Background: an optimization exercise with open tools, aiming at a short achievable clock period and few clock cycles. Do not read the settings as production practice.
At most, simulation tests tie the RTL to the original design; equivalence was not proved.
Some runs may be left out. An edit can pass the tests and still lose a function that they never use.
For run 9, only the layout was checked, not whether the RTL still works.
No activity file was given, so power comes from the tool's default toggle rates.

**Run 1: M1 wires**

Drawn at 1 px/um. Supply wires on this layer in gray.
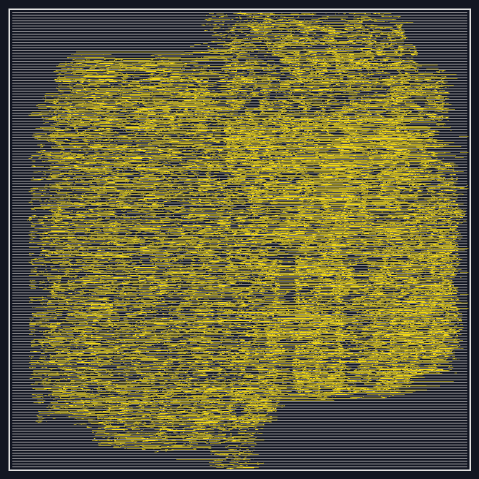
**Run 1: zoomed window**

Region (205, 113) to (255, 163) um. Cells in gray, sequential cells in the stronger gray; small squares are vias.
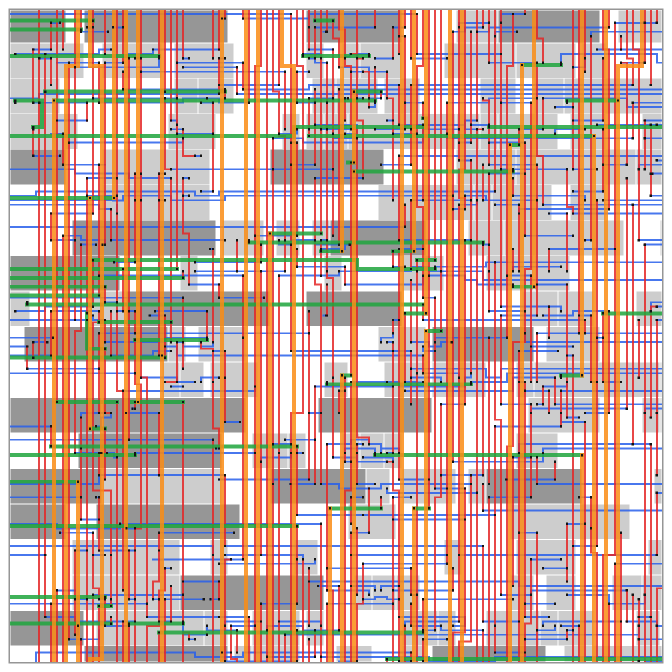
**Run 1: IR drop map**

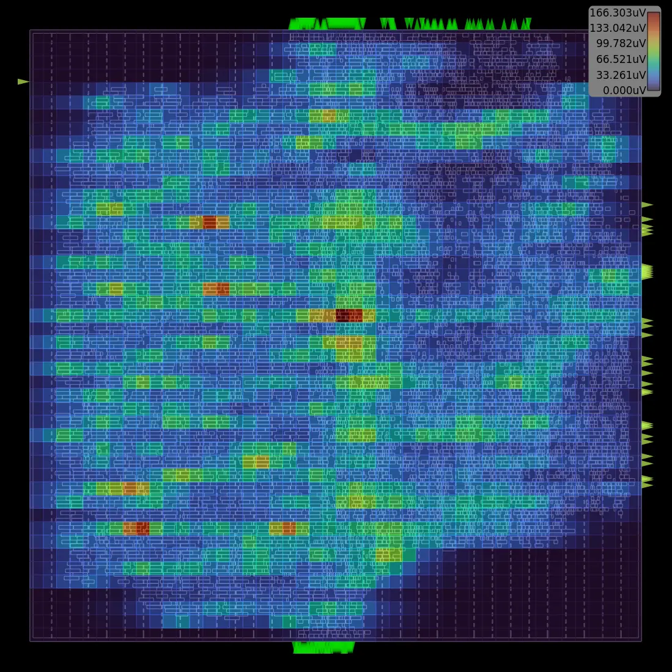
--- flow/flow/run.sh ---
#!/bin/bash
set -euo pipefail
MARGIN=7
sed -E "s/SETUP_SLACK_MARGIN=[0-9.]+/SETUP_SLACK_MARGIN=${MARGIN}/" standard.sh > standard_margin.sh
grep -q "SETUP_SLACK_MARGIN=${MARGIN}" standard_margin.sh
bash standard_margin.sh > make_finish.log 2>&1
--- flow/standard.sh ---
#!/bin/bash
# synth_recipe.tcl (not shown) runs the flow's synth.tcl, then flattens the netlist and writes it again
# the make line also repeats each setting of config.mk as NAME=value (left out here)
make -C /OpenROAD-flow-scripts/flow DESIGN_CONFIG=/design/flow/config.mk WORK_HOME=/design/flow/orfs CLKGATE_MAP_FILE= SYNTH_SCRIPT=/design/flow/synth_recipe.tcl "${@:-finish}"
--- flow/constraint.sdc ---
create_clock -name core_clock -period 10.0 [get_ports {clk}]
set_input_delay 2.0000 -clock core_clock [delete_from_list [all_inputs] [get_ports {clk}]]
set_output_delay 2.0000 -clock core_clock [all_outputs]
set_load 0.01 [all_outputs]
--- flow/config.mk ---
export PLATFORM = sky130hd
export DESIGN_NAME = datapath
export DESIGN_NICKNAME = datapath
export VERILOG_FILES = /design/flow/design.v
export SDC_FILE = /design/flow/constraint.sdc
export NUM_CORES = 4
export LEC_CHECK = 0
export ABC_CLOCK_PERIOD_IN_PS = 3000
export CAP_MARGIN = 20
export CORE_MARGIN = 2
export CORE_UTILIZATION = 40
export PLACE_DENSITY = 0.6
export SETUP_SLACK_MARGIN = 5
export SLEW_MARGIN = 20
--- flow/design.v ---
`timescale 1ns / 1ns
module br_cmp (
    input [31:0] a,
    input [31:0] b,
    input [2:0] f3,
    output reg taken
);
    wire eq = (a == b);
    wire lt = ($signed(a) < $signed(b));
    wire ltu = (a < b);
    always @(*) begin
        case (f3)
            3'b000:  taken = eq;
            3'b001:  taken = ~eq;
            3'b100:  taken = lt;
            3'b101:  taken = ~lt;
            3'b110:  taken = ltu;
            3'b111:  taken = ~ltu;
            default: taken = 1'b0;
        endcase
    end
endmodule
`timescale 1ns / 1ns
module ks_add #(
    parameter W = 32
) (
    input  [W-1:0] a,
    input  [W-1:0] b,
    output [W-1:0] s
);
    wire [W-1:0] ones = {W{1'b1}};
    wire [W-1:0] g0 = a & b;
    wire [W-1:0] p0 = a ^ b;
    wire [W-1:0] g1 = g0 | (p0 & (g0 << 1));
    wire [W-1:0] q1 = p0 & ((p0 << 1) | ~(ones << 1));
    wire [W-1:0] g2 = g1 | (q1 & (g1 << 2));
    wire [W-1:0] q2 = q1 & ((q1 << 2) | ~(ones << 2));
    wire [W-1:0] g3 = g2 | (q2 & (g2 << 4));
    wire [W-1:0] q3 = q2 & ((q2 << 4) | ~(ones << 4));
    wire [W-1:0] g4 = g3 | (q3 & (g3 << 8));
    wire [W-1:0] q4 = q3 & ((q3 << 8) | ~(ones << 8));
    wire [W-1:0] g5 = g4 | (q4 & (g4 << 16));
    wire [W-1:0] q5 = q4 & ((q4 << 16) | ~(ones << 16));
    wire [W-1:0] g6 = g5 | (q5 & (g5 << 32));
    assign s = p0 ^ (g6 << 1);
endmodule
`timescale 1ns / 1ns
module datapath (
    input clk,
    input rst,
    input [31:0] data_in,
    input [31:0] inst_in,
    output [1:0] read_en,
    output [1:0] write_en,
    output [31:0] data_addr,
    output [31:0] inst_addr,
    output [31:0] data_out
);
    wire stall;                  
    wire redirect;               
    wire [31:0] redirect_pc;
    reg [31:0] rf[1:31];
    reg [31:0] pc;
    assign inst_addr = pc;
    wire [6:0] f_opc = inst_in[6:0];
    wire [2:0] f_f3 = inst_in[14:12];
    wire f_jal = (f_opc == 7'b1101111);
    wire f_br = (f_opc == 7'b1100011);
    wire f_same = (inst_in[19:15] == inst_in[24:20]);
    reg f_hint;
    always @(*) begin
        case (f_f3)
            3'b000:  f_hint = f_same;                   
            3'b001:  f_hint = ~f_same;                  
            3'b100:  f_hint = ~f_same;                  
            3'b101:  f_hint = 1'b1;                     
            3'b110:  f_hint = ~f_same;                  
            3'b111:  f_hint = f_same | inst_in[31];     
            default: f_hint = 1'b0;
        endcase
    end
    wire f_take = f_jal | (f_br & (f_hint | (inst_in[31] & ~f_same)));
    wire [31:0] f_immb = {{20{inst_in[31]}}, inst_in[7], inst_in[30:25], inst_in[11:8], 1'b0};
    wire [31:0] f_immj = {{12{inst_in[31]}}, inst_in[19:12], inst_in[20], inst_in[30:21], 1'b0};
    wire [31:0] f_imm = inst_in[3] ? f_immj : f_immb;
    wire [31:0] f_target;
    ks_add #(.W(32)) f_add (.a(pc), .b(f_imm), .s(f_target));
    wire [31:0] pc_seq = stall ? pc : pc + 32'd4;
    wire [31:0] pc_fetch = (f_take & ~stall) ? f_target : pc_seq;
    always @(posedge clk) begin
        if (rst) pc <= 32'd0;
        else if (redirect) pc <= redirect_pc;
        else pc <= pc_fetch;
    end
    reg d_valid, d_pred;
    reg [31:0] d_ir, d_pc;
    always @(posedge clk) begin
        if (rst | redirect) d_valid <= 1'b0;
        else if (~stall) d_valid <= 1'b1;
        if (~stall) begin
            d_ir <= inst_in;
            d_pc <= pc;
            d_pred <= f_take;
        end
    end
    wire [6:0] d_opc = d_ir[6:0];
    wire [2:0] d_f3 = d_ir[14:12];
    wire [4:0] d_rs1 = d_ir[19:15];
    wire [4:0] d_rs2 = d_ir[24:20];
    wire [4:0] d_rd = d_ir[11:7];
    wire d_lui = (d_opc == 7'b0110111);
    wire d_auipc = (d_opc == 7'b0010111);
    wire d_jal = (d_opc == 7'b1101111);
    wire d_jalr = (d_opc == 7'b1100111);
    wire d_br = (d_opc == 7'b1100011);
    wire d_ld = (d_opc == 7'b0000011);
    wire d_st = (d_opc == 7'b0100011);
    wire d_opi = (d_opc == 7'b0010011);
    wire d_opr = (d_opc == 7'b0110011);
    wire d_use1 = d_jalr | d_br | d_ld | d_st | d_opi | d_opr;
    wire d_use2 = d_br | d_opr;          
    wire d_we = (d_lui | d_auipc | d_jal | d_jalr | d_ld | d_opi | d_opr) & (|d_rd);
    wire [31:0] d_immi = {{20{d_ir[31]}}, d_ir[31:20]};
    wire [31:0] d_imms = {{20{d_ir[31]}}, d_ir[31:25], d_ir[11:7]};
    wire [31:0] d_immb = {{20{d_ir[31]}}, d_ir[7], d_ir[30:25], d_ir[11:8], 1'b0};
    wire [31:0] d_immu = {d_ir[31:12], 12'b0};
    reg w_we;
    reg [4:0] w_rd;
    reg [31:0] w_data;
    wire [31:0] d_r1 = (d_rs1 == 5'd0) ? 32'd0 :
                       (w_we && w_rd == d_rs1) ? w_data : rf[d_rs1];
    wire [31:0] d_r2 = (d_rs2 == 5'd0) ? 32'd0 :
                       (w_we && w_rd == d_rs2) ? w_data : rf[d_rs2];
    wire [31:0] d_a = d_lui ? 32'd0 : d_auipc ? d_pc : d_r1;
    wire [31:0] d_b = (d_opr | d_br) ? d_r2 :
                      (d_lui | d_auipc) ? d_immu :
                      d_st ? d_imms : d_immi;
    wire [31:0] d_pc4 = d_pc + 32'd4;
    wire [31:0] d_alt = d_pred ? d_pc4 : d_pc + d_immb;
    reg e_we, e_ld;
    reg [4:0] e_rd;
    reg m_we;
    reg [4:0] m_rd;
    assign stall = d_valid & e_ld & e_we &
                   ((d_use1 & (d_rs1 == e_rd)) | (d_use2 & (d_rs2 == e_rd)));
    wire d_a_reg = d_use1 & (|d_rs1);
    wire d_b_reg = d_use2 & (|d_rs2);
    wire d_s_reg = d_st & (|d_rs2);
    wire e_hit1 = e_we & (e_rd == d_rs1);
    wire e_hit2 = e_we & (e_rd == d_rs2);
    wire m_hit1 = m_we & (m_rd == d_rs1);
    wire m_hit2 = m_we & (m_rd == d_rs2);
    wire d_alu = d_opi | d_opr;
    wire d_sub = (d_opr & d_f3 == 3'b000 & d_ir[30]) | (d_alu & (d_f3 == 3'b010 | d_f3 == 3'b011)) | d_br;
    wire d_link = d_jal | d_jalr;
    wire d_sel_add = ~d_link & (~d_alu | d_f3 == 3'b000);
    wire d_sel_sll = d_alu & d_f3 == 3'b001;
    wire d_sel_slt = d_alu & d_f3 == 3'b010;
    wire d_sel_sltu = d_alu & d_f3 == 3'b011;
    wire d_sel_xor = d_alu & d_f3 == 3'b100;
    wire d_sel_sr = d_alu & d_f3 == 3'b101;
    wire d_sel_or = d_alu & d_f3 == 3'b110;
    wire d_sel_and = d_alu & d_f3 == 3'b111;
    wire [1:0] d_rsize = (d_f3 == 3'b000 | d_f3 == 3'b100) ? 2'b01 :
                         (d_f3 == 3'b001 | d_f3 == 3'b101) ? 2'b10 :
                         (d_f3 == 3'b010) ? 2'b11 : 2'b00;
    wire [1:0] d_wsize = (d_f3 == 3'b000) ? 2'b01 :
                         (d_f3 == 3'b001) ? 2'b10 :
                         (d_f3 == 3'b010) ? 2'b11 : 2'b00;
    wire d_go = d_valid & ~stall & ~redirect;
    reg e_st, e_br, e_jalr, e_pred;
    reg [1:0] e_size;
    reg e_sign;
    reg [2:0] e_f3;
    reg e_sub, e_arith;
    reg e_sel_add, e_sel_sll, e_sel_slt, e_sel_sltu, e_sel_xor, e_sel_sr, e_sel_or, e_sel_and, e_sel_link;
    reg e_fa_e, e_fa_m, e_fb_e, e_fb_m, e_fs_e, e_fs_l, e_fs_m;
    reg [31:0] e_a, e_b, e_s, e_pc4, e_alt;
    always @(posedge clk) begin
        if (rst | ~d_go) begin
            e_we <= 1'b0;
            e_ld <= 1'b0;
            e_st <= 1'b0;
            e_br <= 1'b0;
            e_jalr <= 1'b0;
        end else begin
            e_we <= d_we;
            e_ld <= d_ld;
            e_st <= d_st;
            e_br <= d_br;
            e_jalr <= d_jalr;
        end
        e_rd <= d_rd;
        e_pred <= d_pred;
        e_size <= d_ld ? d_rsize : d_wsize;
        e_sign <= ~d_f3[2];
        e_f3 <= d_f3;
        e_sub <= d_sub;
        e_arith <= d_ir[30];
        e_sel_add <= d_sel_add;
        e_sel_sll <= d_sel_sll;
        e_sel_slt <= d_sel_slt;
        e_sel_sltu <= d_sel_sltu;
        e_sel_xor <= d_sel_xor;
        e_sel_sr <= d_sel_sr;
        e_sel_or <= d_sel_or;
        e_sel_and <= d_sel_and;
        e_sel_link <= d_link;
        e_fa_e <= d_a_reg & e_hit1;
        e_fa_m <= d_a_reg & ~e_hit1 & m_hit1;
        e_fb_e <= d_b_reg & e_hit2;
        e_fb_m <= d_b_reg & ~e_hit2 & m_hit2;
        e_fs_e <= d_s_reg & e_hit2 & ~e_ld;
        e_fs_l <= d_s_reg & e_hit2 & e_ld;
        e_fs_m <= d_s_reg & ~e_hit2 & m_hit2;
        e_a <= d_a;
        e_b <= d_b;
        e_s <= d_r2;
        e_pc4 <= d_pc4;
        e_alt <= d_alt;
    end
    reg [31:0] m_res;
    reg m_ld, m_sign;
    reg [1:0] m_rden, m_wren;
    wire [31:0] ld_ext;
    wire [31:0] a = e_fa_e ? m_res : e_fa_m ? w_data : e_a;
    wire [31:0] b = e_fb_e ? m_res : e_fb_m ? w_data : e_b;
    wire [31:0] s = e_fs_e ? m_res : e_fs_l ? ld_ext : e_fs_m ? w_data : e_s;
    wire [33:0] sum_x;
    ks_add #(.W(34)) alu_add (.a({1'b0, a, e_sub}), .b({1'b0, b ^ {32{e_sub}}, e_sub}), .s(sum_x));
    wire [32:0] sum = sum_x[33:1];
    wire ltu = ~sum[32];
    wire lt = (a[31] ^ b[31]) ? a[31] : sum[31];
    wire [31:0] sll = a << b[4:0];
    wire [32:0] sr33 = $signed({e_arith & a[31], a}) >>> b[4:0];
    wire [31:0] e_result =
        ({32{e_sel_add}} & sum[31:0]) |
        ({32{e_sel_sll}} & sll) |
        ({32{e_sel_slt}} & {31'd0, lt}) |
        ({32{e_sel_sltu}} & {31'd0, ltu}) |
        ({32{e_sel_xor}} & (a ^ b)) |
        ({32{e_sel_sr}} & sr33[31:0]) |
        ({32{e_sel_or}} & (a | b)) |
        ({32{e_sel_and}} & (a & b)) |
        ({32{e_sel_link}} & e_pc4);
    wire t_ee, t_em, t_er, t_me, t_mm, t_mr, t_re, t_rm, t_rr;
    br_cmp c_ee (.a(m_res),  .b(m_res),  .f3(e_f3), .taken(t_ee));
    br_cmp c_em (.a(m_res),  .b(w_data), .f3(e_f3), .taken(t_em));
    br_cmp c_er (.a(m_res),  .b(e_b),    .f3(e_f3), .taken(t_er));
    br_cmp c_me (.a(w_data), .b(m_res),  .f3(e_f3), .taken(t_me));
    br_cmp c_mm (.a(w_data), .b(w_data), .f3(e_f3), .taken(t_mm));
    br_cmp c_mr (.a(w_data), .b(e_b),    .f3(e_f3), .taken(t_mr));
    br_cmp c_re (.a(e_a),    .b(m_res),  .f3(e_f3), .taken(t_re));
    br_cmp c_rm (.a(e_a),    .b(w_data), .f3(e_f3), .taken(t_rm));
    br_cmp c_rr (.a(e_a),    .b(e_b),    .f3(e_f3), .taken(t_rr));
    wire e_fa_r = ~e_fa_e & ~e_fa_m;
    wire e_fb_r = ~e_fb_e & ~e_fb_m;
    wire taken = (e_fa_e & e_fb_e & t_ee) | (e_fa_e & e_fb_m & t_em) | (e_fa_e & e_fb_r & t_er) |
                 (e_fa_m & e_fb_e & t_me) | (e_fa_m & e_fb_m & t_mm) | (e_fa_m & e_fb_r & t_mr) |
                 (e_fa_r & e_fb_e & t_re) | (e_fa_r & e_fb_m & t_rm) | (e_fa_r & e_fb_r & t_rr);
    wire [31:0] j_e, j_m, j_r;
    ks_add #(.W(32)) j_add_e (.a(m_res), .b(e_b), .s(j_e));
    ks_add #(.W(32)) j_add_m (.a(w_data), .b(e_b), .s(j_m));
    ks_add #(.W(32)) j_add_r (.a(e_a), .b(e_b), .s(j_r));
    wire [31:0] j_target = e_fa_e ? j_e : e_fa_m ? j_m : j_r;
    assign redirect = (e_br & (taken ^ e_pred)) | e_jalr;
    assign redirect_pc = e_jalr ? {j_target[31:1], 1'b0} : e_alt;
    reg [31:0] m_sd;
    always @(posedge clk) begin
        if (rst) begin
            m_we <= 1'b0;
            m_ld <= 1'b0;
            m_rden <= 2'b00;
            m_wren <= 2'b00;
        end else begin
            m_we <= e_we;
            m_ld <= e_ld;
            m_rden <= e_ld ? e_size : 2'b00;
            m_wren <= e_st ? e_size : 2'b00;
        end
        m_rd <= e_rd;
        m_sign <= e_sign;
        m_res <= e_result;
        m_sd <= s;
    end
    assign data_addr = m_res;
    assign data_out = m_sd;
    assign read_en = m_rden;
    assign write_en = m_wren;
    assign ld_ext = (m_sign & m_rden == 2'b01) ? {{24{data_in[7]}}, data_in[7:0]} :
                    (m_sign & m_rden == 2'b10) ? {{16{data_in[15]}}, data_in[15:0]} :
                    data_in;
    always @(posedge clk) begin
        if (rst) w_we <= 1'b0;
        else w_we <= m_we;
        w_rd <= m_rd;
        w_data <= m_ld ? ld_ext : m_res;
    end
    always @(posedge clk) begin
        if (w_we) rf[w_rd] <= w_data;
    end
endmodule
==> impl_metrics.yaml, run 1 <==
outcome:
  outcome: "no timing/DRC/antenna violations"
cts:
  cts-root-buf: "clkbuf_16"
  clockBufferDepth: 3
  numClockSinks: 1408
  postCtsHoldBufs: 0
  worstSkewPairLatency_ps: 850
  cts_tree: "yes"
  cts.reportedPaths.clkPinSlew_ps: 60
synth:
  ys_seq_area_frac: 0.4672
  syn_nets: 7510
  synth_common_cells: "edfxtp_1, nor2_1, mux4_2, nand2_1, a21oi_1"
  yosys_warnings: 2
  async_flop_share: 0
  synthCells: 6963
  synth_edf_count: 1057
  synth-seq-cells: 1408
  avgSynthCellArea_sq_um: 11.92
  synth.area.top_cells: "edfxtp_1, mux4_2, dfxtp_1"
  yosys.area.top_type: "edfxtp_1"
  ys_types: 100
placed_design:
  hpwl_um: 214400
  place.gp.congestion: 1.022
sta:
  relSlewSlack: 0.1370
  rsz0062_at_grt: "yes"
  fin_ws_ps: 5617
  clock_skew_ps: 79.48
  timing.final.crit_share: 0.4383
  finalSetupViolations: 0
  fin_crit_ps: 4383
  final_hold_viol_count: 0
die:
  start_util: 0.4015
  die_area_sq_um: 211100
  die_x_um: 459.5
grt:
  grt_start_max_net_pins: 69
  track_usage: 0.3312
  top_usage_layer: "met2"
  grt_pass1_wl_um: 495900
critical_path:
  arrival_ps: 5050
  r2r-end: "pc[7]$_SDFFE_PP0P_"
  startpoint_type: "flop"
  cp.required_ps: 10670
  rr_worst_depth: 15
  crit_fanout: 7
  crit_start: "w_data[6]$_DFF_P_"
cells_and_area:
  nNetsFinal: 8172
min_path:
  min-delay-path-class: "flop to flop"
routing:
  drtIter0Drc: 9278
  viasPerCell: 6.520
  drcViolationCount: 0
  ant_nets: 0
flow_run:
  cap_viol_max_count: 0
power_and_ir_drop:
  leakagePower_nw: 38.22
  ir_drop_mv: 0.1903
Testbench counts for the RTL of run 1, summed over its fixed seeds: cycles 93,449.
-- 'M1 wires' (at the start) --
7,672 nets have wire on it. The wires run mostly horizontal. The layer holds 36% of the routed length. The layer carries 131 mm of wire. The longest straight run is 108 um.
via count: 68,200
DRT Wirelength: 361,800 um
met1 capacity usage during global routing: 0.4144

-- 'zoomed window' (at the start) --
Key: met1 = blue; met3 = green; met2 = red; met4 = orange
Most frequent: edfxtp_1 (12), nor2_1 (11), a21oi_1 (11). Netlist names of flops here include `rf` (12), `e_s` (4), `e_a` (2). Sequential cells in the window: 21. 125 logic cells have their middle in the window.

-- 'IR drop map' (at the start) --
Power Total: 19.98 mW
pwr/cell area: 190.5 nW/um^2

[run 1: worst min-delay path by stage]
stage | cells past startpoint | endpoint | slack (ps) | from
3_3_place_gp | 0 | m_sign$_DFF_P_ | 320 | e_sign$_DFF_P_
6_report | 0 | m_sign$_DFF_P_ | 330 | e_sign$_DFF_P_
2_1_floorplan | 0 | m_sign$_DFF_P_ | 310 | e_sign$_DFF_P_
3_5_place_dp | 0 | m_sign$_DFF_P_ | 320 | e_sign$_DFF_P_
5_1_grt | 0 | m_sign$_DFF_P_ | 350 | e_sign$_DFF_P_
4_1_cts | 0 | m_sign$_DFF_P_ | 330 | e_sign$_DFF_P_
[run 1: state kept, by name, summed over array words and instances, names as in the netlist, 31 cells and up, named ones only]
name    flops
m_sd       32
pc         32
d_pc       32
e_b        32
rf        992
e_s        32
e_alt      32
e_a        32
d_ir       32
m_res      32
w_data     32
e_pc4      31
[run 1: area by class of cell]
cell class / count / area (sq um)
Timing Repair Buffer: 937 / 10110
Inverter: 294 / 1196
Sequential cell: 1408 / 39300
Clock inverter: 88 / 1013
Clock buffer: 192 / 4110
Fill cell: 17510 / 101800
Antenna cell: 10 / 25.02
Tap cell: 2704 / 3383
Multi-Input combinational cell: 4827 / 45750
[run 1: cells in the final DEF, fill, tap and decap left out, types with 198 or more instances in the layout]
cell | netlist | final
mux2i_1 | 256 | 219
a211oi_1 | 260 | 198
o21ai_0 | 369 | 253
inv_1 | 291 | 240
ha_1 | 476 | 373
buf_4 | 0 | 513
edfxtp_1 | 1057 | 1057
buf_6 | 4 | 203
mux4_2 | 532 | 532
a21oi_1 | 489 | 395
nand2_1 | 526 | 510
nor2_1 | 545 | 490
[run 1: critical path, cell delays in order, from the launching register on]
cell and delay, ps:
dfxtp_4 380, buf_4 210, ha_1 330, nand4_1 250, or3_4 440, nor3_4 290
a21oi_1 170, o2111ai_1 220, or3_4 170, o311ai_4 120, or4_4 490, o31a_4 380
nor2_8 220, buf_12 170, o221ai_2 90, a311oi_1 300
[run 1: layer usage]
layer  share of wire  vias up
li1                -    28250
met1            0.36    34400
met2            0.45     4491
met3            0.10     1049
met4           0.084        6
met5         0.00013        -
[run 1: power by group]
part	leakage [nW]	internal [mW]	switching [mW]
Sequential	12.7	6.95	0.490
Combinational	23.1	2.68	3.98
Clock	2.47	3.29	2.59
Total	38.2	12.9	7.06
[run 1: timing repair]
item,CTS,global route
endpoints found under the hold margin,0,0
gates cloned,39,11
resized for setup,1473,343
pin swaps,204,126
setup buffers,442,152
endpoints found under the setup margin,395,301
[run 1: cells by family after synthesis]
family                   share of synthesized area
AO/OA/AOI/OAI                               0.1341
AND/OR/NAND/NOR                            0.08355
flip-flops                                  0.4672
multiplexers                                0.1803
buffers and inverters                      0.03526
adder cells (fa/ha/maj)                    0.07298
XOR/XNOR                                   0.02660
**Run 1: gate-type map**

Drawn at 1.5 px/um.
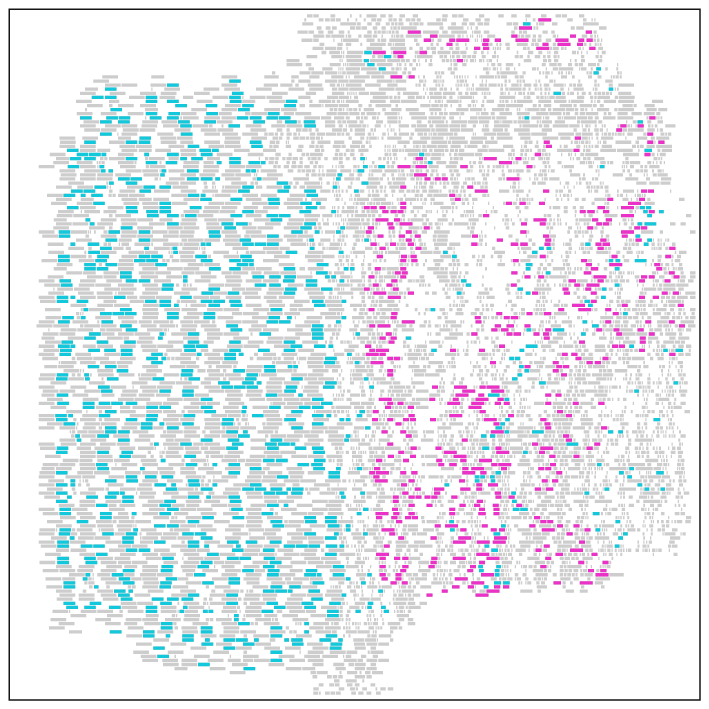

==> run 2, diff against run 1 <==
==> flow/flow/run.sh (replaced) <==
#!/bin/bash
set -euo pipefail
MARGIN=7
sed -E "s/SETUP_SLACK_MARGIN=[0-9.]+/SETUP_SLACK_MARGIN=${MARGIN} MATCH_CELL_FOOTPRINT=0/" standard.sh > standard_margin.sh
grep -q "SETUP_SLACK_MARGIN=${MARGIN} MATCH_CELL_FOOTPRINT=0" standard_margin.sh
bash standard_margin.sh > make_finish.log 2>&1
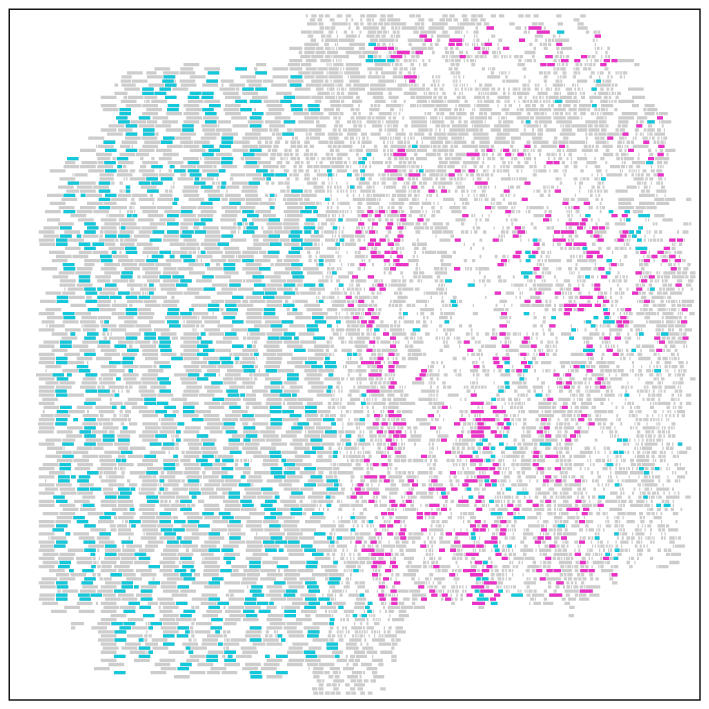
**Above:** run 2 (gate-type map).
Drawn at 1.5 px/um.
Key: multiplexers = cyan [cells 825, where widely spread]; adder and majority cells = magenta [cells 481]
non-filler instance count after layout: 10,450
most common cell after layout, fill and taps aside: edfxtp_1
multi-input logic portion of the cell area: 0.4355

==> impl_metrics.yaml, run 2 <==
outcome:
  outcome: "no timing/DRC/antenna violations"
sta:
  fin_ws_ps: 5549
  finalSetupViolations: 0
  final.setup.tns_ps: 0
  clock_skew_ps: 73.28
  fmax_mhz: 224.7
  fin_crit_ps: 4451
  relSlewSlack: 0.1473
  rsz0062_at_grt: "yes"
  final_hold_viol_count: 0
  timing.final.max_slew_violations: 0
  timing.final.crit_share: 0.4451
  tightestPinTransition_ps: 1243
critical_path:
  arrival_ps: 5170
  rr_worst_depth: 16
  crit_fanout: 12
  startpoint_type: "flop"
  cp.required_ps: 10720
  cp-end-kind: "flop"
  worst-setup-path-type: "flop to flop"
cells_and_area:
  nNetsFinal: 8153
  top_register: "rf"
  layout_common_cells: "edfxtp_1, mux4_2, nand2_1"
  drive_gt1_frac: 0.3257
  multi_input_area_sq_um: 45610
  regArea_sq_um: 39260
  fin_util: 0.5068
  synthToLayoutAreaGrowth_pct: 26.22
  fillers: 17630
  largest_reg_flops: 992
routing:
  viasPerCell: 6.508
  drtIter0Drc: 8742
  drtPass1Iterations: 6
  ant_nets: 0
  drcViolationCount: 0
  finalWirelength_um: 366900
  wl_per_cell_um: 35.10
  num_vias: 68020
placed_design:
  post-place-ws_ps: 3687
  port_buffers: 165
  dpl.cell_count: 9534
  hpwl_um: 217800
  place.gp.congestion: 1.018
grt:
  antenna_found_initial: 21
  gr-total-overflow: 0
  grt_pass1_wl_um: 499700
  track_usage: 0.3352
  grt_start_max_net_pins: 98
  grt_pass1_vias: 65570
synth:
  syn_nets: 7510
  synth_edf_count: 1057
  ys_seq_area_frac: 0.4672
  avgSynthCellArea_sq_um: 11.92
  synth_common_cells: "edfxtp_1, nor2_1, mux4_2, nand2_1, a21oi_1"
  yosys.area.top_type: "edfxtp_1"
  synth-seq-cells: 1408
  synth.area.top_cells: "edfxtp_1, mux4_2, dfxtp_1"
  yosysMostFrequentCell: "edfxtp_1"
  syn-cell-area_sq_um: 82970
  synth.top_cell.area_share: 0.3825
  synthFlopType: "edfxtp_1"
  ys_types: 100
  synthCells: 6963
  async_flop_share: 0
  yosys_warnings: 2
cts:
  clockBufferDepth: 3
  cts_buffers: 157
  cts_tree: "yes"
  numClockSinks: 1408
  cts-root-buf: "clkbuf_16"
  worstSkewPairLatency_ps: 850
  cts.reportedPaths.clkPinSlew_ps: 70
  htree_num_levels: 4
die:
  num_io_pins: 166
  coreArea_sq_um: 206700
  fp.dieH_um: 459.5
  start_util: 0.4015
  fp-row-count: 167
  die_x_um: 459.5
  die_area_sq_um: 211100
min_path:
  worstHoldPathCells: 0
  min-delay-path-class: "flop to flop"
flow_run:
  cap_viol_max_count: 0
power_and_ir_drop:
  ir_drop_mv: 0.2130
  leakagePower_nw: 38.28
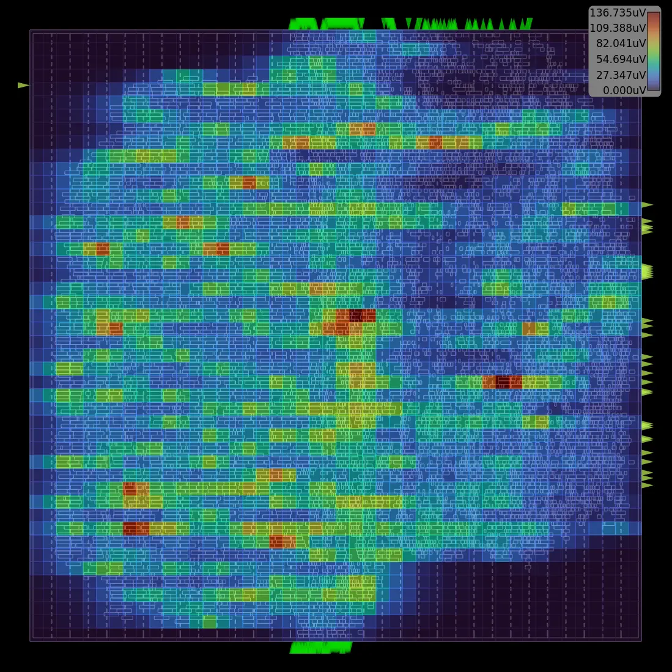
**Above:** run 2 (IR drop map).
Int Power: 12.72 mW
Power Total: 19.73 mW
pwr/cell area: 188.4 nW/um^2

-- run 2: cell counts after synthesis --
Identical to the previous run, type by type.
-- run 2: layout make-up --
cell class	count	area share
antenna	13	0.0003106
clock buffer	202	0.04072
multi-input combinational	4829	0.4355
inverter	294	0.01127
timing repair inverter	1	0.0001075
sequential	1408	0.3749
timing repair buffer	915	0.09773
tap	2704	0.03231
clock inverter	86	0.007133
-- run 2: worst max-delay path: stages, from the launching register on --
cell	delay [ps]
dfxtp_2	390
inv_1	120
ha_2	410
nand4_1	200
or4_4	590
o221ai_4	310
a21oi_4	120
mux2_2	270
o311ai_2	120
or4_4	560
buf_6	150
o31ai_4	280
buf_6	160
nand2_8	50
buf_12	150
a211o_1	230
a311oi_1	250
-- run 2: kinds of logic after synthesis --
kind of cell             after synthesis  synth area share
XOR/XNOR                             252           0.02660
multiplexers                         825            0.1803
AO/OA/AOI/OAI                       1713            0.1341
AND/OR/NAND/NOR                     1553           0.08355
buffers and inverters                731           0.03526
adder cells (fa/ha/maj)              481           0.07298
flip-flops                          1408            0.4672
-- run 2: what timing repair did --
action,4_1_cts,5_1_grt
hold buffers,0,0
setup endpoints to repair,389,396
cloned,59,17
resized for setup,1318,371
setup buffers,393,148
pin swaps,204,185
-- run 2: worst paths after layout --
check | slack, ps | end | from
max | 5550 | pc[19]$_SDFFE_PP0P_ | e_b[6]$_DFF_P_
min | 350 | m_sign$_DFF_P_ | e_sign$_DFF_P_
max reg2reg | 5550 | pc[19]$_SDFFE_PP0P_ | e_b[6]$_DFF_P_
min reg2reg | 350 | m_sign$_DFF_P_ | e_sign$_DFF_P_
-- run 2: through the flow --
step,hold WS [ps],cell area [sq um]
6_report,350.0,104700
5_1_grt,359.3,104700
4_1_cts,353.0,101700
3_5_place_dp,313.6,88390
3_3_place_gp,319.5,88370
2_1_floorplan,309.6,83950
-- run 2: report_power, final --
part	switching, mW	internal [mW]
logic	3.98	2.60
clock network	2.57	3.17
registers	0.462	6.95
total	7.01	12.7
-- run 2: metal layers --
layer,up-vias,share of wire,GRT usage
li1,28260,-,-
met1,34540,0.36,0.4210
met2,4191,0.46,0.5297
met3,1026,0.094,0.05786
met4,8,0.085,0.2275
met5,-,0.00012,0
**Run 2: port wiring**

Drawn at 1 px/um.
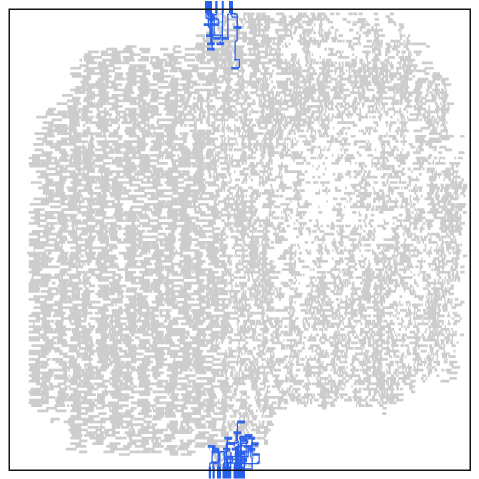

==> run 3, diff against run 2 <==
--- a/flow/design.v
+++ b/flow/design.v
@@ -59,4 +59,6 @@
     wire stall;                  
-    wire redirect;               
+    wire mispredict;             
     wire [31:0] redirect_pc;
+    reg redirect;                
+    reg [31:0] redirect_q;
     reg [31:0] rf[1:31];
@@ -84,5 +86,6 @@
     wire [31:0] f_immj = {{12{inst_in[31]}}, inst_in[19:12], inst_in[20], inst_in[30:21], 1'b0};
-    wire [31:0] f_imm = inst_in[3] ? f_immj : f_immb;
-    wire [31:0] f_target;
-    ks_add #(.W(32)) f_add (.a(pc), .b(f_imm), .s(f_target));
+    wire [31:0] f_targb, f_targj;
+    ks_add #(.W(32)) f_add_b (.a(pc), .b(f_immb), .s(f_targb));
+    ks_add #(.W(32)) f_add_j (.a(pc), .b(f_immj), .s(f_targj));
+    wire [31:0] f_target = inst_in[3] ? f_targj : f_targb;
     wire [31:0] pc_seq = stall ? pc : pc + 32'd4;
@@ -91,3 +94,3 @@
         if (rst) pc <= 32'd0;
-        else if (redirect) pc <= redirect_pc;
+        else if (redirect) pc <= redirect_q;
         else pc <= pc_fetch;
@@ -265,4 +268,9 @@
     wire [31:0] j_target = e_fa_e ? j_e : e_fa_m ? j_m : j_r;
-    assign redirect = (e_br & (taken ^ e_pred)) | e_jalr;
+    assign mispredict = ((e_br & (taken ^ e_pred)) | e_jalr) & ~redirect;
     assign redirect_pc = e_jalr ? {j_target[31:1], 1'b0} : e_alt;
+    always @(posedge clk) begin
+        if (rst) redirect <= 1'b0;
+        else redirect <= mispredict;
+        redirect_q <= redirect_pc;
+    end
     reg [31:0] m_sd;
@@ -275,6 +283,6 @@
         end else begin
-            m_we <= e_we;
-            m_ld <= e_ld;
-            m_rden <= e_ld ? e_size : 2'b00;
-            m_wren <= e_st ? e_size : 2'b00;
+            m_we <= e_we & ~redirect;
+            m_ld <= e_ld & ~redirect;
+            m_rden <= (e_ld & ~redirect) ? e_size : 2'b00;
+            m_wren <= (e_st & ~redirect) ? e_size : 2'b00;
         end
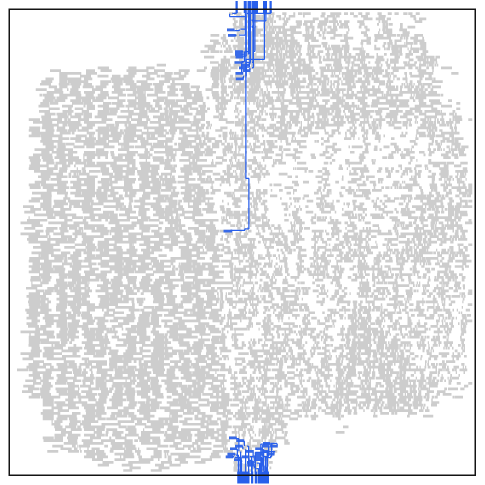
**Above:** run 3 (port wiring).
Drawn at 1 px/um.
Key: `data_out` = blue [direction output, edge 20 bottom, 12 top, end cells 32, buffers 32, wire 1,440 um]

==> impl_metrics.yaml, run 3 <==
outcome:
  outcome: "no timing/DRC/antenna violations"
synth:
  synth.top_cell.area_share: 0.3741
  yosysMostFrequentCell: "edfxtp_1"
  synth.area.top_cells: "edfxtp_1, mux4_2, dfxtp_1"
  yosys_warnings: 2
  syn-cell-area_sq_um: 84850
  synth_common_cells: "edfxtp_1, mux4_2, nor2_1, a21oi_1, nand2_1"
  synthFlopType: "edfxtp_1"
  async_flop_share: 0
  yosys.area.top_type: "edfxtp_1"
  avgSynthCellArea_sq_um: 11.93
  synthCells: 7111
  synth_edf_count: 1057
  ys_types: 93
  syn_nets: 7672
  ys_seq_area_frac: 0.4647
  synth-seq-cells: 1441
sta:
  final.setup.tns_ps: 0
  finalSetupViolations: 0
  fmax_mhz: 259.3
  final_hold_viol_count: 0
  timing.final.crit_share: 0.3856
  fin_crit_ps: 3856
  timing.final.max_slew_violations: 0
  rsz0062_at_grt: "yes"
  relSlewSlack: 0.1355
cells_and_area:
  synthToLayoutAreaGrowth_pct: 25.11
  multi_input_area_sq_um: 47520
  top_register: "rf"
  regArea_sq_um: 39930
  layout_commonest_cell: "edfxtp_1"
  fillers: 18350
  layout_common_cells: "edfxtp_1, mux4_2, nand2_1"
  nNetsFinal: 8225
critical_path:
  cp-end-kind: "flop"
  critical_path_buf_inv_count: 2
  critPathTopFamily: "simple AND/OR/NAND/NOR gates"
  rr_worst_depth: 12
  arrival_ps: 4630
  crit_slowest_cell: "or4b_4"
  crit_cells: 12
  r2r_slack_ps: 6140
  crit_path_max_incr_delay_ps: 620
  worst-setup-path-type: "flop to flop"
  cp-endpoint: "redirect$_SDFF_PP0_"
  r2r-end: "redirect$_SDFF_PP0_"
  startpoint_type: "flop"
  cp_cell_sequence: "buf_12 > buf_4 > ha_4 > nand4_1 > or4b_4 > a31o_1 > o211ai_1 > xnor2_1 > a211o_1 > a311o_2 > or4_1 > nand3_1"
  cp.required_ps: 10780
  crit_fanout: 7
flow_run:
  cap_viol_max_count: 0
grt:
  gr-total-overflow: 0
  track_usage: 0.3282
  antenna_found_initial: 20
  grt_start_max_net_pins: 68
  grt_pass1_wl_um: 505000
routing:
  wl_per_cell_um: 34.48
  ant_nets: 0
  viasPerCell: 6.458
  drcViolationCount: 0
  drtPass1Iterations: 6
  drtIter0Drc: 9139
power_and_ir_drop:
  netSwitchingPower_mw: 7.181
  cell_internal_pwr_mw: 12.96
  power_density_nw_per_um2: 189.7
  clockPowerShare: 0.294
  ir_drop_mv: 0.2169
placed_design:
  hpwl_um: 230300
  place.gp.congestion: 0.9931
  port_buffers: 165
  dpl.cell_count: 9788
cts:
  clockBufferDepth: 3
  cts_buffers: 159
  cts_tree: "yes"
  numClockSinks: 1441
  worstSkewPairLatency_ps: 850
  cts-root-buf: "clkbuf_16"
  htree_num_levels: 4
die:
  fp-row-count: 169
  die_area_sq_um: 215800
  num_io_pins: 166
  fp.dieH_um: 464.6
  coreArea_sq_um: 211500
min_path:
  hp-start: "e_sign$_DFF_P_"
Testbench counts for the RTL of run 3, summed over its fixed seeds: cycles 96,728.
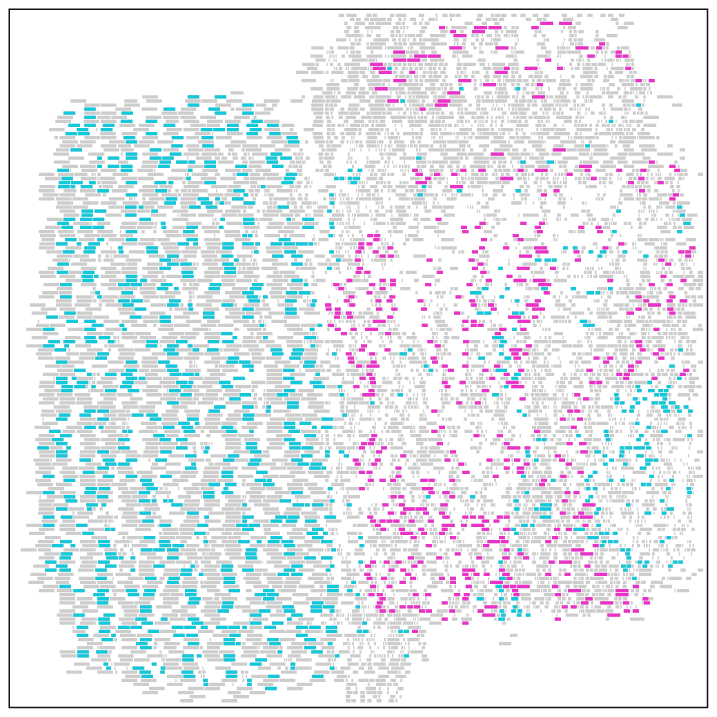
**Above:** run 3 (gate-type map).
Drawn at 1.5 px/um.
Key: multiplexers = cyan [cells 909, where widely spread]; adder and majority cells = magenta [cells 495]
multi-input logic portion of the cell area: 0.4477
non-filler instance count after layout: 10,620

==> run 3: cell types whose count changed after synthesis, moves of 24 or more <==
cell	before	now
nor2_1	545	521
nand2_1	526	491
buf_2	3	44
dfxtp_1	351	384
mux2i_1	256	341
o21ai_0	369	295
==> run 3: routing by layer <==
layer,vias up,wire (um),GRT usage
li1,28670,-,-
met1,34920,139100,0.4242
met2,4054,167400,0.5179
met3,967,31920,0.04853
met4,4,27860,0.2075
met5,-,31,0
==> run 3: worst register-to-register path, delay by kind of cell (launching register included) <==
kind,cells,cell delay [ps]
compound gates,4,1270
xor+xnor,1,170
fa+ha+maj,1,360
buf+inv,2,300
flops,1,350
simple gates,4,1340
==> run 3: timing repair <==
| action | in CTS | in global routing |
|---|---|---|
| buffers inserted | 399 | 93 |
| setup endpoints to repair | 431 | 287 |
| gates resized for setup | 1467 | 281 |
| gates cloned | 33 | 11 |
| pin swaps | 275 | 184 |
==> run 3: logic make-up after synthesis <==
kind of cell / Yosys count / share of synthesized area
xor+xnor: 254 / 0.02622
buf+inv: 748 / 0.03400
fa+ha+maj: 495 / 0.07352
simple gates: 1533 / 0.08181
mux: 909 / 0.1865
flops: 1441 / 0.4647
compound gates: 1731 / 0.1333
==> run 3: layout make-up <==
class | instances | area share
multi-input cells | 4924 | 0.4477
flip-flops and latches | 1441 | 0.3761
repair buffers | 827 | 0.08188
clock buffers | 198 | 0.04080
well taps | 2821 | 0.03325
inverters | 309 | 0.01180
clock inverters | 92 | 0.008003
diodes | 10 | 0.0002357
repair inverters | 2 | 0.0002004
==> run 3: stage by stage <==
stage / util / setup WS (ps) / area (sq um) / hold slack, ps / power, mW
after floorplan: - / 5694 / 85960 / 309.6 / 10.63
after global placement: 0.4281 / 4577 / 90530 / 315.5 / 12.61
after detailed placement: 0.4282 / 4561 / 90550 / 319.3 / 12.64
after CTS: 0.4912 / 6197 / 103900 / 332.5 / 19.69
after global routing: 0.5020 / 6059 / 106100 / 333.9 / 20.75
final: 0.5020 / 6144 / 106200 / 331.2 / 20.14
==> run 3: power by group through the flow <==
stage	logic [mW]	clock network [mW]	registers, mW
floorplan	2.89	0	7.74
global placement	4.25	0	8.36
detailed placement	4.25	0	8.38
CTS	5.79	5.97	7.92
global route	6.58	6.21	7.96
finish	6.27	5.92	7.95
==> run 3: worst min path at each step <==
stage / to / slack [ps] / cells after the start
floorplan: m_sign$_DFF_P_ / 310 / 0
CTS: m_sign$_DFF_P_ / 330 / 0
global placement: m_sign$_DFF_P_ / 320 / 0
detailed placement: m_sign$_DFF_P_ / 320 / 0
finish: m_sign$_DFF_P_ / 330 / 0
global route: m_sign$_DFF_P_ / 330 / 0
**Run 3: M1 wires**

Drawn at 1 px/um. Supply wires on this layer in gray.
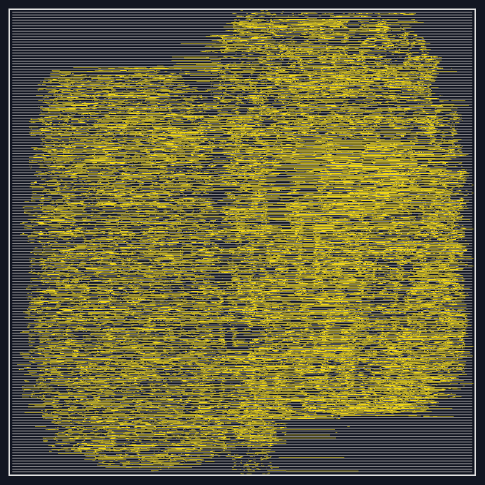

==> run 4, diff against run 3 <==
--- a/flow/flow/run.sh
+++ b/flow/flow/run.sh
@@ -2,3 +2,3 @@
 set -euo pipefail
-MARGIN=7
+MARGIN=6.3
 sed -E "s/SETUP_SLACK_MARGIN=[0-9.]+/SETUP_SLACK_MARGIN=${MARGIN} MATCH_CELL_FOOTPRINT=0/" standard.sh > standard_margin.sh
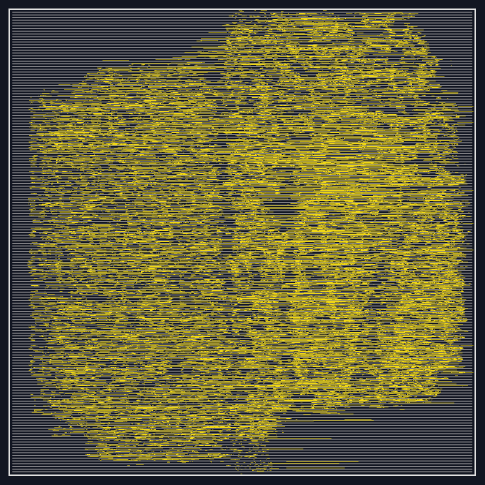
**Above:** run 4 (M1 wires).
Drawn at 1 px/um. Supply wires on this layer in gray.
via count: 66,210
met1 capacity usage during global routing: 0.3914
DRT Wirelength: 344,100 um

==> impl_metrics.yaml, run 4 <==
synth:
  synth.area.top_cells: "edfxtp_1, mux4_2, dfxtp_1"
  yosysMostFrequentCell: "edfxtp_1"
  synthCells: 7111
  ys_types: 93
  synth_edf_count: 1057
  ys_seq_area_frac: 0.4647
  synthFlopType: "edfxtp_1"
  yosys_warnings: 2
  yosys.area.top_type: "edfxtp_1"
  synth.top_cell.area_share: 0.3741
  synth-seq-cells: 1441
  synth_common_cells: "edfxtp_1, mux4_2, nor2_1, a21oi_1, nand2_1"
  avgSynthCellArea_sq_um: 11.93
  async_flop_share: 0
  syn-cell-area_sq_um: 84850
  syn_nets: 7672
routing:
  wl_per_cell_um: 33.30
  ant_nets: 0
  drtIter0Drc: 8341
  viasPerCell: 6.408
  drtPass1Iterations: 8
  drcViolationCount: 0
sta:
  fin_ws_ps: 6108
  fmax_mhz: 256.9
  tightestPinTransition_ps: 1202
  finalSetupViolations: 0
  whs_ps: 327.5
  fin_crit_ps: 3892
  final_hold_viol_count: 0
  rsz0062_at_grt: "yes"
  timing.final.crit_share: 0.3892
  timing.final.max_slew_violations: 0
  clock_skew_ps: 58.96
  final.setup.tns_ps: 0
cts:
  cts_buffers: 158
  numClockSinks: 1441
  postCtsHoldBufs: 0
  cts-root-buf: "clkbuf_16"
  clockBufferDepth: 3
  cts.reportedPaths.clkPinSlew_ps: 60
grt:
  antenna_found_initial: 21
  grt_pass1_wl_um: 477200
  grt_start_max_net_pins: 99
  gr-total-overflow: 0
  grt_pass1_vias: 64110
  track_usage: 0.3071
cells_and_area:
  fin_util: 0.4773
  synthToLayoutAreaGrowth_pct: 18.93
  largest_reg_flops: 992
  top_register: "rf"
  layout_commonest_cell: "edfxtp_1"
  drive_gt1_frac: 0.2277
  final_cell_area_sq_um: 100900
  layout_common_cells: "edfxtp_1, mux4_2, nand2_1"
  nNetsFinal: 7939
die:
  num_io_pins: 166
  fp-row-count: 169
  start_util: 0.4013
  die_x_um: 464.6
  fp.dieH_um: 464.6
  die_area_sq_um: 215800
  coreArea_sq_um: 211500
placed_design:
  port_buffers: 165
  dpl.cell_count: 9819
  place.gp.congestion: 1.009
  post-place-ws_ps: 4586
  hpwl_um: 225800
critical_path:
  startpoint_type: "flop"
  worst-setup-path-type: "flop to flop"
  cp.required_ps: 10780
  crit_fanout: 6
power_and_ir_drop:
  leakagePower_nw: 37.64
  power_density_nw_per_um2: 193.4
  ir_drop_mv: 0.1917
  total_power_mw: 19.52
min_path:
  min-delay-path-class: "flop to flop"
flow_run:
  cap_viol_max_count: 0
outcome:
  outcome: "no timing/DRC/antenna violations"
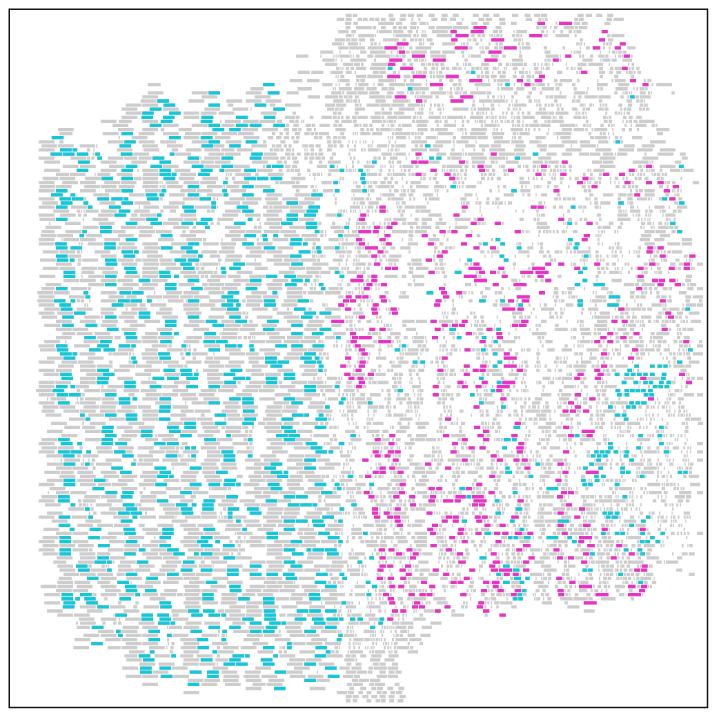
**Above:** run 4 (gate-type map).
Drawn at 1.5 px/um.
Key: multiplexers = cyan [cells 909, where widely spread]; adder and majority cells = magenta [cells 495]
non-filler instance count after layout: 10,330
multi-input logic portion of the cell area: 0.4467

run 4: metal layers:
metal | track usage | vias to the layer above | wire length, um
met5 | 0 | - | 12
met4 | 0.1905 | 2 | 24780
met3 | 0.04702 | 832 | 28280
met2 | 0.4914 | 3641 | 159800
met1 | 0.3914 | 33630 | 131100
li1 | - | 28110 | -
run 4: kinds of logic after synthesis:
kind of cell | Yosys count | share of synthesized area
buf+inv | 748 | 0.03400
flops | 1441 | 0.4647
simple gates | 1533 | 0.08181
mux | 909 | 0.1865
xor+xnor | 254 | 0.02622
fa+ha+maj | 495 | 0.07352
compound gates | 1731 | 0.1333
run 4: layout make-up:
type / instances / area (sq um)
diodes: 11 / 27.53
clock buffers: 193 / 4156
clock inverters: 90 / 1081
fillers: 18790 / 110500
inverters: 309 / 1214
multi-input cells: 4924 / 45080
flip-flops and latches: 1441 / 39750
well taps: 2821 / 3530
repair buffers: 544 / 6072
run 4: power breakdown:
group          internal (mW)  switching (mW)  total (mW)  leakage (nW)
clock                   3.36            2.66        6.02          2.53
combinational           2.26            3.78        6.04          22.2
sequential              7.09           0.373        7.46          12.9
total                   12.7            6.81        19.5          37.6
run 4: final timing paths:
path | from | end | slack [ps] | depth (start not counted)
hold reg to reg | e_sign$_DFF_P_ | m_sign$_DFF_P_ | 330 | 0
hold / removal | e_sign$_DFF_P_ | m_sign$_DFF_P_ | 330 | 0
setup reg to reg | e_b[27]$_DFF_P_ | redirect$_SDFF_PP0_ | 6110 | 11
setup / recovery | e_b[27]$_DFF_P_ | redirect$_SDFF_PP0_ | 6110 | 11
run 4: critical path, cell delays in order, from the launching register on:
cell and delay (ps):
dfxtp_2 460, inv_1 200, ha_4 370, nand4_2 130, or4b_4 640, a31o_1 290, o211ai_1 210, xnor2_1 170
a211o_1 280, a311o_2 450, or4_1 550, nand3_1 80
run 4: timing repair:
action / 4_1_cts / 5_1_grt
cloned: 16 / 13
endpoints found under the setup margin: 321 / 94
pin swaps: 52 / 116
resized for setup: 538 / 284
setup buffers: 99 / 92
**Run 4: IR drop map**

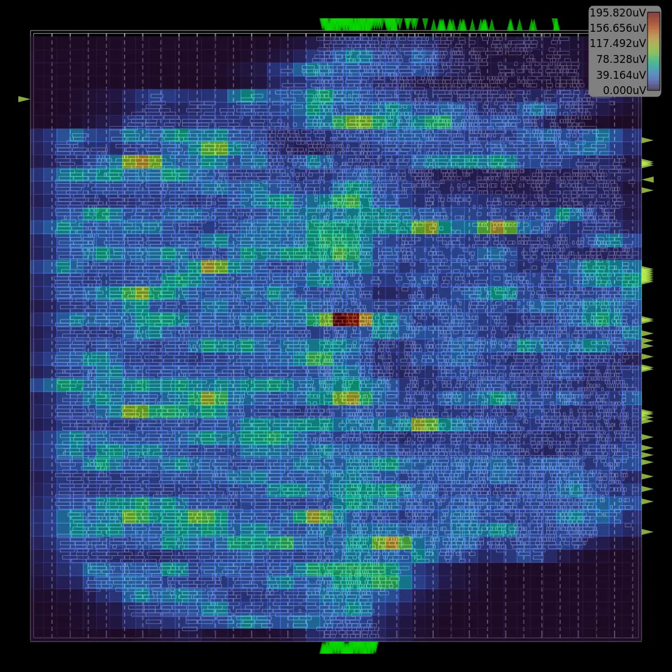

==> run 5, diff against run 4 <==
--- a/flow/flow/run.sh
+++ b/flow/flow/run.sh
@@ -2,3 +2,3 @@
 set -euo pipefail
-MARGIN=6.3
+MARGIN=7
 sed -E "s/SETUP_SLACK_MARGIN=[0-9.]+/SETUP_SLACK_MARGIN=${MARGIN} MATCH_CELL_FOOTPRINT=0/" standard.sh > standard_margin.sh
--- a/flow/config.mk
+++ b/flow/config.mk
@@ -7,3 +7,3 @@
 export LEC_CHECK = 0
-export ABC_CLOCK_PERIOD_IN_PS = 3000
+export ABC_CLOCK_PERIOD_IN_PS = 2000
 export CAP_MARGIN = 20
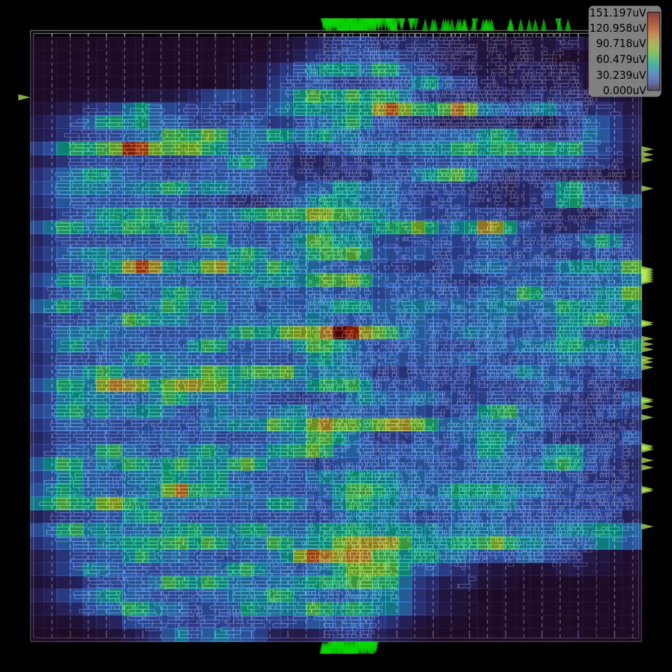
**Above:** run 5 (IR drop map).
Net Sw Power: 7.181 mW
Power Total: 20.14 mW
pwr/cell area: 189.7 nW/um^2
Int Power: 12.96 mW

==> impl_metrics.yaml, run 5 <==
critical_path:
  r2r_slack_ps: 6140
  cp.required_ps: 10780
  crit_fanout: 7
  startpoint_type: "flop"
  arrival_ps: 4630
  worst-setup-path-type: "flop to flop"
  cp-end-kind: "flop"
  rr_worst_depth: 12
cts:
  clockBufferDepth: 3
  cts.reportedPaths.clkPinSlew_ps: 60
  cts_tree: "yes"
  cts-root-buf: "clkbuf_16"
  postCtsHoldBufs: 0
  cts_buffers: 159
  worstSkewPairLatency_ps: 850
  htree_num_levels: 4
  numClockSinks: 1441
sta:
  fin_ws_ps: 6144
  fmax_mhz: 259.3
  whs_ps: 331.2
  relSlewSlack: 0.1355
  timing.final.max_slew_violations: 0
  rsz0062_at_grt: "yes"
  timing.final.crit_share: 0.3856
  clock_skew_ps: 30.85
  finalSetupViolations: 0
  final.setup.tns_ps: 0
  tightestPinTransition_ps: 1292
  final_hold_viol_count: 0
  fin_crit_ps: 3856
cells_and_area:
  layout_commonest_cell: "edfxtp_1"
  layout_common_cells: "edfxtp_1, mux4_2, nand2_1"
  fillers: 18350
  synthToLayoutAreaGrowth_pct: 25.11
  largest_reg_flops: 992
  top_register: "rf"
  drive_gt1_frac: 0.3270
  regArea_sq_um: 39930
  multi_input_area_sq_um: 47520
  nNetsFinal: 8225
placed_design:
  port_buffers: 165
  hpwl_um: 230300
  place.gp.congestion: 0.9931
  post-place-ws_ps: 4561
synth:
  yosys.area.top_type: "edfxtp_1"
  synthFlopType: "edfxtp_1"
  ys_seq_area_frac: 0.4647
  syn-cell-area_sq_um: 84850
  synth_edf_count: 1057
  synth-seq-cells: 1441
  syn_nets: 7672
  synth.top_cell.area_share: 0.3741
  synth_common_cells: "edfxtp_1, mux4_2, nor2_1, a21oi_1, nand2_1"
  yosysMostFrequentCell: "edfxtp_1"
  yosys_warnings: 2
  ys_types: 93
  synth.area.top_cells: "edfxtp_1, mux4_2, dfxtp_1"
  avgSynthCellArea_sq_um: 11.93
  synthCells: 7111
  async_flop_share: 0
die:
  coreArea_sq_um: 211500
  die_area_sq_um: 215800
  fp.dieH_um: 464.6
  fp-row-count: 169
  start_util: 0.4013
  num_io_pins: 166
  die_x_um: 464.6
routing:
  drtPass1Iterations: 6
  ant_nets: 0
  drtIter0Drc: 9139
  finalWirelength_um: 366400
  num_vias: 68620
  drcViolationCount: 0
  viasPerCell: 6.458
  wl_per_cell_um: 34.48
grt:
  grt_pass1_wl_um: 505000
  gr-total-overflow: 0
  track_usage: 0.3282
  grt_start_max_net_pins: 68
  grt_pass1_vias: 66300
  antenna_found_initial: 20
flow_run:
  cap_viol_max_count: 0
outcome:
  outcome: "no timing/DRC/antenna violations"
min_path:
  worstHoldPathCells: 0
  min-delay-path-class: "flop to flop"
power_and_ir_drop:
  ir_drop_mv: 0.2169
  leakagePower_nw: 38.67
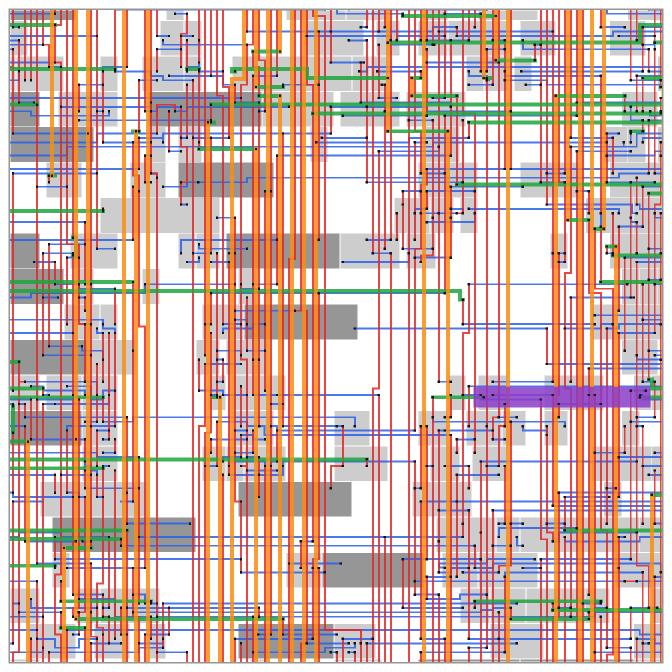
**Above:** run 5 (zoomed window).
Region (207, 114) to (257, 164) um. Cells in gray, sequential cells in the stronger gray; small squares are vias.
Key: met1 = blue; met4 = orange; met3 = green; met2 = red; met5 = purple
Netlist names of flops here include `rf` (4), `w_data` (3), `e_b` (2). Most frequent: ha_1 (17), nor2_1 (13), a21oi_1 (11). Sequential cells in the window: 11. 122 logic cells have their middle in the window.

==> run 5: power by group <==
group / switching, mW / internal [mW]
Combinational: 3.75 / 2.53
Sequential: 0.820 / 7.13
Clock: 2.62 / 3.31
==> run 5: final timing paths <==
kind                                        start                  end
worst max-delay path            m_res[31]$_DFF_P_  redirect$_SDFF_PP0_
worst min-delay path               e_sign$_DFF_P_       m_sign$_DFF_P_
worst max register to register  m_res[31]$_DFF_P_  redirect$_SDFF_PP0_
worst min register to register     e_sign$_DFF_P_       m_sign$_DFF_P_
==> run 5: cells by family after synthesis <==
kind of cell | after synthesis | share of synthesized area
multiplexers | 909 | 0.1865
adder cells (fa/ha/maj) | 495 | 0.07352
flip-flops | 1441 | 0.4647
AND/OR/NAND/NOR | 1533 | 0.08181
buffers and inverters | 748 | 0.03400
XOR/XNOR | 254 | 0.02622
AO/OA/AOI/OAI | 1731 | 0.1333
==> run 5: worst max-delay path, stage by stage (launching register included) <==
cell,delay (ps)
dfxtp_4,350
buf_12,150
buf_4,140
ha_4,360
nand4_1,220
or4b_4,620
a31o_1,290
o211ai_1,240
xnor2_1,170
a211o_1,280
a311o_2,460
or4_1,420
nand3_1,70
==> run 5: what timing repair did <==
item / CTS / global route
gates resized for setup: 1467 / 281
cloned: 33 / 11
endpoints found under the setup margin: 431 / 287
buffers inserted: 399 / 93
pin swaps: 275 / 184
==> run 5: layout make-up <==
class / instances / share of cell area
flip-flops and latches: 1441 / 0.3761
clock buffers: 198 / 0.04080
clock inverters: 92 / 0.008003
repair inverters: 2 / 0.0002004
diodes: 10 / 0.0002357
repair buffers: 827 / 0.08188
well taps: 2821 / 0.03325
multi-input cells: 4924 / 0.4477
inverters: 309 / 0.01180
==> run 5: stage by stage <==
step / power [mW] / instances / instance area (sq um) / utilization
final: 20.14 / 10620 / 106200 / 0.5020
after global routing: 20.75 / 10620 / 106100 / 0.5020
after CTS: 19.69 / 10510 / 103900 / 0.4912
after detailed placement: 12.64 / 9788 / 90550 / 0.4282
after global placement: 12.61 / 9787 / 90530 / 0.4281
after floorplan: 10.63 / 7111 / 85960 / -
==> run 5: per-layer routing <==
metal	global-route usage	part of all wire	vias up
met1	0.4242	0.38	34920
met5	0	0.000085	-
met4	0.2075	0.076	4
li1	-	-	28670
met3	0.04853	0.087	967
met2	0.5179	0.46	4054
==> run 6, diff against run 5 <==
--- a/flow/config.mk
+++ b/flow/config.mk
@@ -7,7 +7,7 @@
 export LEC_CHECK = 0
-export ABC_CLOCK_PERIOD_IN_PS = 2000
+export ABC_CLOCK_PERIOD_IN_PS = 3000
 export CAP_MARGIN = 20
 export CORE_MARGIN = 2
-export CORE_UTILIZATION = 40
-export PLACE_DENSITY = 0.6
+export CORE_UTILIZATION = 45
+export PLACE_DENSITY = 0.65
 export SETUP_SLACK_MARGIN = 5
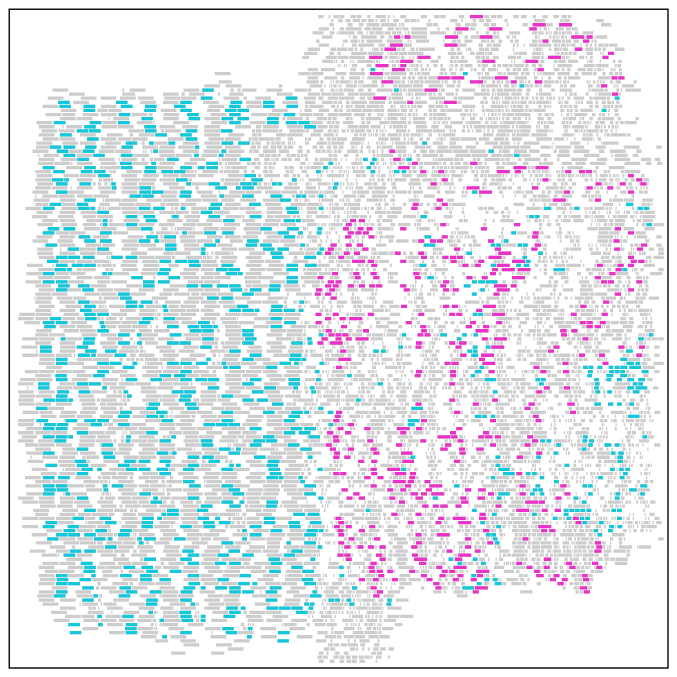
**Above:** run 6 (gate-type map).
Drawn at 1.5 px/um.
multi-input logic portion of the cell area: 0.4451
non-filler instance count after layout: 10,380

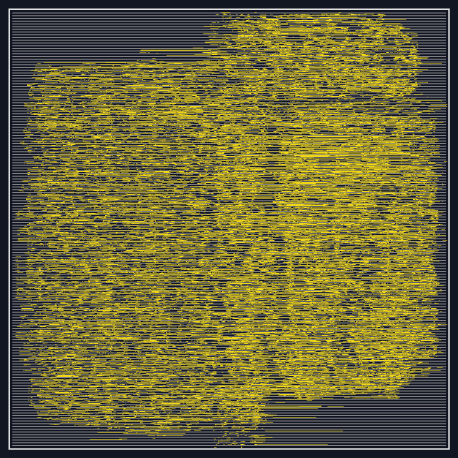
**Above:** run 6 (M1 wires).
Drawn at 1 px/um. Supply wires on this layer in gray.
The layer holds 35% of the routed length. The longest straight run is 133 um. The wires run mostly horizontal. 7,779 nets have wire on it.
met1 capacity usage during global routing: 0.4525
DRT Wirelength: 363,000 um
via count: 70,330

==> impl_metrics.yaml, run 6 <==
sta:
  final.setup.tns_ps: 0
  whs_ps: 328.4
  fin_crit_ps: 3988
  final_hold_viol_count: 0
  finalSetupViolations: 0
  timing.final.max_slew_violations: 0
  timing.final.crit_share: 0.3988
  rsz0062_at_grt: "yes"
  fmax_mhz: 250.8
  tightestPinTransition_ps: 1258
  relSlewSlack: 0.1550
  clock_skew_ps: 54.48
cells_and_area:
  layout_commonest_cell: "edfxtp_1"
  synthToLayoutAreaGrowth_pct: 26.03
  fillers: 14950
  layout_common_cells: "edfxtp_1, mux4_2, buf_4"
  top_register: "rf"
  largest_reg_flops: 992
  regArea_sq_um: 39960
  multi_input_area_sq_um: 47600
  drive_gt1_frac: 0.3310
  nNetsFinal: 8301
critical_path:
  cp.required_ps: 10710
  startpoint_type: "flop"
  cp-end-kind: "flop"
  worst-setup-path-type: "flop to flop"
  arrival_ps: 4690
  crit_fanout: 6
power_and_ir_drop:
  netSwitchingPower_mw: 7.251
  power_density_nw_per_um2: 191.2
  clockPowerShare: 0.293
  ir_drop_mv: 0.1516
  total_power_mw: 20.44
  p_seq_frac: 0.383
  combPwrFrac: 0.324
  cell_internal_pwr_mw: 13.19
  leakagePower_nw: 39.22
  switching_share: 0.3546
synth:
  synth_edf_count: 1057
  synth_common_cells: "edfxtp_1, mux4_2, nor2_1, a21oi_1, nand2_1"
  syn-cell-area_sq_um: 84850
  avgSynthCellArea_sq_um: 11.93
  async_flop_share: 0
  yosys.area.top_type: "edfxtp_1"
  synth-seq-cells: 1441
  yosysMostFrequentCell: "edfxtp_1"
  ys_seq_area_frac: 0.4647
  yosys_warnings: 2
  synth.area.top_cells: "edfxtp_1, mux4_2, dfxtp_1"
  synthCells: 7111
  ys_types: 93
  syn_nets: 7672
  synth.top_cell.area_share: 0.3741
  synthFlopType: "edfxtp_1"
cts:
  cts_tree: "yes"
  cts.reportedPaths.clkPinSlew_ps: 60
  cts-root-buf: "clkbuf_16"
  clockBufferDepth: 3
  postCtsHoldBufs: 0
  cts_buffers: 157
  htree_num_levels: 4
  worstSkewPairLatency_ps: 840
  numClockSinks: 1441
grt:
  grt_start_max_net_pins: 65
  grt_pass1_vias: 67010
  antenna_found_initial: 22
  grt_pass1_wl_um: 495700
  track_usage: 0.3616
  gr-total-overflow: 0
die:
  die_x_um: 438.2
  num_io_pins: 166
  fp-row-count: 159
  fp.dieH_um: 438.2
  coreArea_sq_um: 187600
  die_area_sq_um: 192100
  start_util: 0.4523
flow_run:
  cap_viol_max_count: 0
placed_design:
  port_buffers: 165
  hpwl_um: 216000
  place.gp.congestion: 1.030
outcome:
  outcome: "no timing/DRC/antenna violations"
routing:
  viasPerCell: 6.777
  drcViolationCount: 0
  drtPass1Iterations: 10
  ant_nets: 0
  wl_per_cell_um: 34.97
  drtIter0Drc: 9629
min_path:
  min-delay-path-class: "flop to flop"
-- run 6: cell counts after synthesis --
No cell type changed its count.
-- run 6: repair_timing --
item / 4_1_cts / 5_1_grt
setup buffers: 402 / 175
cloned: 44 / 9
pin swaps: 279 / 256
endpoints found under the setup margin: 440 / 281
resized for setup: 1383 / 375
-- run 6: routing by layer --
metal	vias to the layer above	routed length, um	global-route usage
li1	28840	-	-
met1	35160	128500	0.4525
met2	5120	164100	0.5710
met3	1201	39930	0.07330
met4	4	30390	0.2356
met5	-	27	0
-- run 6: area by class of cell --
class	count	area share
antenna	12	0.0002808
clock buffer	203	0.04022
clock inverter	87	0.008786
inverter	309	0.01156
multi-input combinational	4924	0.4451
sequential	1441	0.3737
tap	2495	0.02919
timing repair buffer	905	0.09094
timing repair inverter	2	0.0002574
-- run 6: logic make-up (layout without fill, tap and decap cells) --
family                   Yosys count  in the layout  share of synthesized area
AND/OR/NAND/NOR                 1533           1534                    0.08181
flip-flops                      1441           1441                     0.4647
multiplexers                     909            909                     0.1865
AO/OA/AOI/OAI                   1731           1732                     0.1333
other                              0             12                          0
buffers and inverters            748           1506                    0.03400
adder cells (fa/ha/maj)          495            495                    0.07352
XOR/XNOR                         254            254                    0.02622
-- run 6: power groups by stage --
stage	logic (mW)	clock network, mW	registers (mW)
2_1_floorplan	2.89	0	7.74
3_3_place_gp	4.14	0	8.31
3_5_place_dp	4.17	0	8.34
4_1_cts	5.78	5.99	7.87
5_1_grt	6.92	6.24	7.83
6_report	6.63	5.99	7.83
-- run 6: worst paths after layout --
path                                startpoint                 to  slack (ps)  cells past startpoint
worst min-delay path            e_sign$_DFF_P_     m_sign$_DFF_P_         330                      0
worst max register to register  e_fb_m$_DFF_P_  m_res[24]$_DFF_P_        6010                     20
worst min register to register  e_sign$_DFF_P_     m_sign$_DFF_P_         330                      0
worst max-delay path            e_fb_m$_DFF_P_  m_res[24]$_DFF_P_        6010                     20
-- run 6: critical path: stages (launching register included) --
cell and delay [ps]:
dfxtp_4 440, clkbuf_16 180, buf_4 100, mux2i_1 170, nor2_1 80, a21oi_2 200, xnor2_1 100, ha_1 360
buf_6 130, a21o_1 190, a21o_1 210, a21o_1 210, a31oi_4 190, o31ai_4 100, buf_12 150, buf_8 130
a31o_4 250, a21oi_4 150, a21oi_2 80, xor2_1 140, a221o_1 290
-- run 6: through the flow --
step / setup WS (ps) / cell area [sq um] / cells / util
2_1_floorplan: 5694 / 85960 / 7111 / -
3_3_place_gp: 4630 / 90020 / 9446 / 0.4798
3_5_place_dp: 4646 / 90020 / 9446 / 0.4798
4_1_cts: 6141 / 103500 / 10180 / 0.5517
5_1_grt: 5941 / 106900 / 10370 / 0.5699
6_report: 6012 / 106900 / 10380 / 0.5701
**Run 6: zoomed window**

Region (194, 106) to (244, 156) um. Cells in gray, sequential cells in the stronger gray; small squares are vias.
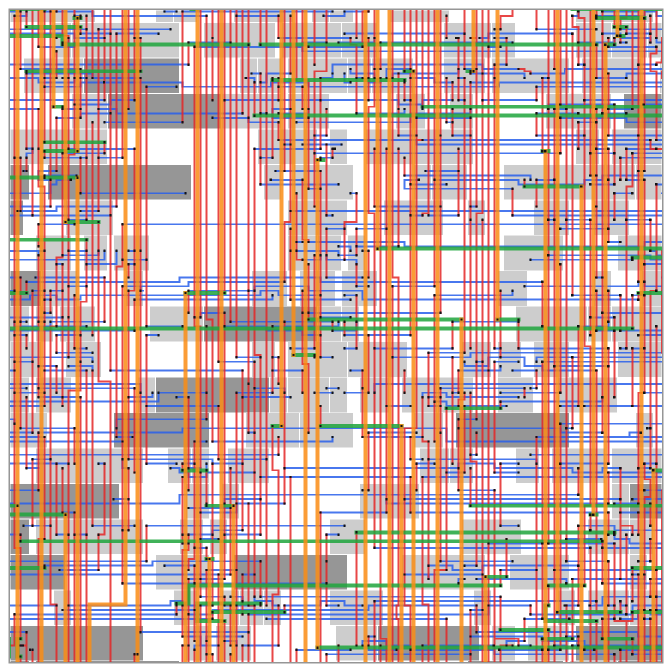

==> run 7, diff against run 6 <==
--- a/flow/design.v
+++ b/flow/design.v
@@ -180,3 +180,3 @@
     reg e_fa_e, e_fa_m, e_fb_e, e_fb_m, e_fs_e, e_fs_l, e_fs_m;
-    reg [31:0] e_a, e_b, e_s, e_pc4, e_alt;
+    reg [31:0] e_a, e_b, e_bx, e_s, e_pc4, e_alt;
     always @(posedge clk) begin
@@ -220,2 +220,3 @@
         e_b <= d_b;
+        e_bx <= d_b ^ {32{d_sub}};
         e_s <= d_r2;
@@ -231,4 +232,6 @@
     wire [31:0] s = e_fs_e ? m_res : e_fs_l ? ld_ext : e_fs_m ? w_data : e_s;
+    wire [31:0] subv = {32{e_sub}};
+    wire [31:0] bx = e_fb_e ? (m_res ^ subv) : e_fb_m ? (w_data ^ subv) : e_bx;
     wire [33:0] sum_x;
-    ks_add #(.W(34)) alu_add (.a({1'b0, a, e_sub}), .b({1'b0, b ^ {32{e_sub}}, e_sub}), .s(sum_x));
+    ks_add #(.W(34)) alu_add (.a({1'b0, a, e_sub}), .b({1'b0, bx, e_sub}), .s(sum_x));
     wire [32:0] sum = sum_x[33:1];
@@ -238,4 +241,3 @@
     wire [32:0] sr33 = $signed({e_arith & a[31], a}) >>> b[4:0];
-    wire [31:0] e_result =
-        ({32{e_sel_add}} & sum[31:0]) |
+    wire [31:0] e_other =
         ({32{e_sel_sll}} & sll) |
@@ -248,2 +250,3 @@
         ({32{e_sel_link}} & e_pc4);
+    wire [31:0] e_result = e_sel_add ? sum[31:0] : e_other;
     wire t_ee, t_em, t_er, t_me, t_mm, t_mr, t_re, t_rm, t_rr;
--- a/flow/config.mk
+++ b/flow/config.mk
@@ -10,4 +10,4 @@
 export CORE_MARGIN = 2
-export CORE_UTILIZATION = 45
-export PLACE_DENSITY = 0.65
+export CORE_UTILIZATION = 40
+export PLACE_DENSITY = 0.6
 export SETUP_SLACK_MARGIN = 5
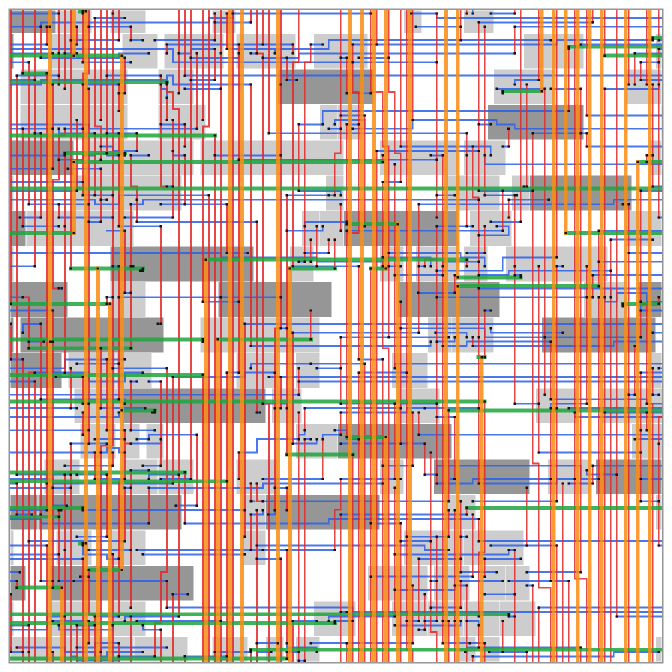
**Above:** run 7 (zoomed window).
Region (209, 115) to (259, 165) um. Cells in gray, sequential cells in the stronger gray; small squares are vias.
Key: met3 = green; met2 = red; met1 = blue; met4 = orange
105 logic cells have their middle in the window. Most frequent: a21oi_1 (11), a211oi_1 (11). Netlist names of flops here include `e_a` (8), `rf` (5). Sequential cells in the window: 16.

==> impl_metrics.yaml, run 7 <==
outcome:
  outcome: "no timing/DRC/antenna violations"
routing:
  finalWirelength_um: 383700
  num_vias: 71140
  drtPass1Iterations: 8
  drcViolationCount: 0
critical_path:
  arrival_ps: 4770
  cp-end-kind: "flop"
  startpoint_type: "input port"
  worst-setup-path-type: "input port to flop"
  cpMostUsedCell: "a21oi_2"
  crit_slowest_cell: "fa_2"
  cp_cell_sequence: "buf_8 > ha_4 > inv_2 > fa_2 > nand2b_4 > a211oi_4 > o211ai_1 > a31oi_2 > a21oi_2 > a21oi_2 > a41oi_2 > a211o_1 > xnor2_1 > a211oi_1 > nor3_1"
  cp.required_ps: 10710
sta:
  rsz0062_at_grt: "yes"
  tightestPinTransition_ps: 1157
  timing.final.crit_share: 0.4059
  fin_crit_ps: 4059
  relSlewSlack: 0.2265
  timing.final.max_slew_violations: 0
  final.setup.tns_ps: 0
  clock_skew_ps: 41.19
flow_run:
  cap_viol_max_count: 0
grt:
  grt_pass1_vias: 68580
  grt_start_max_net_pins: 99
  track_usage: 0.3379
  grt_pass1_wl_um: 524000
  antenna_found_initial: 26
power_and_ir_drop:
  ir_drop_mv: 0.2201
cts:
  clockBufferDepth: 3
  cts-root-buf: "clkbuf_16"
  cts.reportedPaths.clkPinSlew_ps: 60
  cts_buffers: 166
  htree_num_levels: 4
  cts_tree: "yes"
synth:
  yosys_warnings: 2
  synthSimpleGateAreaFrac: 0.07917
  synthFlopType: "edfxtp_1"
  synthCells: 7273
  synth_top_family_by_area: "multiplexers"
  syn_nets: 7835
  synth_fa_ha_area_frac: 0.07261
  avgSynthCellArea_sq_um: 11.85
  synthMuxAreaShare: 0.1739
  synth_edf_count: 1057
  synth_common_cells: "edfxtp_1, a21oi_1, nor2_1, mux4_2, nand2_1"
  yosys.area.top_type: "edfxtp_1"
  synth.top_cell.area_share: 0.3682
placed_design:
  hpwl_um: 230600
  postPlaceCellArea_sq_um: 91890
  port_buffers: 165
  place.gp.congestion: 1.012
min_path:
  min-delay-path-class: "flop to flop"
cells_and_area:
  synthToLayoutAreaGrowth_pct: 28.60
  largest_reg_flops: 992
  final_cell_area_sq_um: 110900
  top_register: "rf"
  regArea_sq_um: 40580
die:
  die_area_sq_um: 219200
  num_io_pins: 166
  coreArea_sq_um: 214400
Testbench counts for the RTL of run 7, summed over its fixed seeds: cycles 96,728.
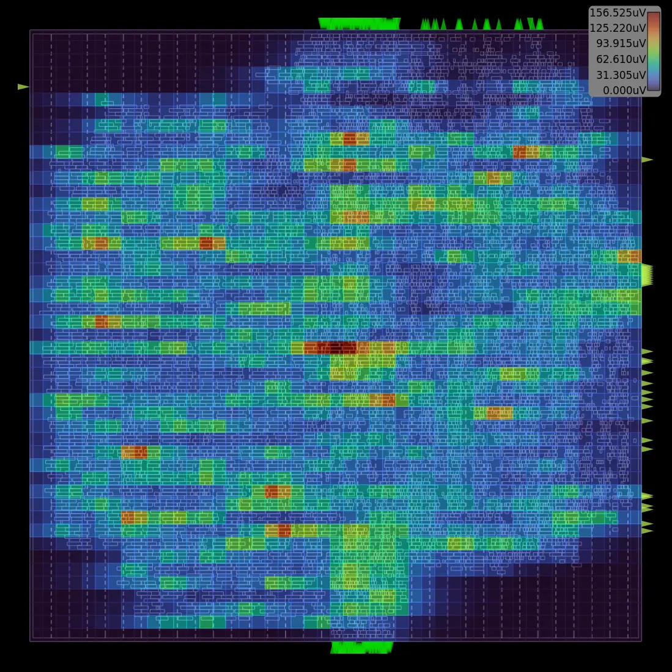
**Above:** run 7 (IR drop map).
pwr/cell area: 195.3 nW/um^2
Int Power: 13.83 mW
Power Total: 21.65 mW
Net Sw Power: 7.816 mW

[run 7: worst max-delay path: cells and delay by family]
kind	cells	cell delay (ps)
AOI/OAI and AO/OA	8	1780
xor gates and xnor gates	1	140
adders and majority gates	2	480
buffers and inverters	2	120
and+or+nand+nor	2	240
[run 7: metrics by stage]
stage	power (mW)	worst slack, ps	utilization	hold slack [ps]	instances
2_1_floorplan	10.97	5525	-	309.6	7273
3_3_place_gp	13.09	4263	0.4286	316.1	9961
3_5_place_dp	13.12	4269	0.4286	319.5	9961
4_1_cts	20.86	6066	0.4981	342.4	10770
5_1_grt	22.21	5813	0.5170	355.9	10980
6_report	21.65	5942	0.5170	344.5	10980
[run 7: where the power goes]
group	internal [mW]	switching, mW
Clock	3.59	2.77
Combinational	2.97	4.41
Sequential	7.27	0.637
[run 7: worst paths after layout]
path                                       start                endpoint  slack, ps  cells after the start
worst max register to register  m_res[0]$_DFF_P_  redirect_q[28]$_DFF_P_       6060                     14
worst min-delay path              e_sign$_DFF_P_          m_sign$_DFF_P_        340                      0
worst max-delay path                 inst_in[21]     pc[29]$_SDFFE_PP0P_       5940                     15
worst min register to register    e_sign$_DFF_P_          m_sign$_DFF_P_        340                      0
[run 7: per-layer routing]
layer  share of wire  up-vias  global-route usage
met2            0.45     4626              0.5257
met3            0.10     1131             0.07203
met1            0.36    35880              0.4257
met4           0.078       10              0.2205
li1                -    29500                   -
met5         0.00017        -                   0
[run 7: kinds of logic (layout without fill, tap and decap cells)]
group | Yosys count | after routing
flops | 1473 | 1473
compound gates | 1847 | 1847
fa+ha+maj | 496 | 496
other cells | 0 | 11
mux | 851 | 851
xor+xnor | 344 | 344
simple gates | 1505 | 1507
buf+inv | 757 | 1615
[run 7: repair_timing]
item / CTS / global route
resized for setup: 1449 / 458
gates cloned: 46 / 16
pin swaps: 267 / 292
buffers inserted: 452 / 187
hold endpoints to repair: 0 / 0
endpoints found under the setup margin: 450 / 317
[run 7: final cells by class]
class | count | share of cell area
sequential | 1473 | 0.3661
timing repair inverter | 4 | 0.0004966
multi-input combinational | 5045 | 0.4403
inverter | 298 | 0.01115
antenna | 11 | 0.0002483
tap | 2838 | 0.03203
clock buffer | 214 | 0.04070
timing repair buffer | 1005 | 0.09942
clock inverter | 94 | 0.009605
**Run 7: port wiring**

Drawn at 1 px/um.
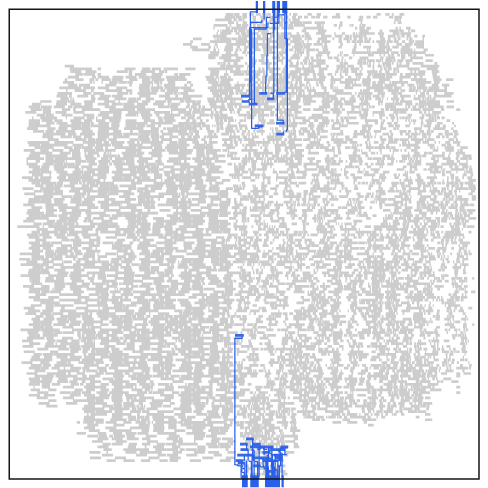

==> run 8, diff against run 7 <==
--- a/flow/design.v
+++ b/flow/design.v
@@ -5,18 +5,12 @@
     input [2:0] f3,
-    output reg taken
+    output taken
 );
     wire eq = (a == b);
-    wire lt = ($signed(a) < $signed(b));
-    wire ltu = (a < b);
-    always @(*) begin
-        case (f3)
-            3'b000:  taken = eq;
-            3'b001:  taken = ~eq;
-            3'b100:  taken = lt;
-            3'b101:  taken = ~lt;
-            3'b110:  taken = ltu;
-            3'b111:  taken = ~ltu;
-            default: taken = 1'b0;
-        endcase
-    end
+    wire flip = ~f3[1];
+    wire [31:0] as = {a[31] ^ flip, a[30:0]};
+    wire [31:0] bs = {b[31] ^ flip, b[30:0]};
+    wire [33:0] d;
+    ks_add #(.W(34)) sub (.a({1'b0, as, 1'b1}), .b({1'b0, ~bs, 1'b1}), .s(d));
+    wire lt = ~d[33];
+    assign taken = f3[2] ? (lt ^ f3[0]) : (~f3[1] & (eq ^ f3[0]));
 endmodule
@@ -60,5 +54,5 @@
     wire mispredict;             
-    wire [31:0] redirect_pc;
     reg redirect;                
-    reg [31:0] redirect_q;
+    reg redirect_j;              
+    reg [31:0] redirect_jq, redirect_bq;
     reg [31:0] rf[1:31];
@@ -86,5 +80,16 @@
     wire [31:0] f_immj = {{12{inst_in[31]}}, inst_in[19:12], inst_in[20], inst_in[30:21], 1'b0};
-    wire [31:0] f_targb, f_targj;
-    ks_add #(.W(32)) f_add_b (.a(pc), .b(f_immb), .s(f_targb));
-    ks_add #(.W(32)) f_add_j (.a(pc), .b(f_immj), .s(f_targj));
+    wire [12:0] f_lowb;
+    wire [20:0] f_lowj;
+    ks_add #(.W(13)) f_add_b (.a({1'b0, pc[12:1]}), .b({1'b0, f_immb[12:1]}), .s(f_lowb));
+    ks_add #(.W(21)) f_add_j (.a({1'b0, pc[20:1]}), .b({1'b0, f_immj[20:1]}), .s(f_lowj));
+    wire [18:0] pc_hib_inc, pc_hib_dec;
+    wire [10:0] pc_hij_inc, pc_hij_dec;
+    ks_add #(.W(19)) hib_inc (.a(pc[31:13]), .b(19'd1), .s(pc_hib_inc));
+    ks_add #(.W(19)) hib_dec (.a(pc[31:13]), .b({19{1'b1}}), .s(pc_hib_dec));
+    ks_add #(.W(11)) hij_inc (.a(pc[31:21]), .b(11'd1), .s(pc_hij_inc));
+    ks_add #(.W(11)) hij_dec (.a(pc[31:21]), .b({11{1'b1}}), .s(pc_hij_dec));
+    wire [18:0] f_upb = (inst_in[31] == f_lowb[12]) ? pc[31:13] : (f_lowb[12] ? pc_hib_inc : pc_hib_dec);
+    wire [10:0] f_upj = (inst_in[31] == f_lowj[20]) ? pc[31:21] : (f_lowj[20] ? pc_hij_inc : pc_hij_dec);
+    wire [31:0] f_targb = {f_upb, f_lowb[11:0], 1'b0};
+    wire [31:0] f_targj = {f_upj, f_lowj[19:0], 1'b0};
     wire [31:0] f_target = inst_in[3] ? f_targj : f_targb;
@@ -94,3 +99,3 @@
         if (rst) pc <= 32'd0;
-        else if (redirect) pc <= redirect_q;
+        else if (redirect) pc <= redirect_j ? redirect_jq : redirect_bq;
         else pc <= pc_fetch;
@@ -272,3 +277,2 @@
     assign mispredict = ((e_br & (taken ^ e_pred)) | e_jalr) & ~redirect;
-    assign redirect_pc = e_jalr ? {j_target[31:1], 1'b0} : e_alt;
     always @(posedge clk) begin
@@ -276,3 +280,5 @@
         else redirect <= mispredict;
-        redirect_q <= redirect_pc;
+        redirect_j <= e_jalr;
+        redirect_jq <= {j_target[31:1], 1'b0};
+        redirect_bq <= e_alt;
     end
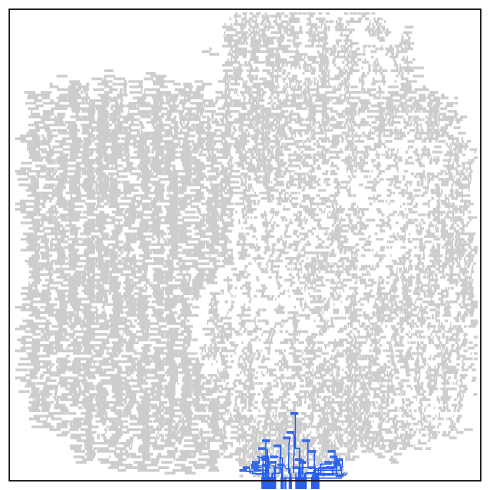
**Above:** run 8 (port wiring).
Drawn at 1 px/um.
IO Port Bufs: 165
I/O pin count: 166

==> impl_metrics.yaml, run 8 <==
cells_and_area:
  layout_common_cells: "edfxtp_1, buf_4, mux4_2"
  synthToLayoutAreaGrowth_pct: 30.23
  largest_reg_flops: 992
  fillers: 18380
  regArea_sq_um: 41190
  nNetsFinal: 8629
  layout_commonest_cell: "edfxtp_1"
  fin_cells: 11090
  multi_input_area_sq_um: 49220
  top_register: "rf"
  drive_gt1_frac: 0.3572
power_and_ir_drop:
  power_density_nw_per_um2: 197.8
  leakagePower_nw: 41.45
  ir_drop_mv: 0.2009
  total_power_mw: 22.37
die:
  coreArea_sq_um: 216500
  start_util: 0.4011
  die_area_sq_um: 220900
  die_x_um: 470.0
  fp-row-count: 171
  fp.dieH_um: 470.0
critical_path:
  cp-endpoint: "pc[31]$_SDFFE_PP0P_"
  critPathTopFamily: "compound AO/OA/AOI/OAI gates"
  r2r-end: "m_res[0]$_DFF_P_"
  rr_startpoint: "e_fa_m$_DFF_P_"
  crit_cells: 16
  worst-setup-path-type: "input port to flop"
  cp_cell_sequence: "buf_8 > ha_4 > inv_2 > fa_2 > and2b_2 > o221ai_4 > a21o_4 > a31oi_4 > a2111oi_4 > or2_4 > buf_4 > nand2_1 > a311oi_2 > a21oi_1 > or3_1 > a31oi_1"
  cp-end-kind: "flop"
  crit_start: "inst_in[21]"
  critical_path_buf_inv_count: 3
  r2r_slack_ps: 5970
  rr_worst_depth: 18
  startpoint_type: "input port"
  crit_fanout: 4
  crit_slowest_cell: "a2111oi_4"
  cp.required_ps: 10740
  arrival_ps: 4960
  crit_path_max_incr_delay_ps: 450
placed_design:
  dpl.cell_count: 10020
  place.gp.congestion: 1.048
  hpwl_um: 247300
min_path:
  hp-start: "e_alt[12]$_DFF_P_"
  min-delay-path-class: "flop to flop"
grt:
  grt_start_max_net_pins: 80
  antenna_found_initial: 25
  track_usage: 0.3555
  gr-total-overflow: 0
  grt_pass1_wl_um: 552600
  grt_pass1_vias: 69080
synth:
  synth.top_cell.area_share: 0.3655
  synth-seq-cells: 1505
  synthFlopType: "edfxtp_1"
  ys_seq_area_frac: 0.4687
  synthCells: 7320
  yosysMostFrequentCell: "edfxtp_1"
  avgSynthCellArea_sq_um: 11.87
  async_flop_share: 0
  syn_nets: 7862
  synth_common_cells: "edfxtp_1, nor2_1, mux4_2, a21oi_1, nand2_1"
  ys_types: 101
  synth.area.top_cells: "edfxtp_1, mux4_2, dfxtp_1"
  yosys_warnings: 1
  synth_edf_count: 1057
sta:
  whs_ps: 316.4
  final.setup.tns_ps: 0
  relSlewSlack: 0.05553
  final_hold_viol_count: 0
  clock_skew_ps: 78.69
  fin_crit_ps: 4219
  rsz0062_at_grt: "yes"
  timing.final.max_slew_violations: 0
  tightestPinTransition_ps: 1412
  fmax_mhz: 237.0
  timing.final.crit_share: 0.4219
  finalSetupViolations: 0
cts:
  cts_tree: "yes"
  cts.reportedPaths.clkPinSlew_ps: 60
  cts_buffers: 167
  htree_num_levels: 4
  clockBufferDepth: 3
  cts-root-buf: "clkbuf_16"
  worstSkewPairLatency_ps: 860
routing:
  ant_nets: 0
  finalWirelength_um: 407500
  drcViolationCount: 0
  num_vias: 72030
  viasPerCell: 6.493
  drtIter0Drc: 9286
  wl_per_cell_um: 36.74
flow_run:
  cap_viol_max_count: 0
outcome:
  outcome: "no timing/DRC/antenna violations"
Testbench counts for the RTL of run 8, summed over its fixed seeds: cycles 96,728.
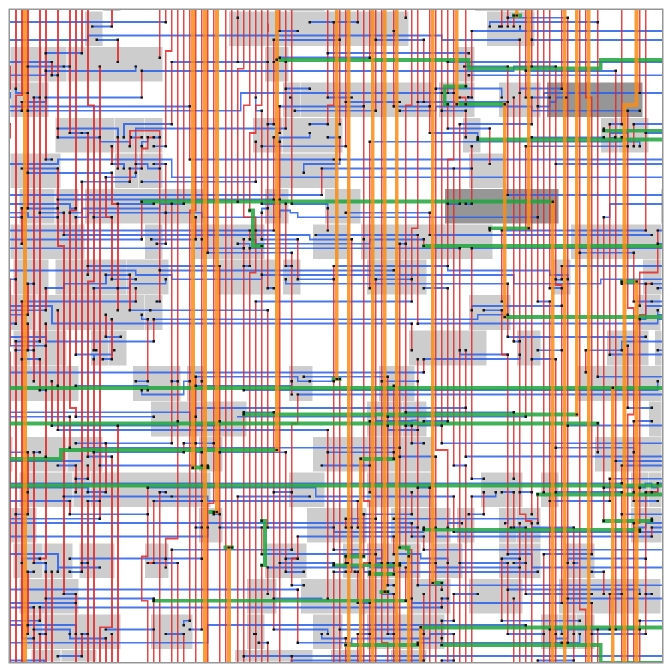
**Above:** run 8 (zoomed window).
Region (210, 116) to (260, 166) um. Cells in gray, sequential cells in the stronger gray; small squares are vias.
Key: met3 = green; met2 = red; met4 = orange; met1 = blue
Most frequent: nor2_1 (13), buf_4 (12), inv_1 (11). Netlist names of flops here include `e_a` (2). 117 logic cells have their middle in the window. Sequential cells in the window: 2.

-- run 8: cell types whose count changed after synthesis, moves of 13 or more --
cell / previous run / this run
clkbuf_1: 320 / 339
a21o_1: 76 / 91
o21ai_0: 309 / 346
o21bai_1: 60 / 47
a22o_1: 47 / 32
dfxtp_1: 416 / 448
a211oi_1: 341 / 322
a21oi_1: 563 / 505
mux2i_1: 285 / 322
a221oi_1: 27 / 49
ha_1: 489 / 469
-- run 8: logic make-up after synthesis --
group / Yosys count / synth area share
compound gates: 1822 / 0.1372
simple gates: 1522 / 0.08017
flops: 1505 / 0.4687
mux: 881 / 0.1760
buf+inv: 781 / 0.03495
fa+ha+maj: 476 / 0.06918
xor+xnor: 333 / 0.03380
-- run 8: cell type report --
type / instances / area share
diodes: 11 / 0.0002434
well taps: 2854 / 0.03157
clock buffers: 212 / 0.04019
flip-flops and latches: 1505 / 0.3642
multi-input cells: 5039 / 0.4352
inverters: 298 / 0.01076
repair buffers: 1076 / 0.1073
clock inverters: 98 / 0.01060
-- run 8: per-layer routing --
| layer | part of all wire | GRT usage | vias to the layer above |
|---|---|---|---|
| met2 | 0.45 | 0.5525 | 4586 |
| li1 | - | - | 29690 |
| met5 | 0.00010 | 0 | - |
| met1 | 0.37 | 0.4456 | 36620 |
| met4 | 0.083 | 0.2443 | 8 |
| met3 | 0.097 | 0.07406 | 1127 |
-- run 8: worst min-delay path by stage --
stage,to,cells after the start,slack [ps]
6_report,redirect_bq[12]$_DFF_P_,0,320
5_1_grt,redirect_bq[8]$_DFF_P_,0,320
3_5_place_dp,redirect_bq[28]$_DFF_P_,0,310
2_1_floorplan,m_sign$_DFF_P_,0,310
4_1_cts,redirect_bq[12]$_DFF_P_,0,310
3_3_place_gp,redirect_bq[30]$_DFF_P_,0,310
-- run 8: per-stage QoR --
| step | utilization | area [sq um] | setup WS [ps] |
|---|---|---|---|
| after detailed placement | 0.4272 | 92500 | 4035 |
| after floorplan | - | 87730 | 5181 |
| after CTS | 0.5046 | 109200 | 5857 |
| final | 0.5224 | 113100 | 5781 |
| after global placement | 0.4272 | 92500 | 4051 |
| after global routing | 0.5223 | 113100 | 5644 |
-- run 8: report_power, final --
group	internal (mW)	leakage, nW	switching, mW	total, mW
Combinational	3.12	25.2	4.69	7.82
Sequential	7.44	13.5	0.591	8.03
Clock	3.70	2.79	2.83	6.53
-- run 8: what timing repair did --
action,in CTS,in global routing
hold buffers,0,0
resized for setup,1808,424
cloned,46,12
buffers inserted,482,208
endpoints found under the setup margin,536,383
pin swaps,306,289
**Run 8: M1 wires**

Drawn at 1 px/um. Supply wires on this layer in gray.
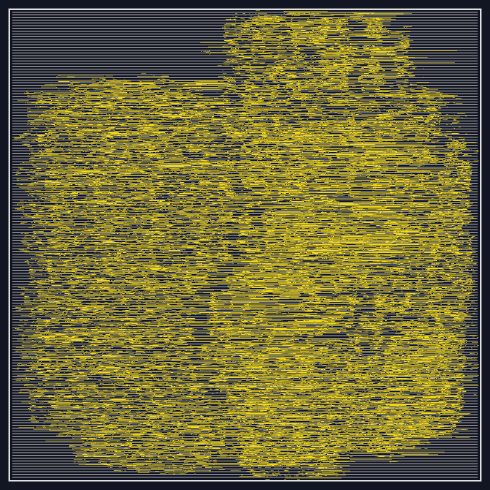

==> run 9, diff against run 8 <==
--- a/flow/design.v
+++ b/flow/design.v
@@ -5,36 +5,18 @@
     input [2:0] f3,
-    output taken
+    output reg taken
 );
     wire eq = (a == b);
-    wire flip = ~f3[1];
-    wire [31:0] as = {a[31] ^ flip, a[30:0]};
-    wire [31:0] bs = {b[31] ^ flip, b[30:0]};
-    wire [33:0] d;
-    ks_add #(.W(34)) sub (.a({1'b0, as, 1'b1}), .b({1'b0, ~bs, 1'b1}), .s(d));
-    wire lt = ~d[33];
-    assign taken = f3[2] ? (lt ^ f3[0]) : (~f3[1] & (eq ^ f3[0]));
-endmodule
-`timescale 1ns / 1ns
-module ks_add #(
-    parameter W = 32
-) (
-    input  [W-1:0] a,
-    input  [W-1:0] b,
-    output [W-1:0] s
-);
-    wire [W-1:0] ones = {W{1'b1}};
-    wire [W-1:0] g0 = a & b;
-    wire [W-1:0] p0 = a ^ b;
-    wire [W-1:0] g1 = g0 | (p0 & (g0 << 1));
-    wire [W-1:0] q1 = p0 & ((p0 << 1) | ~(ones << 1));
-    wire [W-1:0] g2 = g1 | (q1 & (g1 << 2));
-    wire [W-1:0] q2 = q1 & ((q1 << 2) | ~(ones << 2));
-    wire [W-1:0] g3 = g2 | (q2 & (g2 << 4));
-    wire [W-1:0] q3 = q2 & ((q2 << 4) | ~(ones << 4));
-    wire [W-1:0] g4 = g3 | (q3 & (g3 << 8));
-    wire [W-1:0] q4 = q3 & ((q3 << 8) | ~(ones << 8));
-    wire [W-1:0] g5 = g4 | (q4 & (g4 << 16));
-    wire [W-1:0] q5 = q4 & ((q4 << 16) | ~(ones << 16));
-    wire [W-1:0] g6 = g5 | (q5 & (g5 << 32));
-    assign s = p0 ^ (g6 << 1);
+    wire lt = ($signed(a) < $signed(b));
+    wire ltu = (a < b);
+    always @(*) begin
+        case (f3)
+            3'b000:  taken = eq;
+            3'b001:  taken = ~eq;
+            3'b100:  taken = lt;
+            3'b101:  taken = ~lt;
+            3'b110:  taken = ltu;
+            3'b111:  taken = ~ltu;
+            default: taken = 1'b0;
+        endcase
+    end
 endmodule
@@ -53,6 +35,4 @@
     wire stall;                  
-    wire mispredict;             
-    reg redirect;                
-    reg redirect_j;              
-    reg [31:0] redirect_jq, redirect_bq;
+    wire redirect;               
+    wire [31:0] redirect_pc;
     reg [31:0] rf[1:31];
@@ -78,16 +58,14 @@
     wire f_take = f_jal | (f_br & (f_hint | (inst_in[31] & ~f_same)));
-    wire [31:0] f_immb = {{20{inst_in[31]}}, inst_in[7], inst_in[30:25], inst_in[11:8], 1'b0};
-    wire [31:0] f_immj = {{12{inst_in[31]}}, inst_in[19:12], inst_in[20], inst_in[30:21], 1'b0};
-    wire [12:0] f_lowb;
-    wire [20:0] f_lowj;
-    ks_add #(.W(13)) f_add_b (.a({1'b0, pc[12:1]}), .b({1'b0, f_immb[12:1]}), .s(f_lowb));
-    ks_add #(.W(21)) f_add_j (.a({1'b0, pc[20:1]}), .b({1'b0, f_immj[20:1]}), .s(f_lowj));
-    wire [18:0] pc_hib_inc, pc_hib_dec;
-    wire [10:0] pc_hij_inc, pc_hij_dec;
-    ks_add #(.W(19)) hib_inc (.a(pc[31:13]), .b(19'd1), .s(pc_hib_inc));
-    ks_add #(.W(19)) hib_dec (.a(pc[31:13]), .b({19{1'b1}}), .s(pc_hib_dec));
-    ks_add #(.W(11)) hij_inc (.a(pc[31:21]), .b(11'd1), .s(pc_hij_inc));
-    ks_add #(.W(11)) hij_dec (.a(pc[31:21]), .b({11{1'b1}}), .s(pc_hij_dec));
-    wire [18:0] f_upb = (inst_in[31] == f_lowb[12]) ? pc[31:13] : (f_lowb[12] ? pc_hib_inc : pc_hib_dec);
-    wire [10:0] f_upj = (inst_in[31] == f_lowj[20]) ? pc[31:21] : (f_lowj[20] ? pc_hij_inc : pc_hij_dec);
+    wire [11:0] f_offb = {inst_in[31], inst_in[7], inst_in[30:25], inst_in[11:8]};                
+    wire [19:0] f_offj = {inst_in[31], inst_in[19:12], inst_in[20], inst_in[30:21]};              
+    wire [12:0] f_lowb = {1'b0, pc[12:1]} + {1'b0, f_offb};
+    wire [20:0] f_lowj = {1'b0, pc[20:1]} + {1'b0, f_offj};
+    wire [18:0] pc_hib = pc[31:13];
+    wire [18:0] pc_hib_inc = pc[31:13] + 19'd1;
+    wire [18:0] pc_hib_dec = pc[31:13] - 19'd1;
+    wire [10:0] pc_hij = pc[31:21];
+    wire [10:0] pc_hij_inc = pc[31:21] + 11'd1;
+    wire [10:0] pc_hij_dec = pc[31:21] - 11'd1;
+    wire [18:0] f_upb = (inst_in[31] == f_lowb[12]) ? pc_hib : (f_lowb[12] ? pc_hib_inc : pc_hib_dec);
+    wire [10:0] f_upj = (inst_in[31] == f_lowj[20]) ? pc_hij : (f_lowj[20] ? pc_hij_inc : pc_hij_dec);
     wire [31:0] f_targb = {f_upb, f_lowb[11:0], 1'b0};
@@ -99,3 +77,3 @@
         if (rst) pc <= 32'd0;
-        else if (redirect) pc <= redirect_j ? redirect_jq : redirect_bq;
+        else if (redirect) pc <= redirect_pc;
         else pc <= pc_fetch;
@@ -185,3 +163,3 @@
     reg e_fa_e, e_fa_m, e_fb_e, e_fb_m, e_fs_e, e_fs_l, e_fs_m;
-    reg [31:0] e_a, e_b, e_bx, e_s, e_pc4, e_alt;
+    reg [31:0] e_a, e_b, e_s, e_pc4, e_alt;
     always @(posedge clk) begin
@@ -225,3 +203,2 @@
         e_b <= d_b;
-        e_bx <= d_b ^ {32{d_sub}};
         e_s <= d_r2;
@@ -237,7 +214,3 @@
     wire [31:0] s = e_fs_e ? m_res : e_fs_l ? ld_ext : e_fs_m ? w_data : e_s;
-    wire [31:0] subv = {32{e_sub}};
-    wire [31:0] bx = e_fb_e ? (m_res ^ subv) : e_fb_m ? (w_data ^ subv) : e_bx;
-    wire [33:0] sum_x;
-    ks_add #(.W(34)) alu_add (.a({1'b0, a, e_sub}), .b({1'b0, bx, e_sub}), .s(sum_x));
-    wire [32:0] sum = sum_x[33:1];
+    wire [32:0] sum = {1'b0, a} + {1'b0, b ^ {32{e_sub}}} + {32'd0, e_sub};
     wire ltu = ~sum[32];
@@ -246,3 +219,4 @@
     wire [32:0] sr33 = $signed({e_arith & a[31], a}) >>> b[4:0];
-    wire [31:0] e_other =
+    wire [31:0] e_result =
+        ({32{e_sel_add}} & sum[31:0]) |
         ({32{e_sel_sll}} & sll) |
@@ -255,3 +229,2 @@
         ({32{e_sel_link}} & e_pc4);
-    wire [31:0] e_result = e_sel_add ? sum[31:0] : e_other;
     wire t_ee, t_em, t_er, t_me, t_mm, t_mr, t_re, t_rm, t_rr;
@@ -271,15 +244,8 @@
                  (e_fa_r & e_fb_e & t_re) | (e_fa_r & e_fb_m & t_rm) | (e_fa_r & e_fb_r & t_rr);
-    wire [31:0] j_e, j_m, j_r;
-    ks_add #(.W(32)) j_add_e (.a(m_res), .b(e_b), .s(j_e));
-    ks_add #(.W(32)) j_add_m (.a(w_data), .b(e_b), .s(j_m));
-    ks_add #(.W(32)) j_add_r (.a(e_a), .b(e_b), .s(j_r));
+    wire [31:0] j_e = m_res + e_b;
+    wire [31:0] j_m = w_data + e_b;
+    wire [31:0] j_r = e_a + e_b;
     wire [31:0] j_target = e_fa_e ? j_e : e_fa_m ? j_m : j_r;
-    assign mispredict = ((e_br & (taken ^ e_pred)) | e_jalr) & ~redirect;
-    always @(posedge clk) begin
-        if (rst) redirect <= 1'b0;
-        else redirect <= mispredict;
-        redirect_j <= e_jalr;
-        redirect_jq <= {j_target[31:1], 1'b0};
-        redirect_bq <= e_alt;
-    end
+    assign redirect = (e_br & (taken ^ e_pred)) | e_jalr;
+    assign redirect_pc = e_jalr ? {j_target[31:1], 1'b0} : e_alt;
     reg [31:0] m_sd;
@@ -292,6 +258,6 @@
         end else begin
-            m_we <= e_we & ~redirect;
-            m_ld <= e_ld & ~redirect;
-            m_rden <= (e_ld & ~redirect) ? e_size : 2'b00;
-            m_wren <= (e_st & ~redirect) ? e_size : 2'b00;
+            m_we <= e_we;
+            m_ld <= e_ld;
+            m_rden <= e_ld ? e_size : 2'b00;
+            m_wren <= e_st ? e_size : 2'b00;
         end
==> flow/flow/run.sh (replaced) <==
#!/bin/bash
set -euo pipefail
MARGIN=7
sed -E "s/SETUP_SLACK_MARGIN=[0-9.]+/SETUP_SLACK_MARGIN=${MARGIN}/" standard.sh > standard_margin.sh
grep -q "SETUP_SLACK_MARGIN=${MARGIN}" standard_margin.sh
bash standard_margin.sh > make_finish.log 2>&1
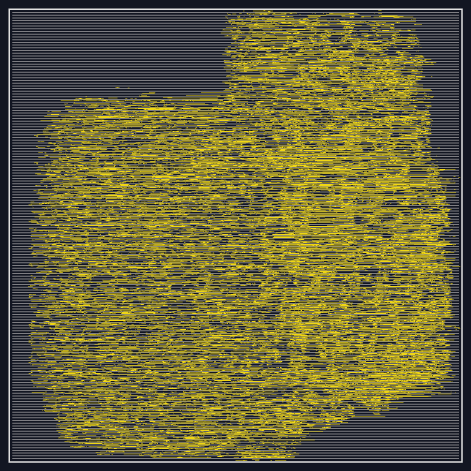
**Above:** run 9 (M1 wires).
Drawn at 1 px/um. Supply wires on this layer in gray.
DRT Wirelength: 332,600 um
met1 capacity usage during global routing: 0.3992
via count: 62,970

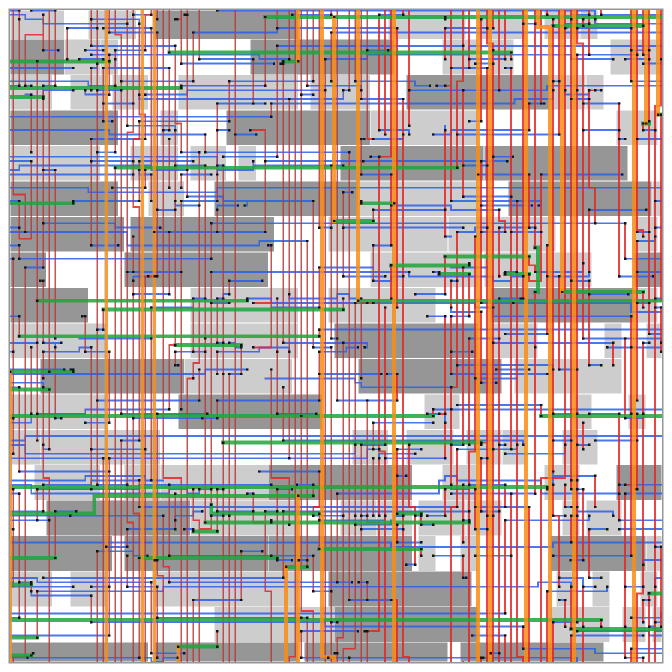
**Above:** run 9 (zoomed window).
Region (201, 110) to (251, 160) um. Cells in gray, sequential cells in the stronger gray; small squares are vias.

==> impl_metrics.yaml, run 9 <==
routing:
  drcViolationCount: 0
  drtPass1Iterations: 6
grt:
  grt_pass1_wl_um: 458700
  antenna_found_initial: 21
  gr-total-overflow: 0
  top_usage_layer: "met2"
critical_path:
  rr_startpoint: "e_fa_m$_DFF_P_"
  r2r_slack_ps: 5060
  crit_path_max_incr_delay_ps: 340
power_and_ir_drop:
  cell_internal_pwr_mw: 12.23
  clockPowerShare: 0.327
  combPwrFrac: 0.250
  ir_drop_mv: 0.1914
synth:
  synth.top_cell.area_share: 0.3967
  ys_types: 92
  synth-seq-cells: 1408
  synth_fa_ha_area_frac: 0.06962
  synth_common_cells: "edfxtp_1, mux4_2, nand2_1, nor2_1, a21oi_1"
  yosysMostFrequentCell: "edfxtp_1"
  synthFlopType: "edfxtp_1"
  yosys.area.top_type: "edfxtp_1"
die:
  fp.dieH_um: 451.3
  num_io_pins: 166
  die_x_um: 451.3
  start_util: 0.4016
  die_area_sq_um: 203600
placed_design:
  port_buffers: 165
  place.gp.congestion: 0.9564
min_path:
  hp-start: "e_sign$_DFF_P_"
cells_and_area:
  layout_common_cells: "edfxtp_1, mux4_2, nand2_1"
  fillers: 17110
sta:
  rsz0062_at_grt: "yes"
  timing.final.max_slew_violations: 0
  timing.final.crit_share: 0.5348
  final.setup.tns_ps: 0
outcome:
  outcome: "no timing/DRC/antenna violations"
cts:
  cts.reportedPaths.clkPinSlew_ps: 60
  postCtsHoldBufs: 0
  cts_buffers: 157
  cts_tree: "yes"
## run 9: layout make-up
class / instances / share of cell area
Tap cell: 2656 / 0.03354
Antenna cell: 7 / 0.0001768
Inverter: 226 / 0.008777
Sequential cell: 1408 / 0.3959
Timing Repair Buffer: 764 / 0.08587
Multi-Input combinational cell: 4447 / 0.4225
Clock buffer: 203 / 0.04329
Clock inverter: 81 / 0.009951
## run 9: worst max-delay path: cells and delay by family
kind / cells / cell delay (ps)
AO/OA/AOI/OAI: 11 / 2020
AND/OR/NAND/NOR: 5 / 770
adder cells (fa/ha/maj): 3 / 680
buffers and inverters: 5 / 530
XOR/XNOR: 1 / 80
## run 9: how the worst max path moves through the flow
stage                           from                   to  slack (ps)  depth (start not counted)
after floorplan           inst_in[8]  pc[31]$_SDFFE_PP0P_        4130                         22
after global placement    inst_in[8]  pc[30]$_SDFFE_PP0P_        2520                         23
after detailed placement  inst_in[8]  pc[30]$_SDFFE_PP0P_        2550                         23
after CTS                 inst_in[8]  pc[31]$_SDFFE_PP0P_        4540                         24
after global routing      inst_in[8]  pc[31]$_SDFFE_PP0P_        4450                         25
final                     inst_in[8]  pc[31]$_SDFFE_PP0P_        4650                         25
## run 9: power groups by stage
stage / combinational [mW] / sequential, mW / clock (mW)
floorplan: 2.06 / 7.51 / 0
global placement: 3.09 / 8.06 / 0
detailed placement: 3.12 / 8.08 / 0
CTS: 4.21 / 7.71 / 6.01
global route: 4.83 / 7.75 / 6.23
finish: 4.56 / 7.73 / 5.97
## run 9: metal layers
| metal | share of wire | vias to the layer above | routed length (um) |
|---|---|---|---|
| met1 | 0.37 | 32040 | 123300 |
| li1 | - | 26420 | - |
| met3 | 0.096 | 792 | 31830 |
| met2 | 0.46 | 3722 | 152400 |
| met5 | 0.000084 | - | 28 |
| met4 | 0.075 | 4 | 25040 |
## run 9: timing repair
item	in CTS	in global routing
resized for setup	1145	272
gates cloned	28	9
setup endpoints to repair	416	263
pin swaps	155	134
buffers inserted	324	116
## run 9: cells by family after synthesis
kind of cell             Yosys count
XOR/XNOR                         227
AO/OA/AOI/OAI                   1554
adder cells (fa/ha/maj)          441
flip-flops                      1408
AND/OR/NAND/NOR                 1398
multiplexers                     826
buffers and inverters            629
## run 9: through the flow
| step | utilization | cell area (sq um) | instances | total power [mW] |
|---|---|---|---|---|
| after global routing | 0.4972 | 99070 | 9788 | 18.81 |
| after global placement | 0.4286 | 85390 | 9024 | 11.14 |
| after floorplan | - | 80880 | 6483 | 9.575 |
| after detailed placement | 0.4286 | 85400 | 9024 | 11.20 |
| after CTS | 0.4864 | 96920 | 9660 | 17.92 |
| final | 0.4973 | 99080 | 9792 | 18.27 |
**Run 9: port wiring**

Drawn at 1 px/um.
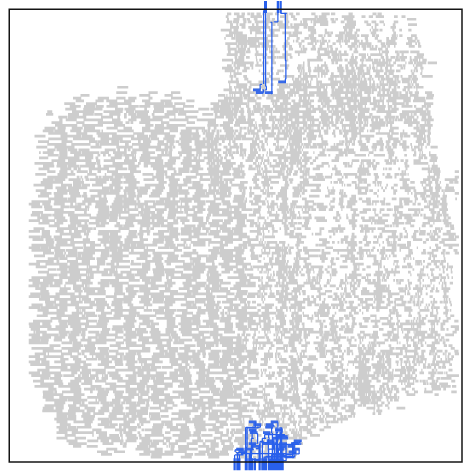

==> run 10, diff against run 9 <==
--- a/flow/design.v
+++ b/flow/design.v
@@ -1,23 +1 @@
-`timescale 1ns / 1ns
-module br_cmp (
-    input [31:0] a,
-    input [31:0] b,
-    input [2:0] f3,
-    output reg taken
-);
-    wire eq = (a == b);
-    wire lt = ($signed(a) < $signed(b));
-    wire ltu = (a < b);
-    always @(*) begin
-        case (f3)
-            3'b000:  taken = eq;
-            3'b001:  taken = ~eq;
-            3'b100:  taken = lt;
-            3'b101:  taken = ~lt;
-            3'b110:  taken = ltu;
-            3'b111:  taken = ~ltu;
-            default: taken = 1'b0;
-        endcase
-    end
-endmodule
 `timescale 1ns / 1ns
@@ -58,23 +36,12 @@
     wire f_take = f_jal | (f_br & (f_hint | (inst_in[31] & ~f_same)));
-    wire [11:0] f_offb = {inst_in[31], inst_in[7], inst_in[30:25], inst_in[11:8]};                
-    wire [19:0] f_offj = {inst_in[31], inst_in[19:12], inst_in[20], inst_in[30:21]};              
-    wire [12:0] f_lowb = {1'b0, pc[12:1]} + {1'b0, f_offb};
-    wire [20:0] f_lowj = {1'b0, pc[20:1]} + {1'b0, f_offj};
-    wire [18:0] pc_hib = pc[31:13];
-    wire [18:0] pc_hib_inc = pc[31:13] + 19'd1;
-    wire [18:0] pc_hib_dec = pc[31:13] - 19'd1;
-    wire [10:0] pc_hij = pc[31:21];
-    wire [10:0] pc_hij_inc = pc[31:21] + 11'd1;
-    wire [10:0] pc_hij_dec = pc[31:21] - 11'd1;
-    wire [18:0] f_upb = (inst_in[31] == f_lowb[12]) ? pc_hib : (f_lowb[12] ? pc_hib_inc : pc_hib_dec);
-    wire [10:0] f_upj = (inst_in[31] == f_lowj[20]) ? pc_hij : (f_lowj[20] ? pc_hij_inc : pc_hij_dec);
-    wire [31:0] f_targb = {f_upb, f_lowb[11:0], 1'b0};
-    wire [31:0] f_targj = {f_upj, f_lowj[19:0], 1'b0};
-    wire [31:0] f_target = inst_in[3] ? f_targj : f_targb;
-    wire [31:0] pc_seq = stall ? pc : pc + 32'd4;
-    wire [31:0] pc_fetch = (f_take & ~stall) ? f_target : pc_seq;
+    wire [31:0] f_immb = {{20{inst_in[31]}}, inst_in[7], inst_in[30:25], inst_in[11:8], 1'b0};
+    wire [31:0] f_immj = {{12{inst_in[31]}}, inst_in[19:12], inst_in[20], inst_in[30:21], 1'b0};
+    wire [31:0] f_imm = inst_in[3] ? f_immj : f_immb;
+    wire [31:0] f_target = pc + f_imm;
+    wire [31:0] pc_base = redirect ? redirect_pc : (stall ? pc : pc + 32'd4);
+    wire f_use_target = f_take & ~stall & ~redirect;
     always @(posedge clk) begin
         if (rst) pc <= 32'd0;
-        else if (redirect) pc <= redirect_pc;
-        else pc <= pc_fetch;
+        else if (f_use_target) pc <= f_target;
+        else pc <= pc_base;
     end
@@ -217,2 +184,3 @@
     wire lt = (a[31] ^ b[31]) ? a[31] : sum[31];
+    wire eq = (a == b);
     wire [31:0] sll = a << b[4:0];
@@ -229,23 +197,16 @@
         ({32{e_sel_link}} & e_pc4);
-    wire t_ee, t_em, t_er, t_me, t_mm, t_mr, t_re, t_rm, t_rr;
-    br_cmp c_ee (.a(m_res),  .b(m_res),  .f3(e_f3), .taken(t_ee));
-    br_cmp c_em (.a(m_res),  .b(w_data), .f3(e_f3), .taken(t_em));
-    br_cmp c_er (.a(m_res),  .b(e_b),    .f3(e_f3), .taken(t_er));
-    br_cmp c_me (.a(w_data), .b(m_res),  .f3(e_f3), .taken(t_me));
-    br_cmp c_mm (.a(w_data), .b(w_data), .f3(e_f3), .taken(t_mm));
-    br_cmp c_mr (.a(w_data), .b(e_b),    .f3(e_f3), .taken(t_mr));
-    br_cmp c_re (.a(e_a),    .b(m_res),  .f3(e_f3), .taken(t_re));
-    br_cmp c_rm (.a(e_a),    .b(w_data), .f3(e_f3), .taken(t_rm));
-    br_cmp c_rr (.a(e_a),    .b(e_b),    .f3(e_f3), .taken(t_rr));
-    wire e_fa_r = ~e_fa_e & ~e_fa_m;
-    wire e_fb_r = ~e_fb_e & ~e_fb_m;
-    wire taken = (e_fa_e & e_fb_e & t_ee) | (e_fa_e & e_fb_m & t_em) | (e_fa_e & e_fb_r & t_er) |
-                 (e_fa_m & e_fb_e & t_me) | (e_fa_m & e_fb_m & t_mm) | (e_fa_m & e_fb_r & t_mr) |
-                 (e_fa_r & e_fb_e & t_re) | (e_fa_r & e_fb_m & t_rm) | (e_fa_r & e_fb_r & t_rr);
-    wire [31:0] j_e = m_res + e_b;
-    wire [31:0] j_m = w_data + e_b;
-    wire [31:0] j_r = e_a + e_b;
-    wire [31:0] j_target = e_fa_e ? j_e : e_fa_m ? j_m : j_r;
+    reg taken;
+    always @(*) begin
+        case (e_f3)
+            3'b000:  taken = eq;
+            3'b001:  taken = ~eq;
+            3'b100:  taken = lt;
+            3'b101:  taken = ~lt;
+            3'b110:  taken = ltu;
+            3'b111:  taken = ~ltu;
+            default: taken = 1'b0;
+        endcase
+    end
     assign redirect = (e_br & (taken ^ e_pred)) | e_jalr;
-    assign redirect_pc = e_jalr ? {j_target[31:1], 1'b0} : e_alt;
+    assign redirect_pc = e_jalr ? {sum[31:1], 1'b0} : e_alt;
     reg [31:0] m_sd;
==> flow/run.sh (new file) <==
#!/bin/bash
# synth_recipe.tcl (not shown) runs the flow's synth.tcl, then flattens the netlist and writes it again
# the make line also repeats each setting of config.mk as NAME=value (left out here)
make -C /OpenROAD-flow-scripts/flow DESIGN_CONFIG=/design/flow/config.mk WORK_HOME=/design/flow/orfs CLKGATE_MAP_FILE= SYNTH_SCRIPT=/design/flow/synth_recipe.tcl finish
removed: flow/flow/run.sh
removed: flow/standard.sh
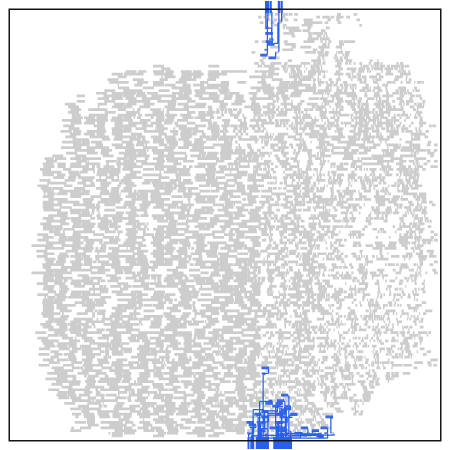
**Above:** run 10 (port wiring).
Drawn at 1 px/um.
Key: `data_out` = blue [direction output, edge 27 bottom, 5 top, end cells 32, buffers 32, wire 1,330 um]

==> impl_metrics.yaml, run 10 <==
grt:
  track_usage: 0.2816
  antenna_found_initial: 8
  grt_pass1_wl_um: 372200
  gr-total-overflow: 0
  grt_start_max_net_pins: 129
synth:
  synth.top_cell.area_share: 0.4371
  synth_common_cells: "edfxtp_1, mux4_2, nand2_1, nor2_1, dfxtp_1"
  avgSynthCellArea_sq_um: 13.26
  syn-cell-area_sq_um: 72610
  synthFlopType: "edfxtp_1"
  synth_edf_count: 1057
  synth-seq-cells: 1408
  synthCells: 5476
  yosys_warnings: 1
  yosys.area.top_type: "edfxtp_1"
cells_and_area:
  final_cell_area_sq_um: 83320
  drive_gt1_frac: 0.2070
  layout_common_cells: "edfxtp_1, mux4_2, nand2_1"
  largest_reg_flops: 992
  nNetsFinal: 5822
  layout_commonest_cell: "edfxtp_1"
  fillers: 15910
  regArea_sq_um: 38850
die:
  num_io_pins: 166
  fp-row-count: 156
  fp.dieH_um: 430.1
  coreArea_sq_um: 180500
  die_area_sq_um: 185000
  die_x_um: 430.1
  start_util: 0.4022
critical_path:
  startpoint_type: "flop"
  critPathTopFamily: "compound AO/OA/AOI/OAI gates"
  crit_path_max_incr_delay_ps: 610
  cp.required_ps: 10680
  arrival_ps: 5580
  cp-end-kind: "flop"
  rr_worst_depth: 17
  crit_fanout: 16
  cp_cell_sequence: "bufbuf_16 > mux2i_1 > nor2_1 > a21oi_1 > xnor2_1 > ha_1 > a21oi_1 > o21ai_0 > a311oi_1 > and3b_1 > o21ai_1 > nand3_4 > nor3_4 > buf_2 > or4_1 > a31oi_2 > a211oi_2"
  crit_slowest_cell: "a311oi_1"
cts:
  cts-root-buf: "clkbuf_16"
  postCtsHoldBufs: 0
  worstSkewPairLatency_ps: 850
  cts_tree: "yes"
  cts_buffers: 153
  clockBufferDepth: 3
  numClockSinks: 1408
placed_design:
  port_buffers: 165
  postPlaceCellArea_sq_um: 77110
  hpwl_um: 173800
  place.gp.congestion: 0.9658
routing:
  drtPass1Iterations: 6
  finalWirelength_um: 264700
  num_vias: 50950
  drtIter0Drc: 6308
  wl_per_cell_um: 32.74
flow_run:
  cap_viol_max_count: 0
sta:
  relSlewSlack: 0.1260
  whs_ps: 334.7
  final_hold_viol_count: 0
  finalSetupViolations: 0
  clock_skew_ps: 60.85
  final.setup.tns_ps: 0
  timing.final.max_slew_violations: 0
  timing.final.crit_share: 0.4907
  fin_crit_ps: 4907
  fmax_mhz: 203.8
power_and_ir_drop:
  power_density_nw_per_um2: 192.2
  ir_drop_mv: 0.1769
outcome:
  outcome: "no timing/DRC/antenna violations"
min_path:
  min-delay-path-class: "flop to flop"
Testbench counts for the RTL of run 10, summed over its fixed seeds: cycles 93,449.
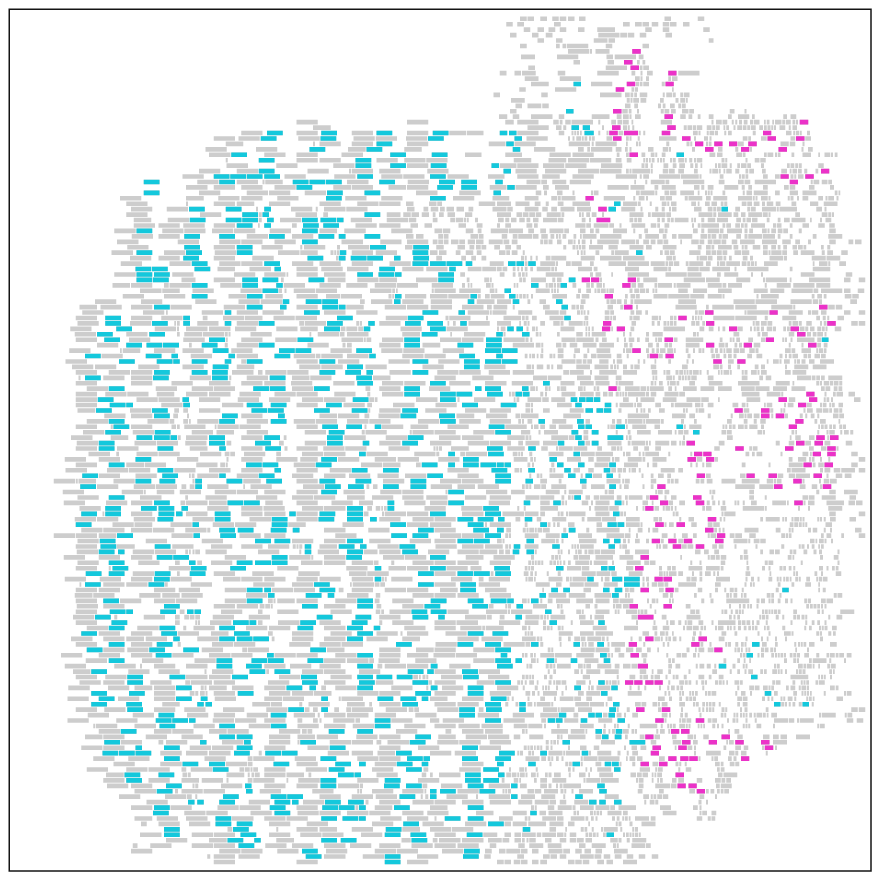
**Above:** run 10 (gate-type map).
Drawn at 2 px/um.
Key: multiplexers = cyan [cells 840]; adder and majority cells = magenta [cells 161, where a column on the right]

[run 10: cell type report]
| type | instances | area share |
|---|---|---|
| Timing Repair Buffer | 349 | 0.03985 |
| Antenna cell | 2 | 0.00006007 |
| Tap cell | 2370 | 0.03559 |
| Clock buffer | 191 | 0.04936 |
| Clock inverter | 83 | 0.01357 |
| Multi-Input combinational cell | 3569 | 0.3902 |
| Inverter | 114 | 0.005136 |
| Sequential cell | 1408 | 0.4662 |
[run 10: metrics by stage]
| stage | std cells | utilization | worst slack [ps] |
|---|---|---|---|
| 2_1_floorplan | 5476 | - | 5004 |
| 4_1_cts | 8049 | 0.4583 | 4981 |
| 3_5_place_dp | 7755 | 0.4271 | 3132 |
| 3_3_place_gp | 7755 | 0.4271 | 3149 |
| 6_report | 8086 | 0.4615 | 5093 |
| 5_1_grt | 8084 | 0.4615 | 4926 |
[run 10: worst paths after layout]
kind | start | endpoint | slack (ps)
max reg2reg | e_fb_m$_DFF_P_ | pc[31]$_SDFFE_PP0P_ | 5090
min reg2reg | e_sign$_DFF_P_ | m_sign$_DFF_P_ | 330
min | e_sign$_DFF_P_ | m_sign$_DFF_P_ | 330
max | e_fb_m$_DFF_P_ | pc[31]$_SDFFE_PP0P_ | 5090
[run 10: timing repair]
| item | CTS | global route |
|---|---|---|
| pin swaps | 11 | 17 |
| gates resized for setup | 52 | 72 |
| cloned | 4 | 3 |
| buffers inserted | 16 | 30 |
| endpoints found under the setup margin | 44 | 40 |
| hold endpoints to repair | 0 | 0 |
[run 10: report_power, final]
part,switching [mW],internal (mW)
clock network,2.48,3.46
logic,1.71,0.917
registers,0.466,6.98
[run 10: routing by layer]
| layer | GRT usage | vias to the layer above | part of all wire |
|---|---|---|---|
| met5 | 0 | - | 0.000087 |
| met4 | 0.1916 | 4 | 0.079 |
| met3 | 0.05023 | 707 | 0.081 |
| met2 | 0.4550 | 2667 | 0.47 |
| met1 | 0.3452 | 25960 | 0.37 |
| li1 | - | 21620 | - |
[run 10: cell families (layout without fill, tap and decap cells)]
| group | Yosys count | after routing | synth area share |
|---|---|---|---|
| AND/OR/NAND/NOR | 1215 | 1217 | 0.07321 |
| AO/OA/AOI/OAI | 1151 | 1152 | 0.1016 |
| buffers and inverters | 502 | 737 | 0.02697 |
| flip-flops | 1408 | 1408 | 0.5339 |
| multiplexers | 840 | 840 | 0.2122 |
| adder cells (fa/ha/maj) | 161 | 161 | 0.02805 |
| XOR/XNOR | 199 | 199 | 0.02400 |
| other | 0 | 2 | 0 |

## static timing again, ports no longer ideal
The flow's constraints put no driver on any port. The routed layouts listed below were extracted and timed again, unchanged, in two steps. Step 1 sets driving cells, clkbuf_16 on the clock port and buf_2 on the other inputs (assumed; they add their load-dependent delay and slew). Step 2 adds t to the input delays and takes it off the output delays; t is the mean of the earliest and latest rising clock arrival at the registers after step 1. Input paths then give back, and output paths get back, about the clock's delay inside the block. a / b / c = ideal ports / drivers / drivers and shift; a / b = the first two.
run | t (ns) | setup slack, ns | worst setup path at the end | slew at the worst register clock pin (ns) | cell pins on the clock port's net
run 1 | 0.895 | 5.617 / 5.617 / 4.829 | input to register | 0.08 / 0.08 | 1
run 2 | 0.893 | 5.549 / 5.549 / 4.746 | input to register | 0.07 / 0.07 | 1
run 3 | 0.919 | 6.144 / 6.144 / 5.344 | input to register | 0.07 / 0.07 | 1
run 4 | 0.943 | 6.108 / 6.108 / 5.224 | input to register | 0.07 / 0.07 | 1
run 5 | 0.919 | 6.144 / 6.144 / 5.344 | input to register | 0.07 / 0.07 | 1
run 6 | 0.901 | 6.012 / 6.012 / 5.370 | input to register | 0.07 / 0.07 | 1
run 7 | 0.927 | 5.941 / 5.972 / 5.045 | input to register | 0.07 / 0.07 | 1
run 8 | 0.905 | 5.781 / 5.824 / 4.918 | input to register | 0.07 / 0.07 | 1
run 9 | 0.913 | 4.652 / 4.687 / 3.774 | input to register | 0.07 / 0.07 | 1
run 10 | 0.902 | 5.093 / 5.093 / 4.317 | input to register | 0.08 / 0.08 | 1
After both steps every run listed still meets setup and hold. The setup slack of run 7, which loses most, moves by +0.031 ns with the drivers and by -0.896 ns with both steps.
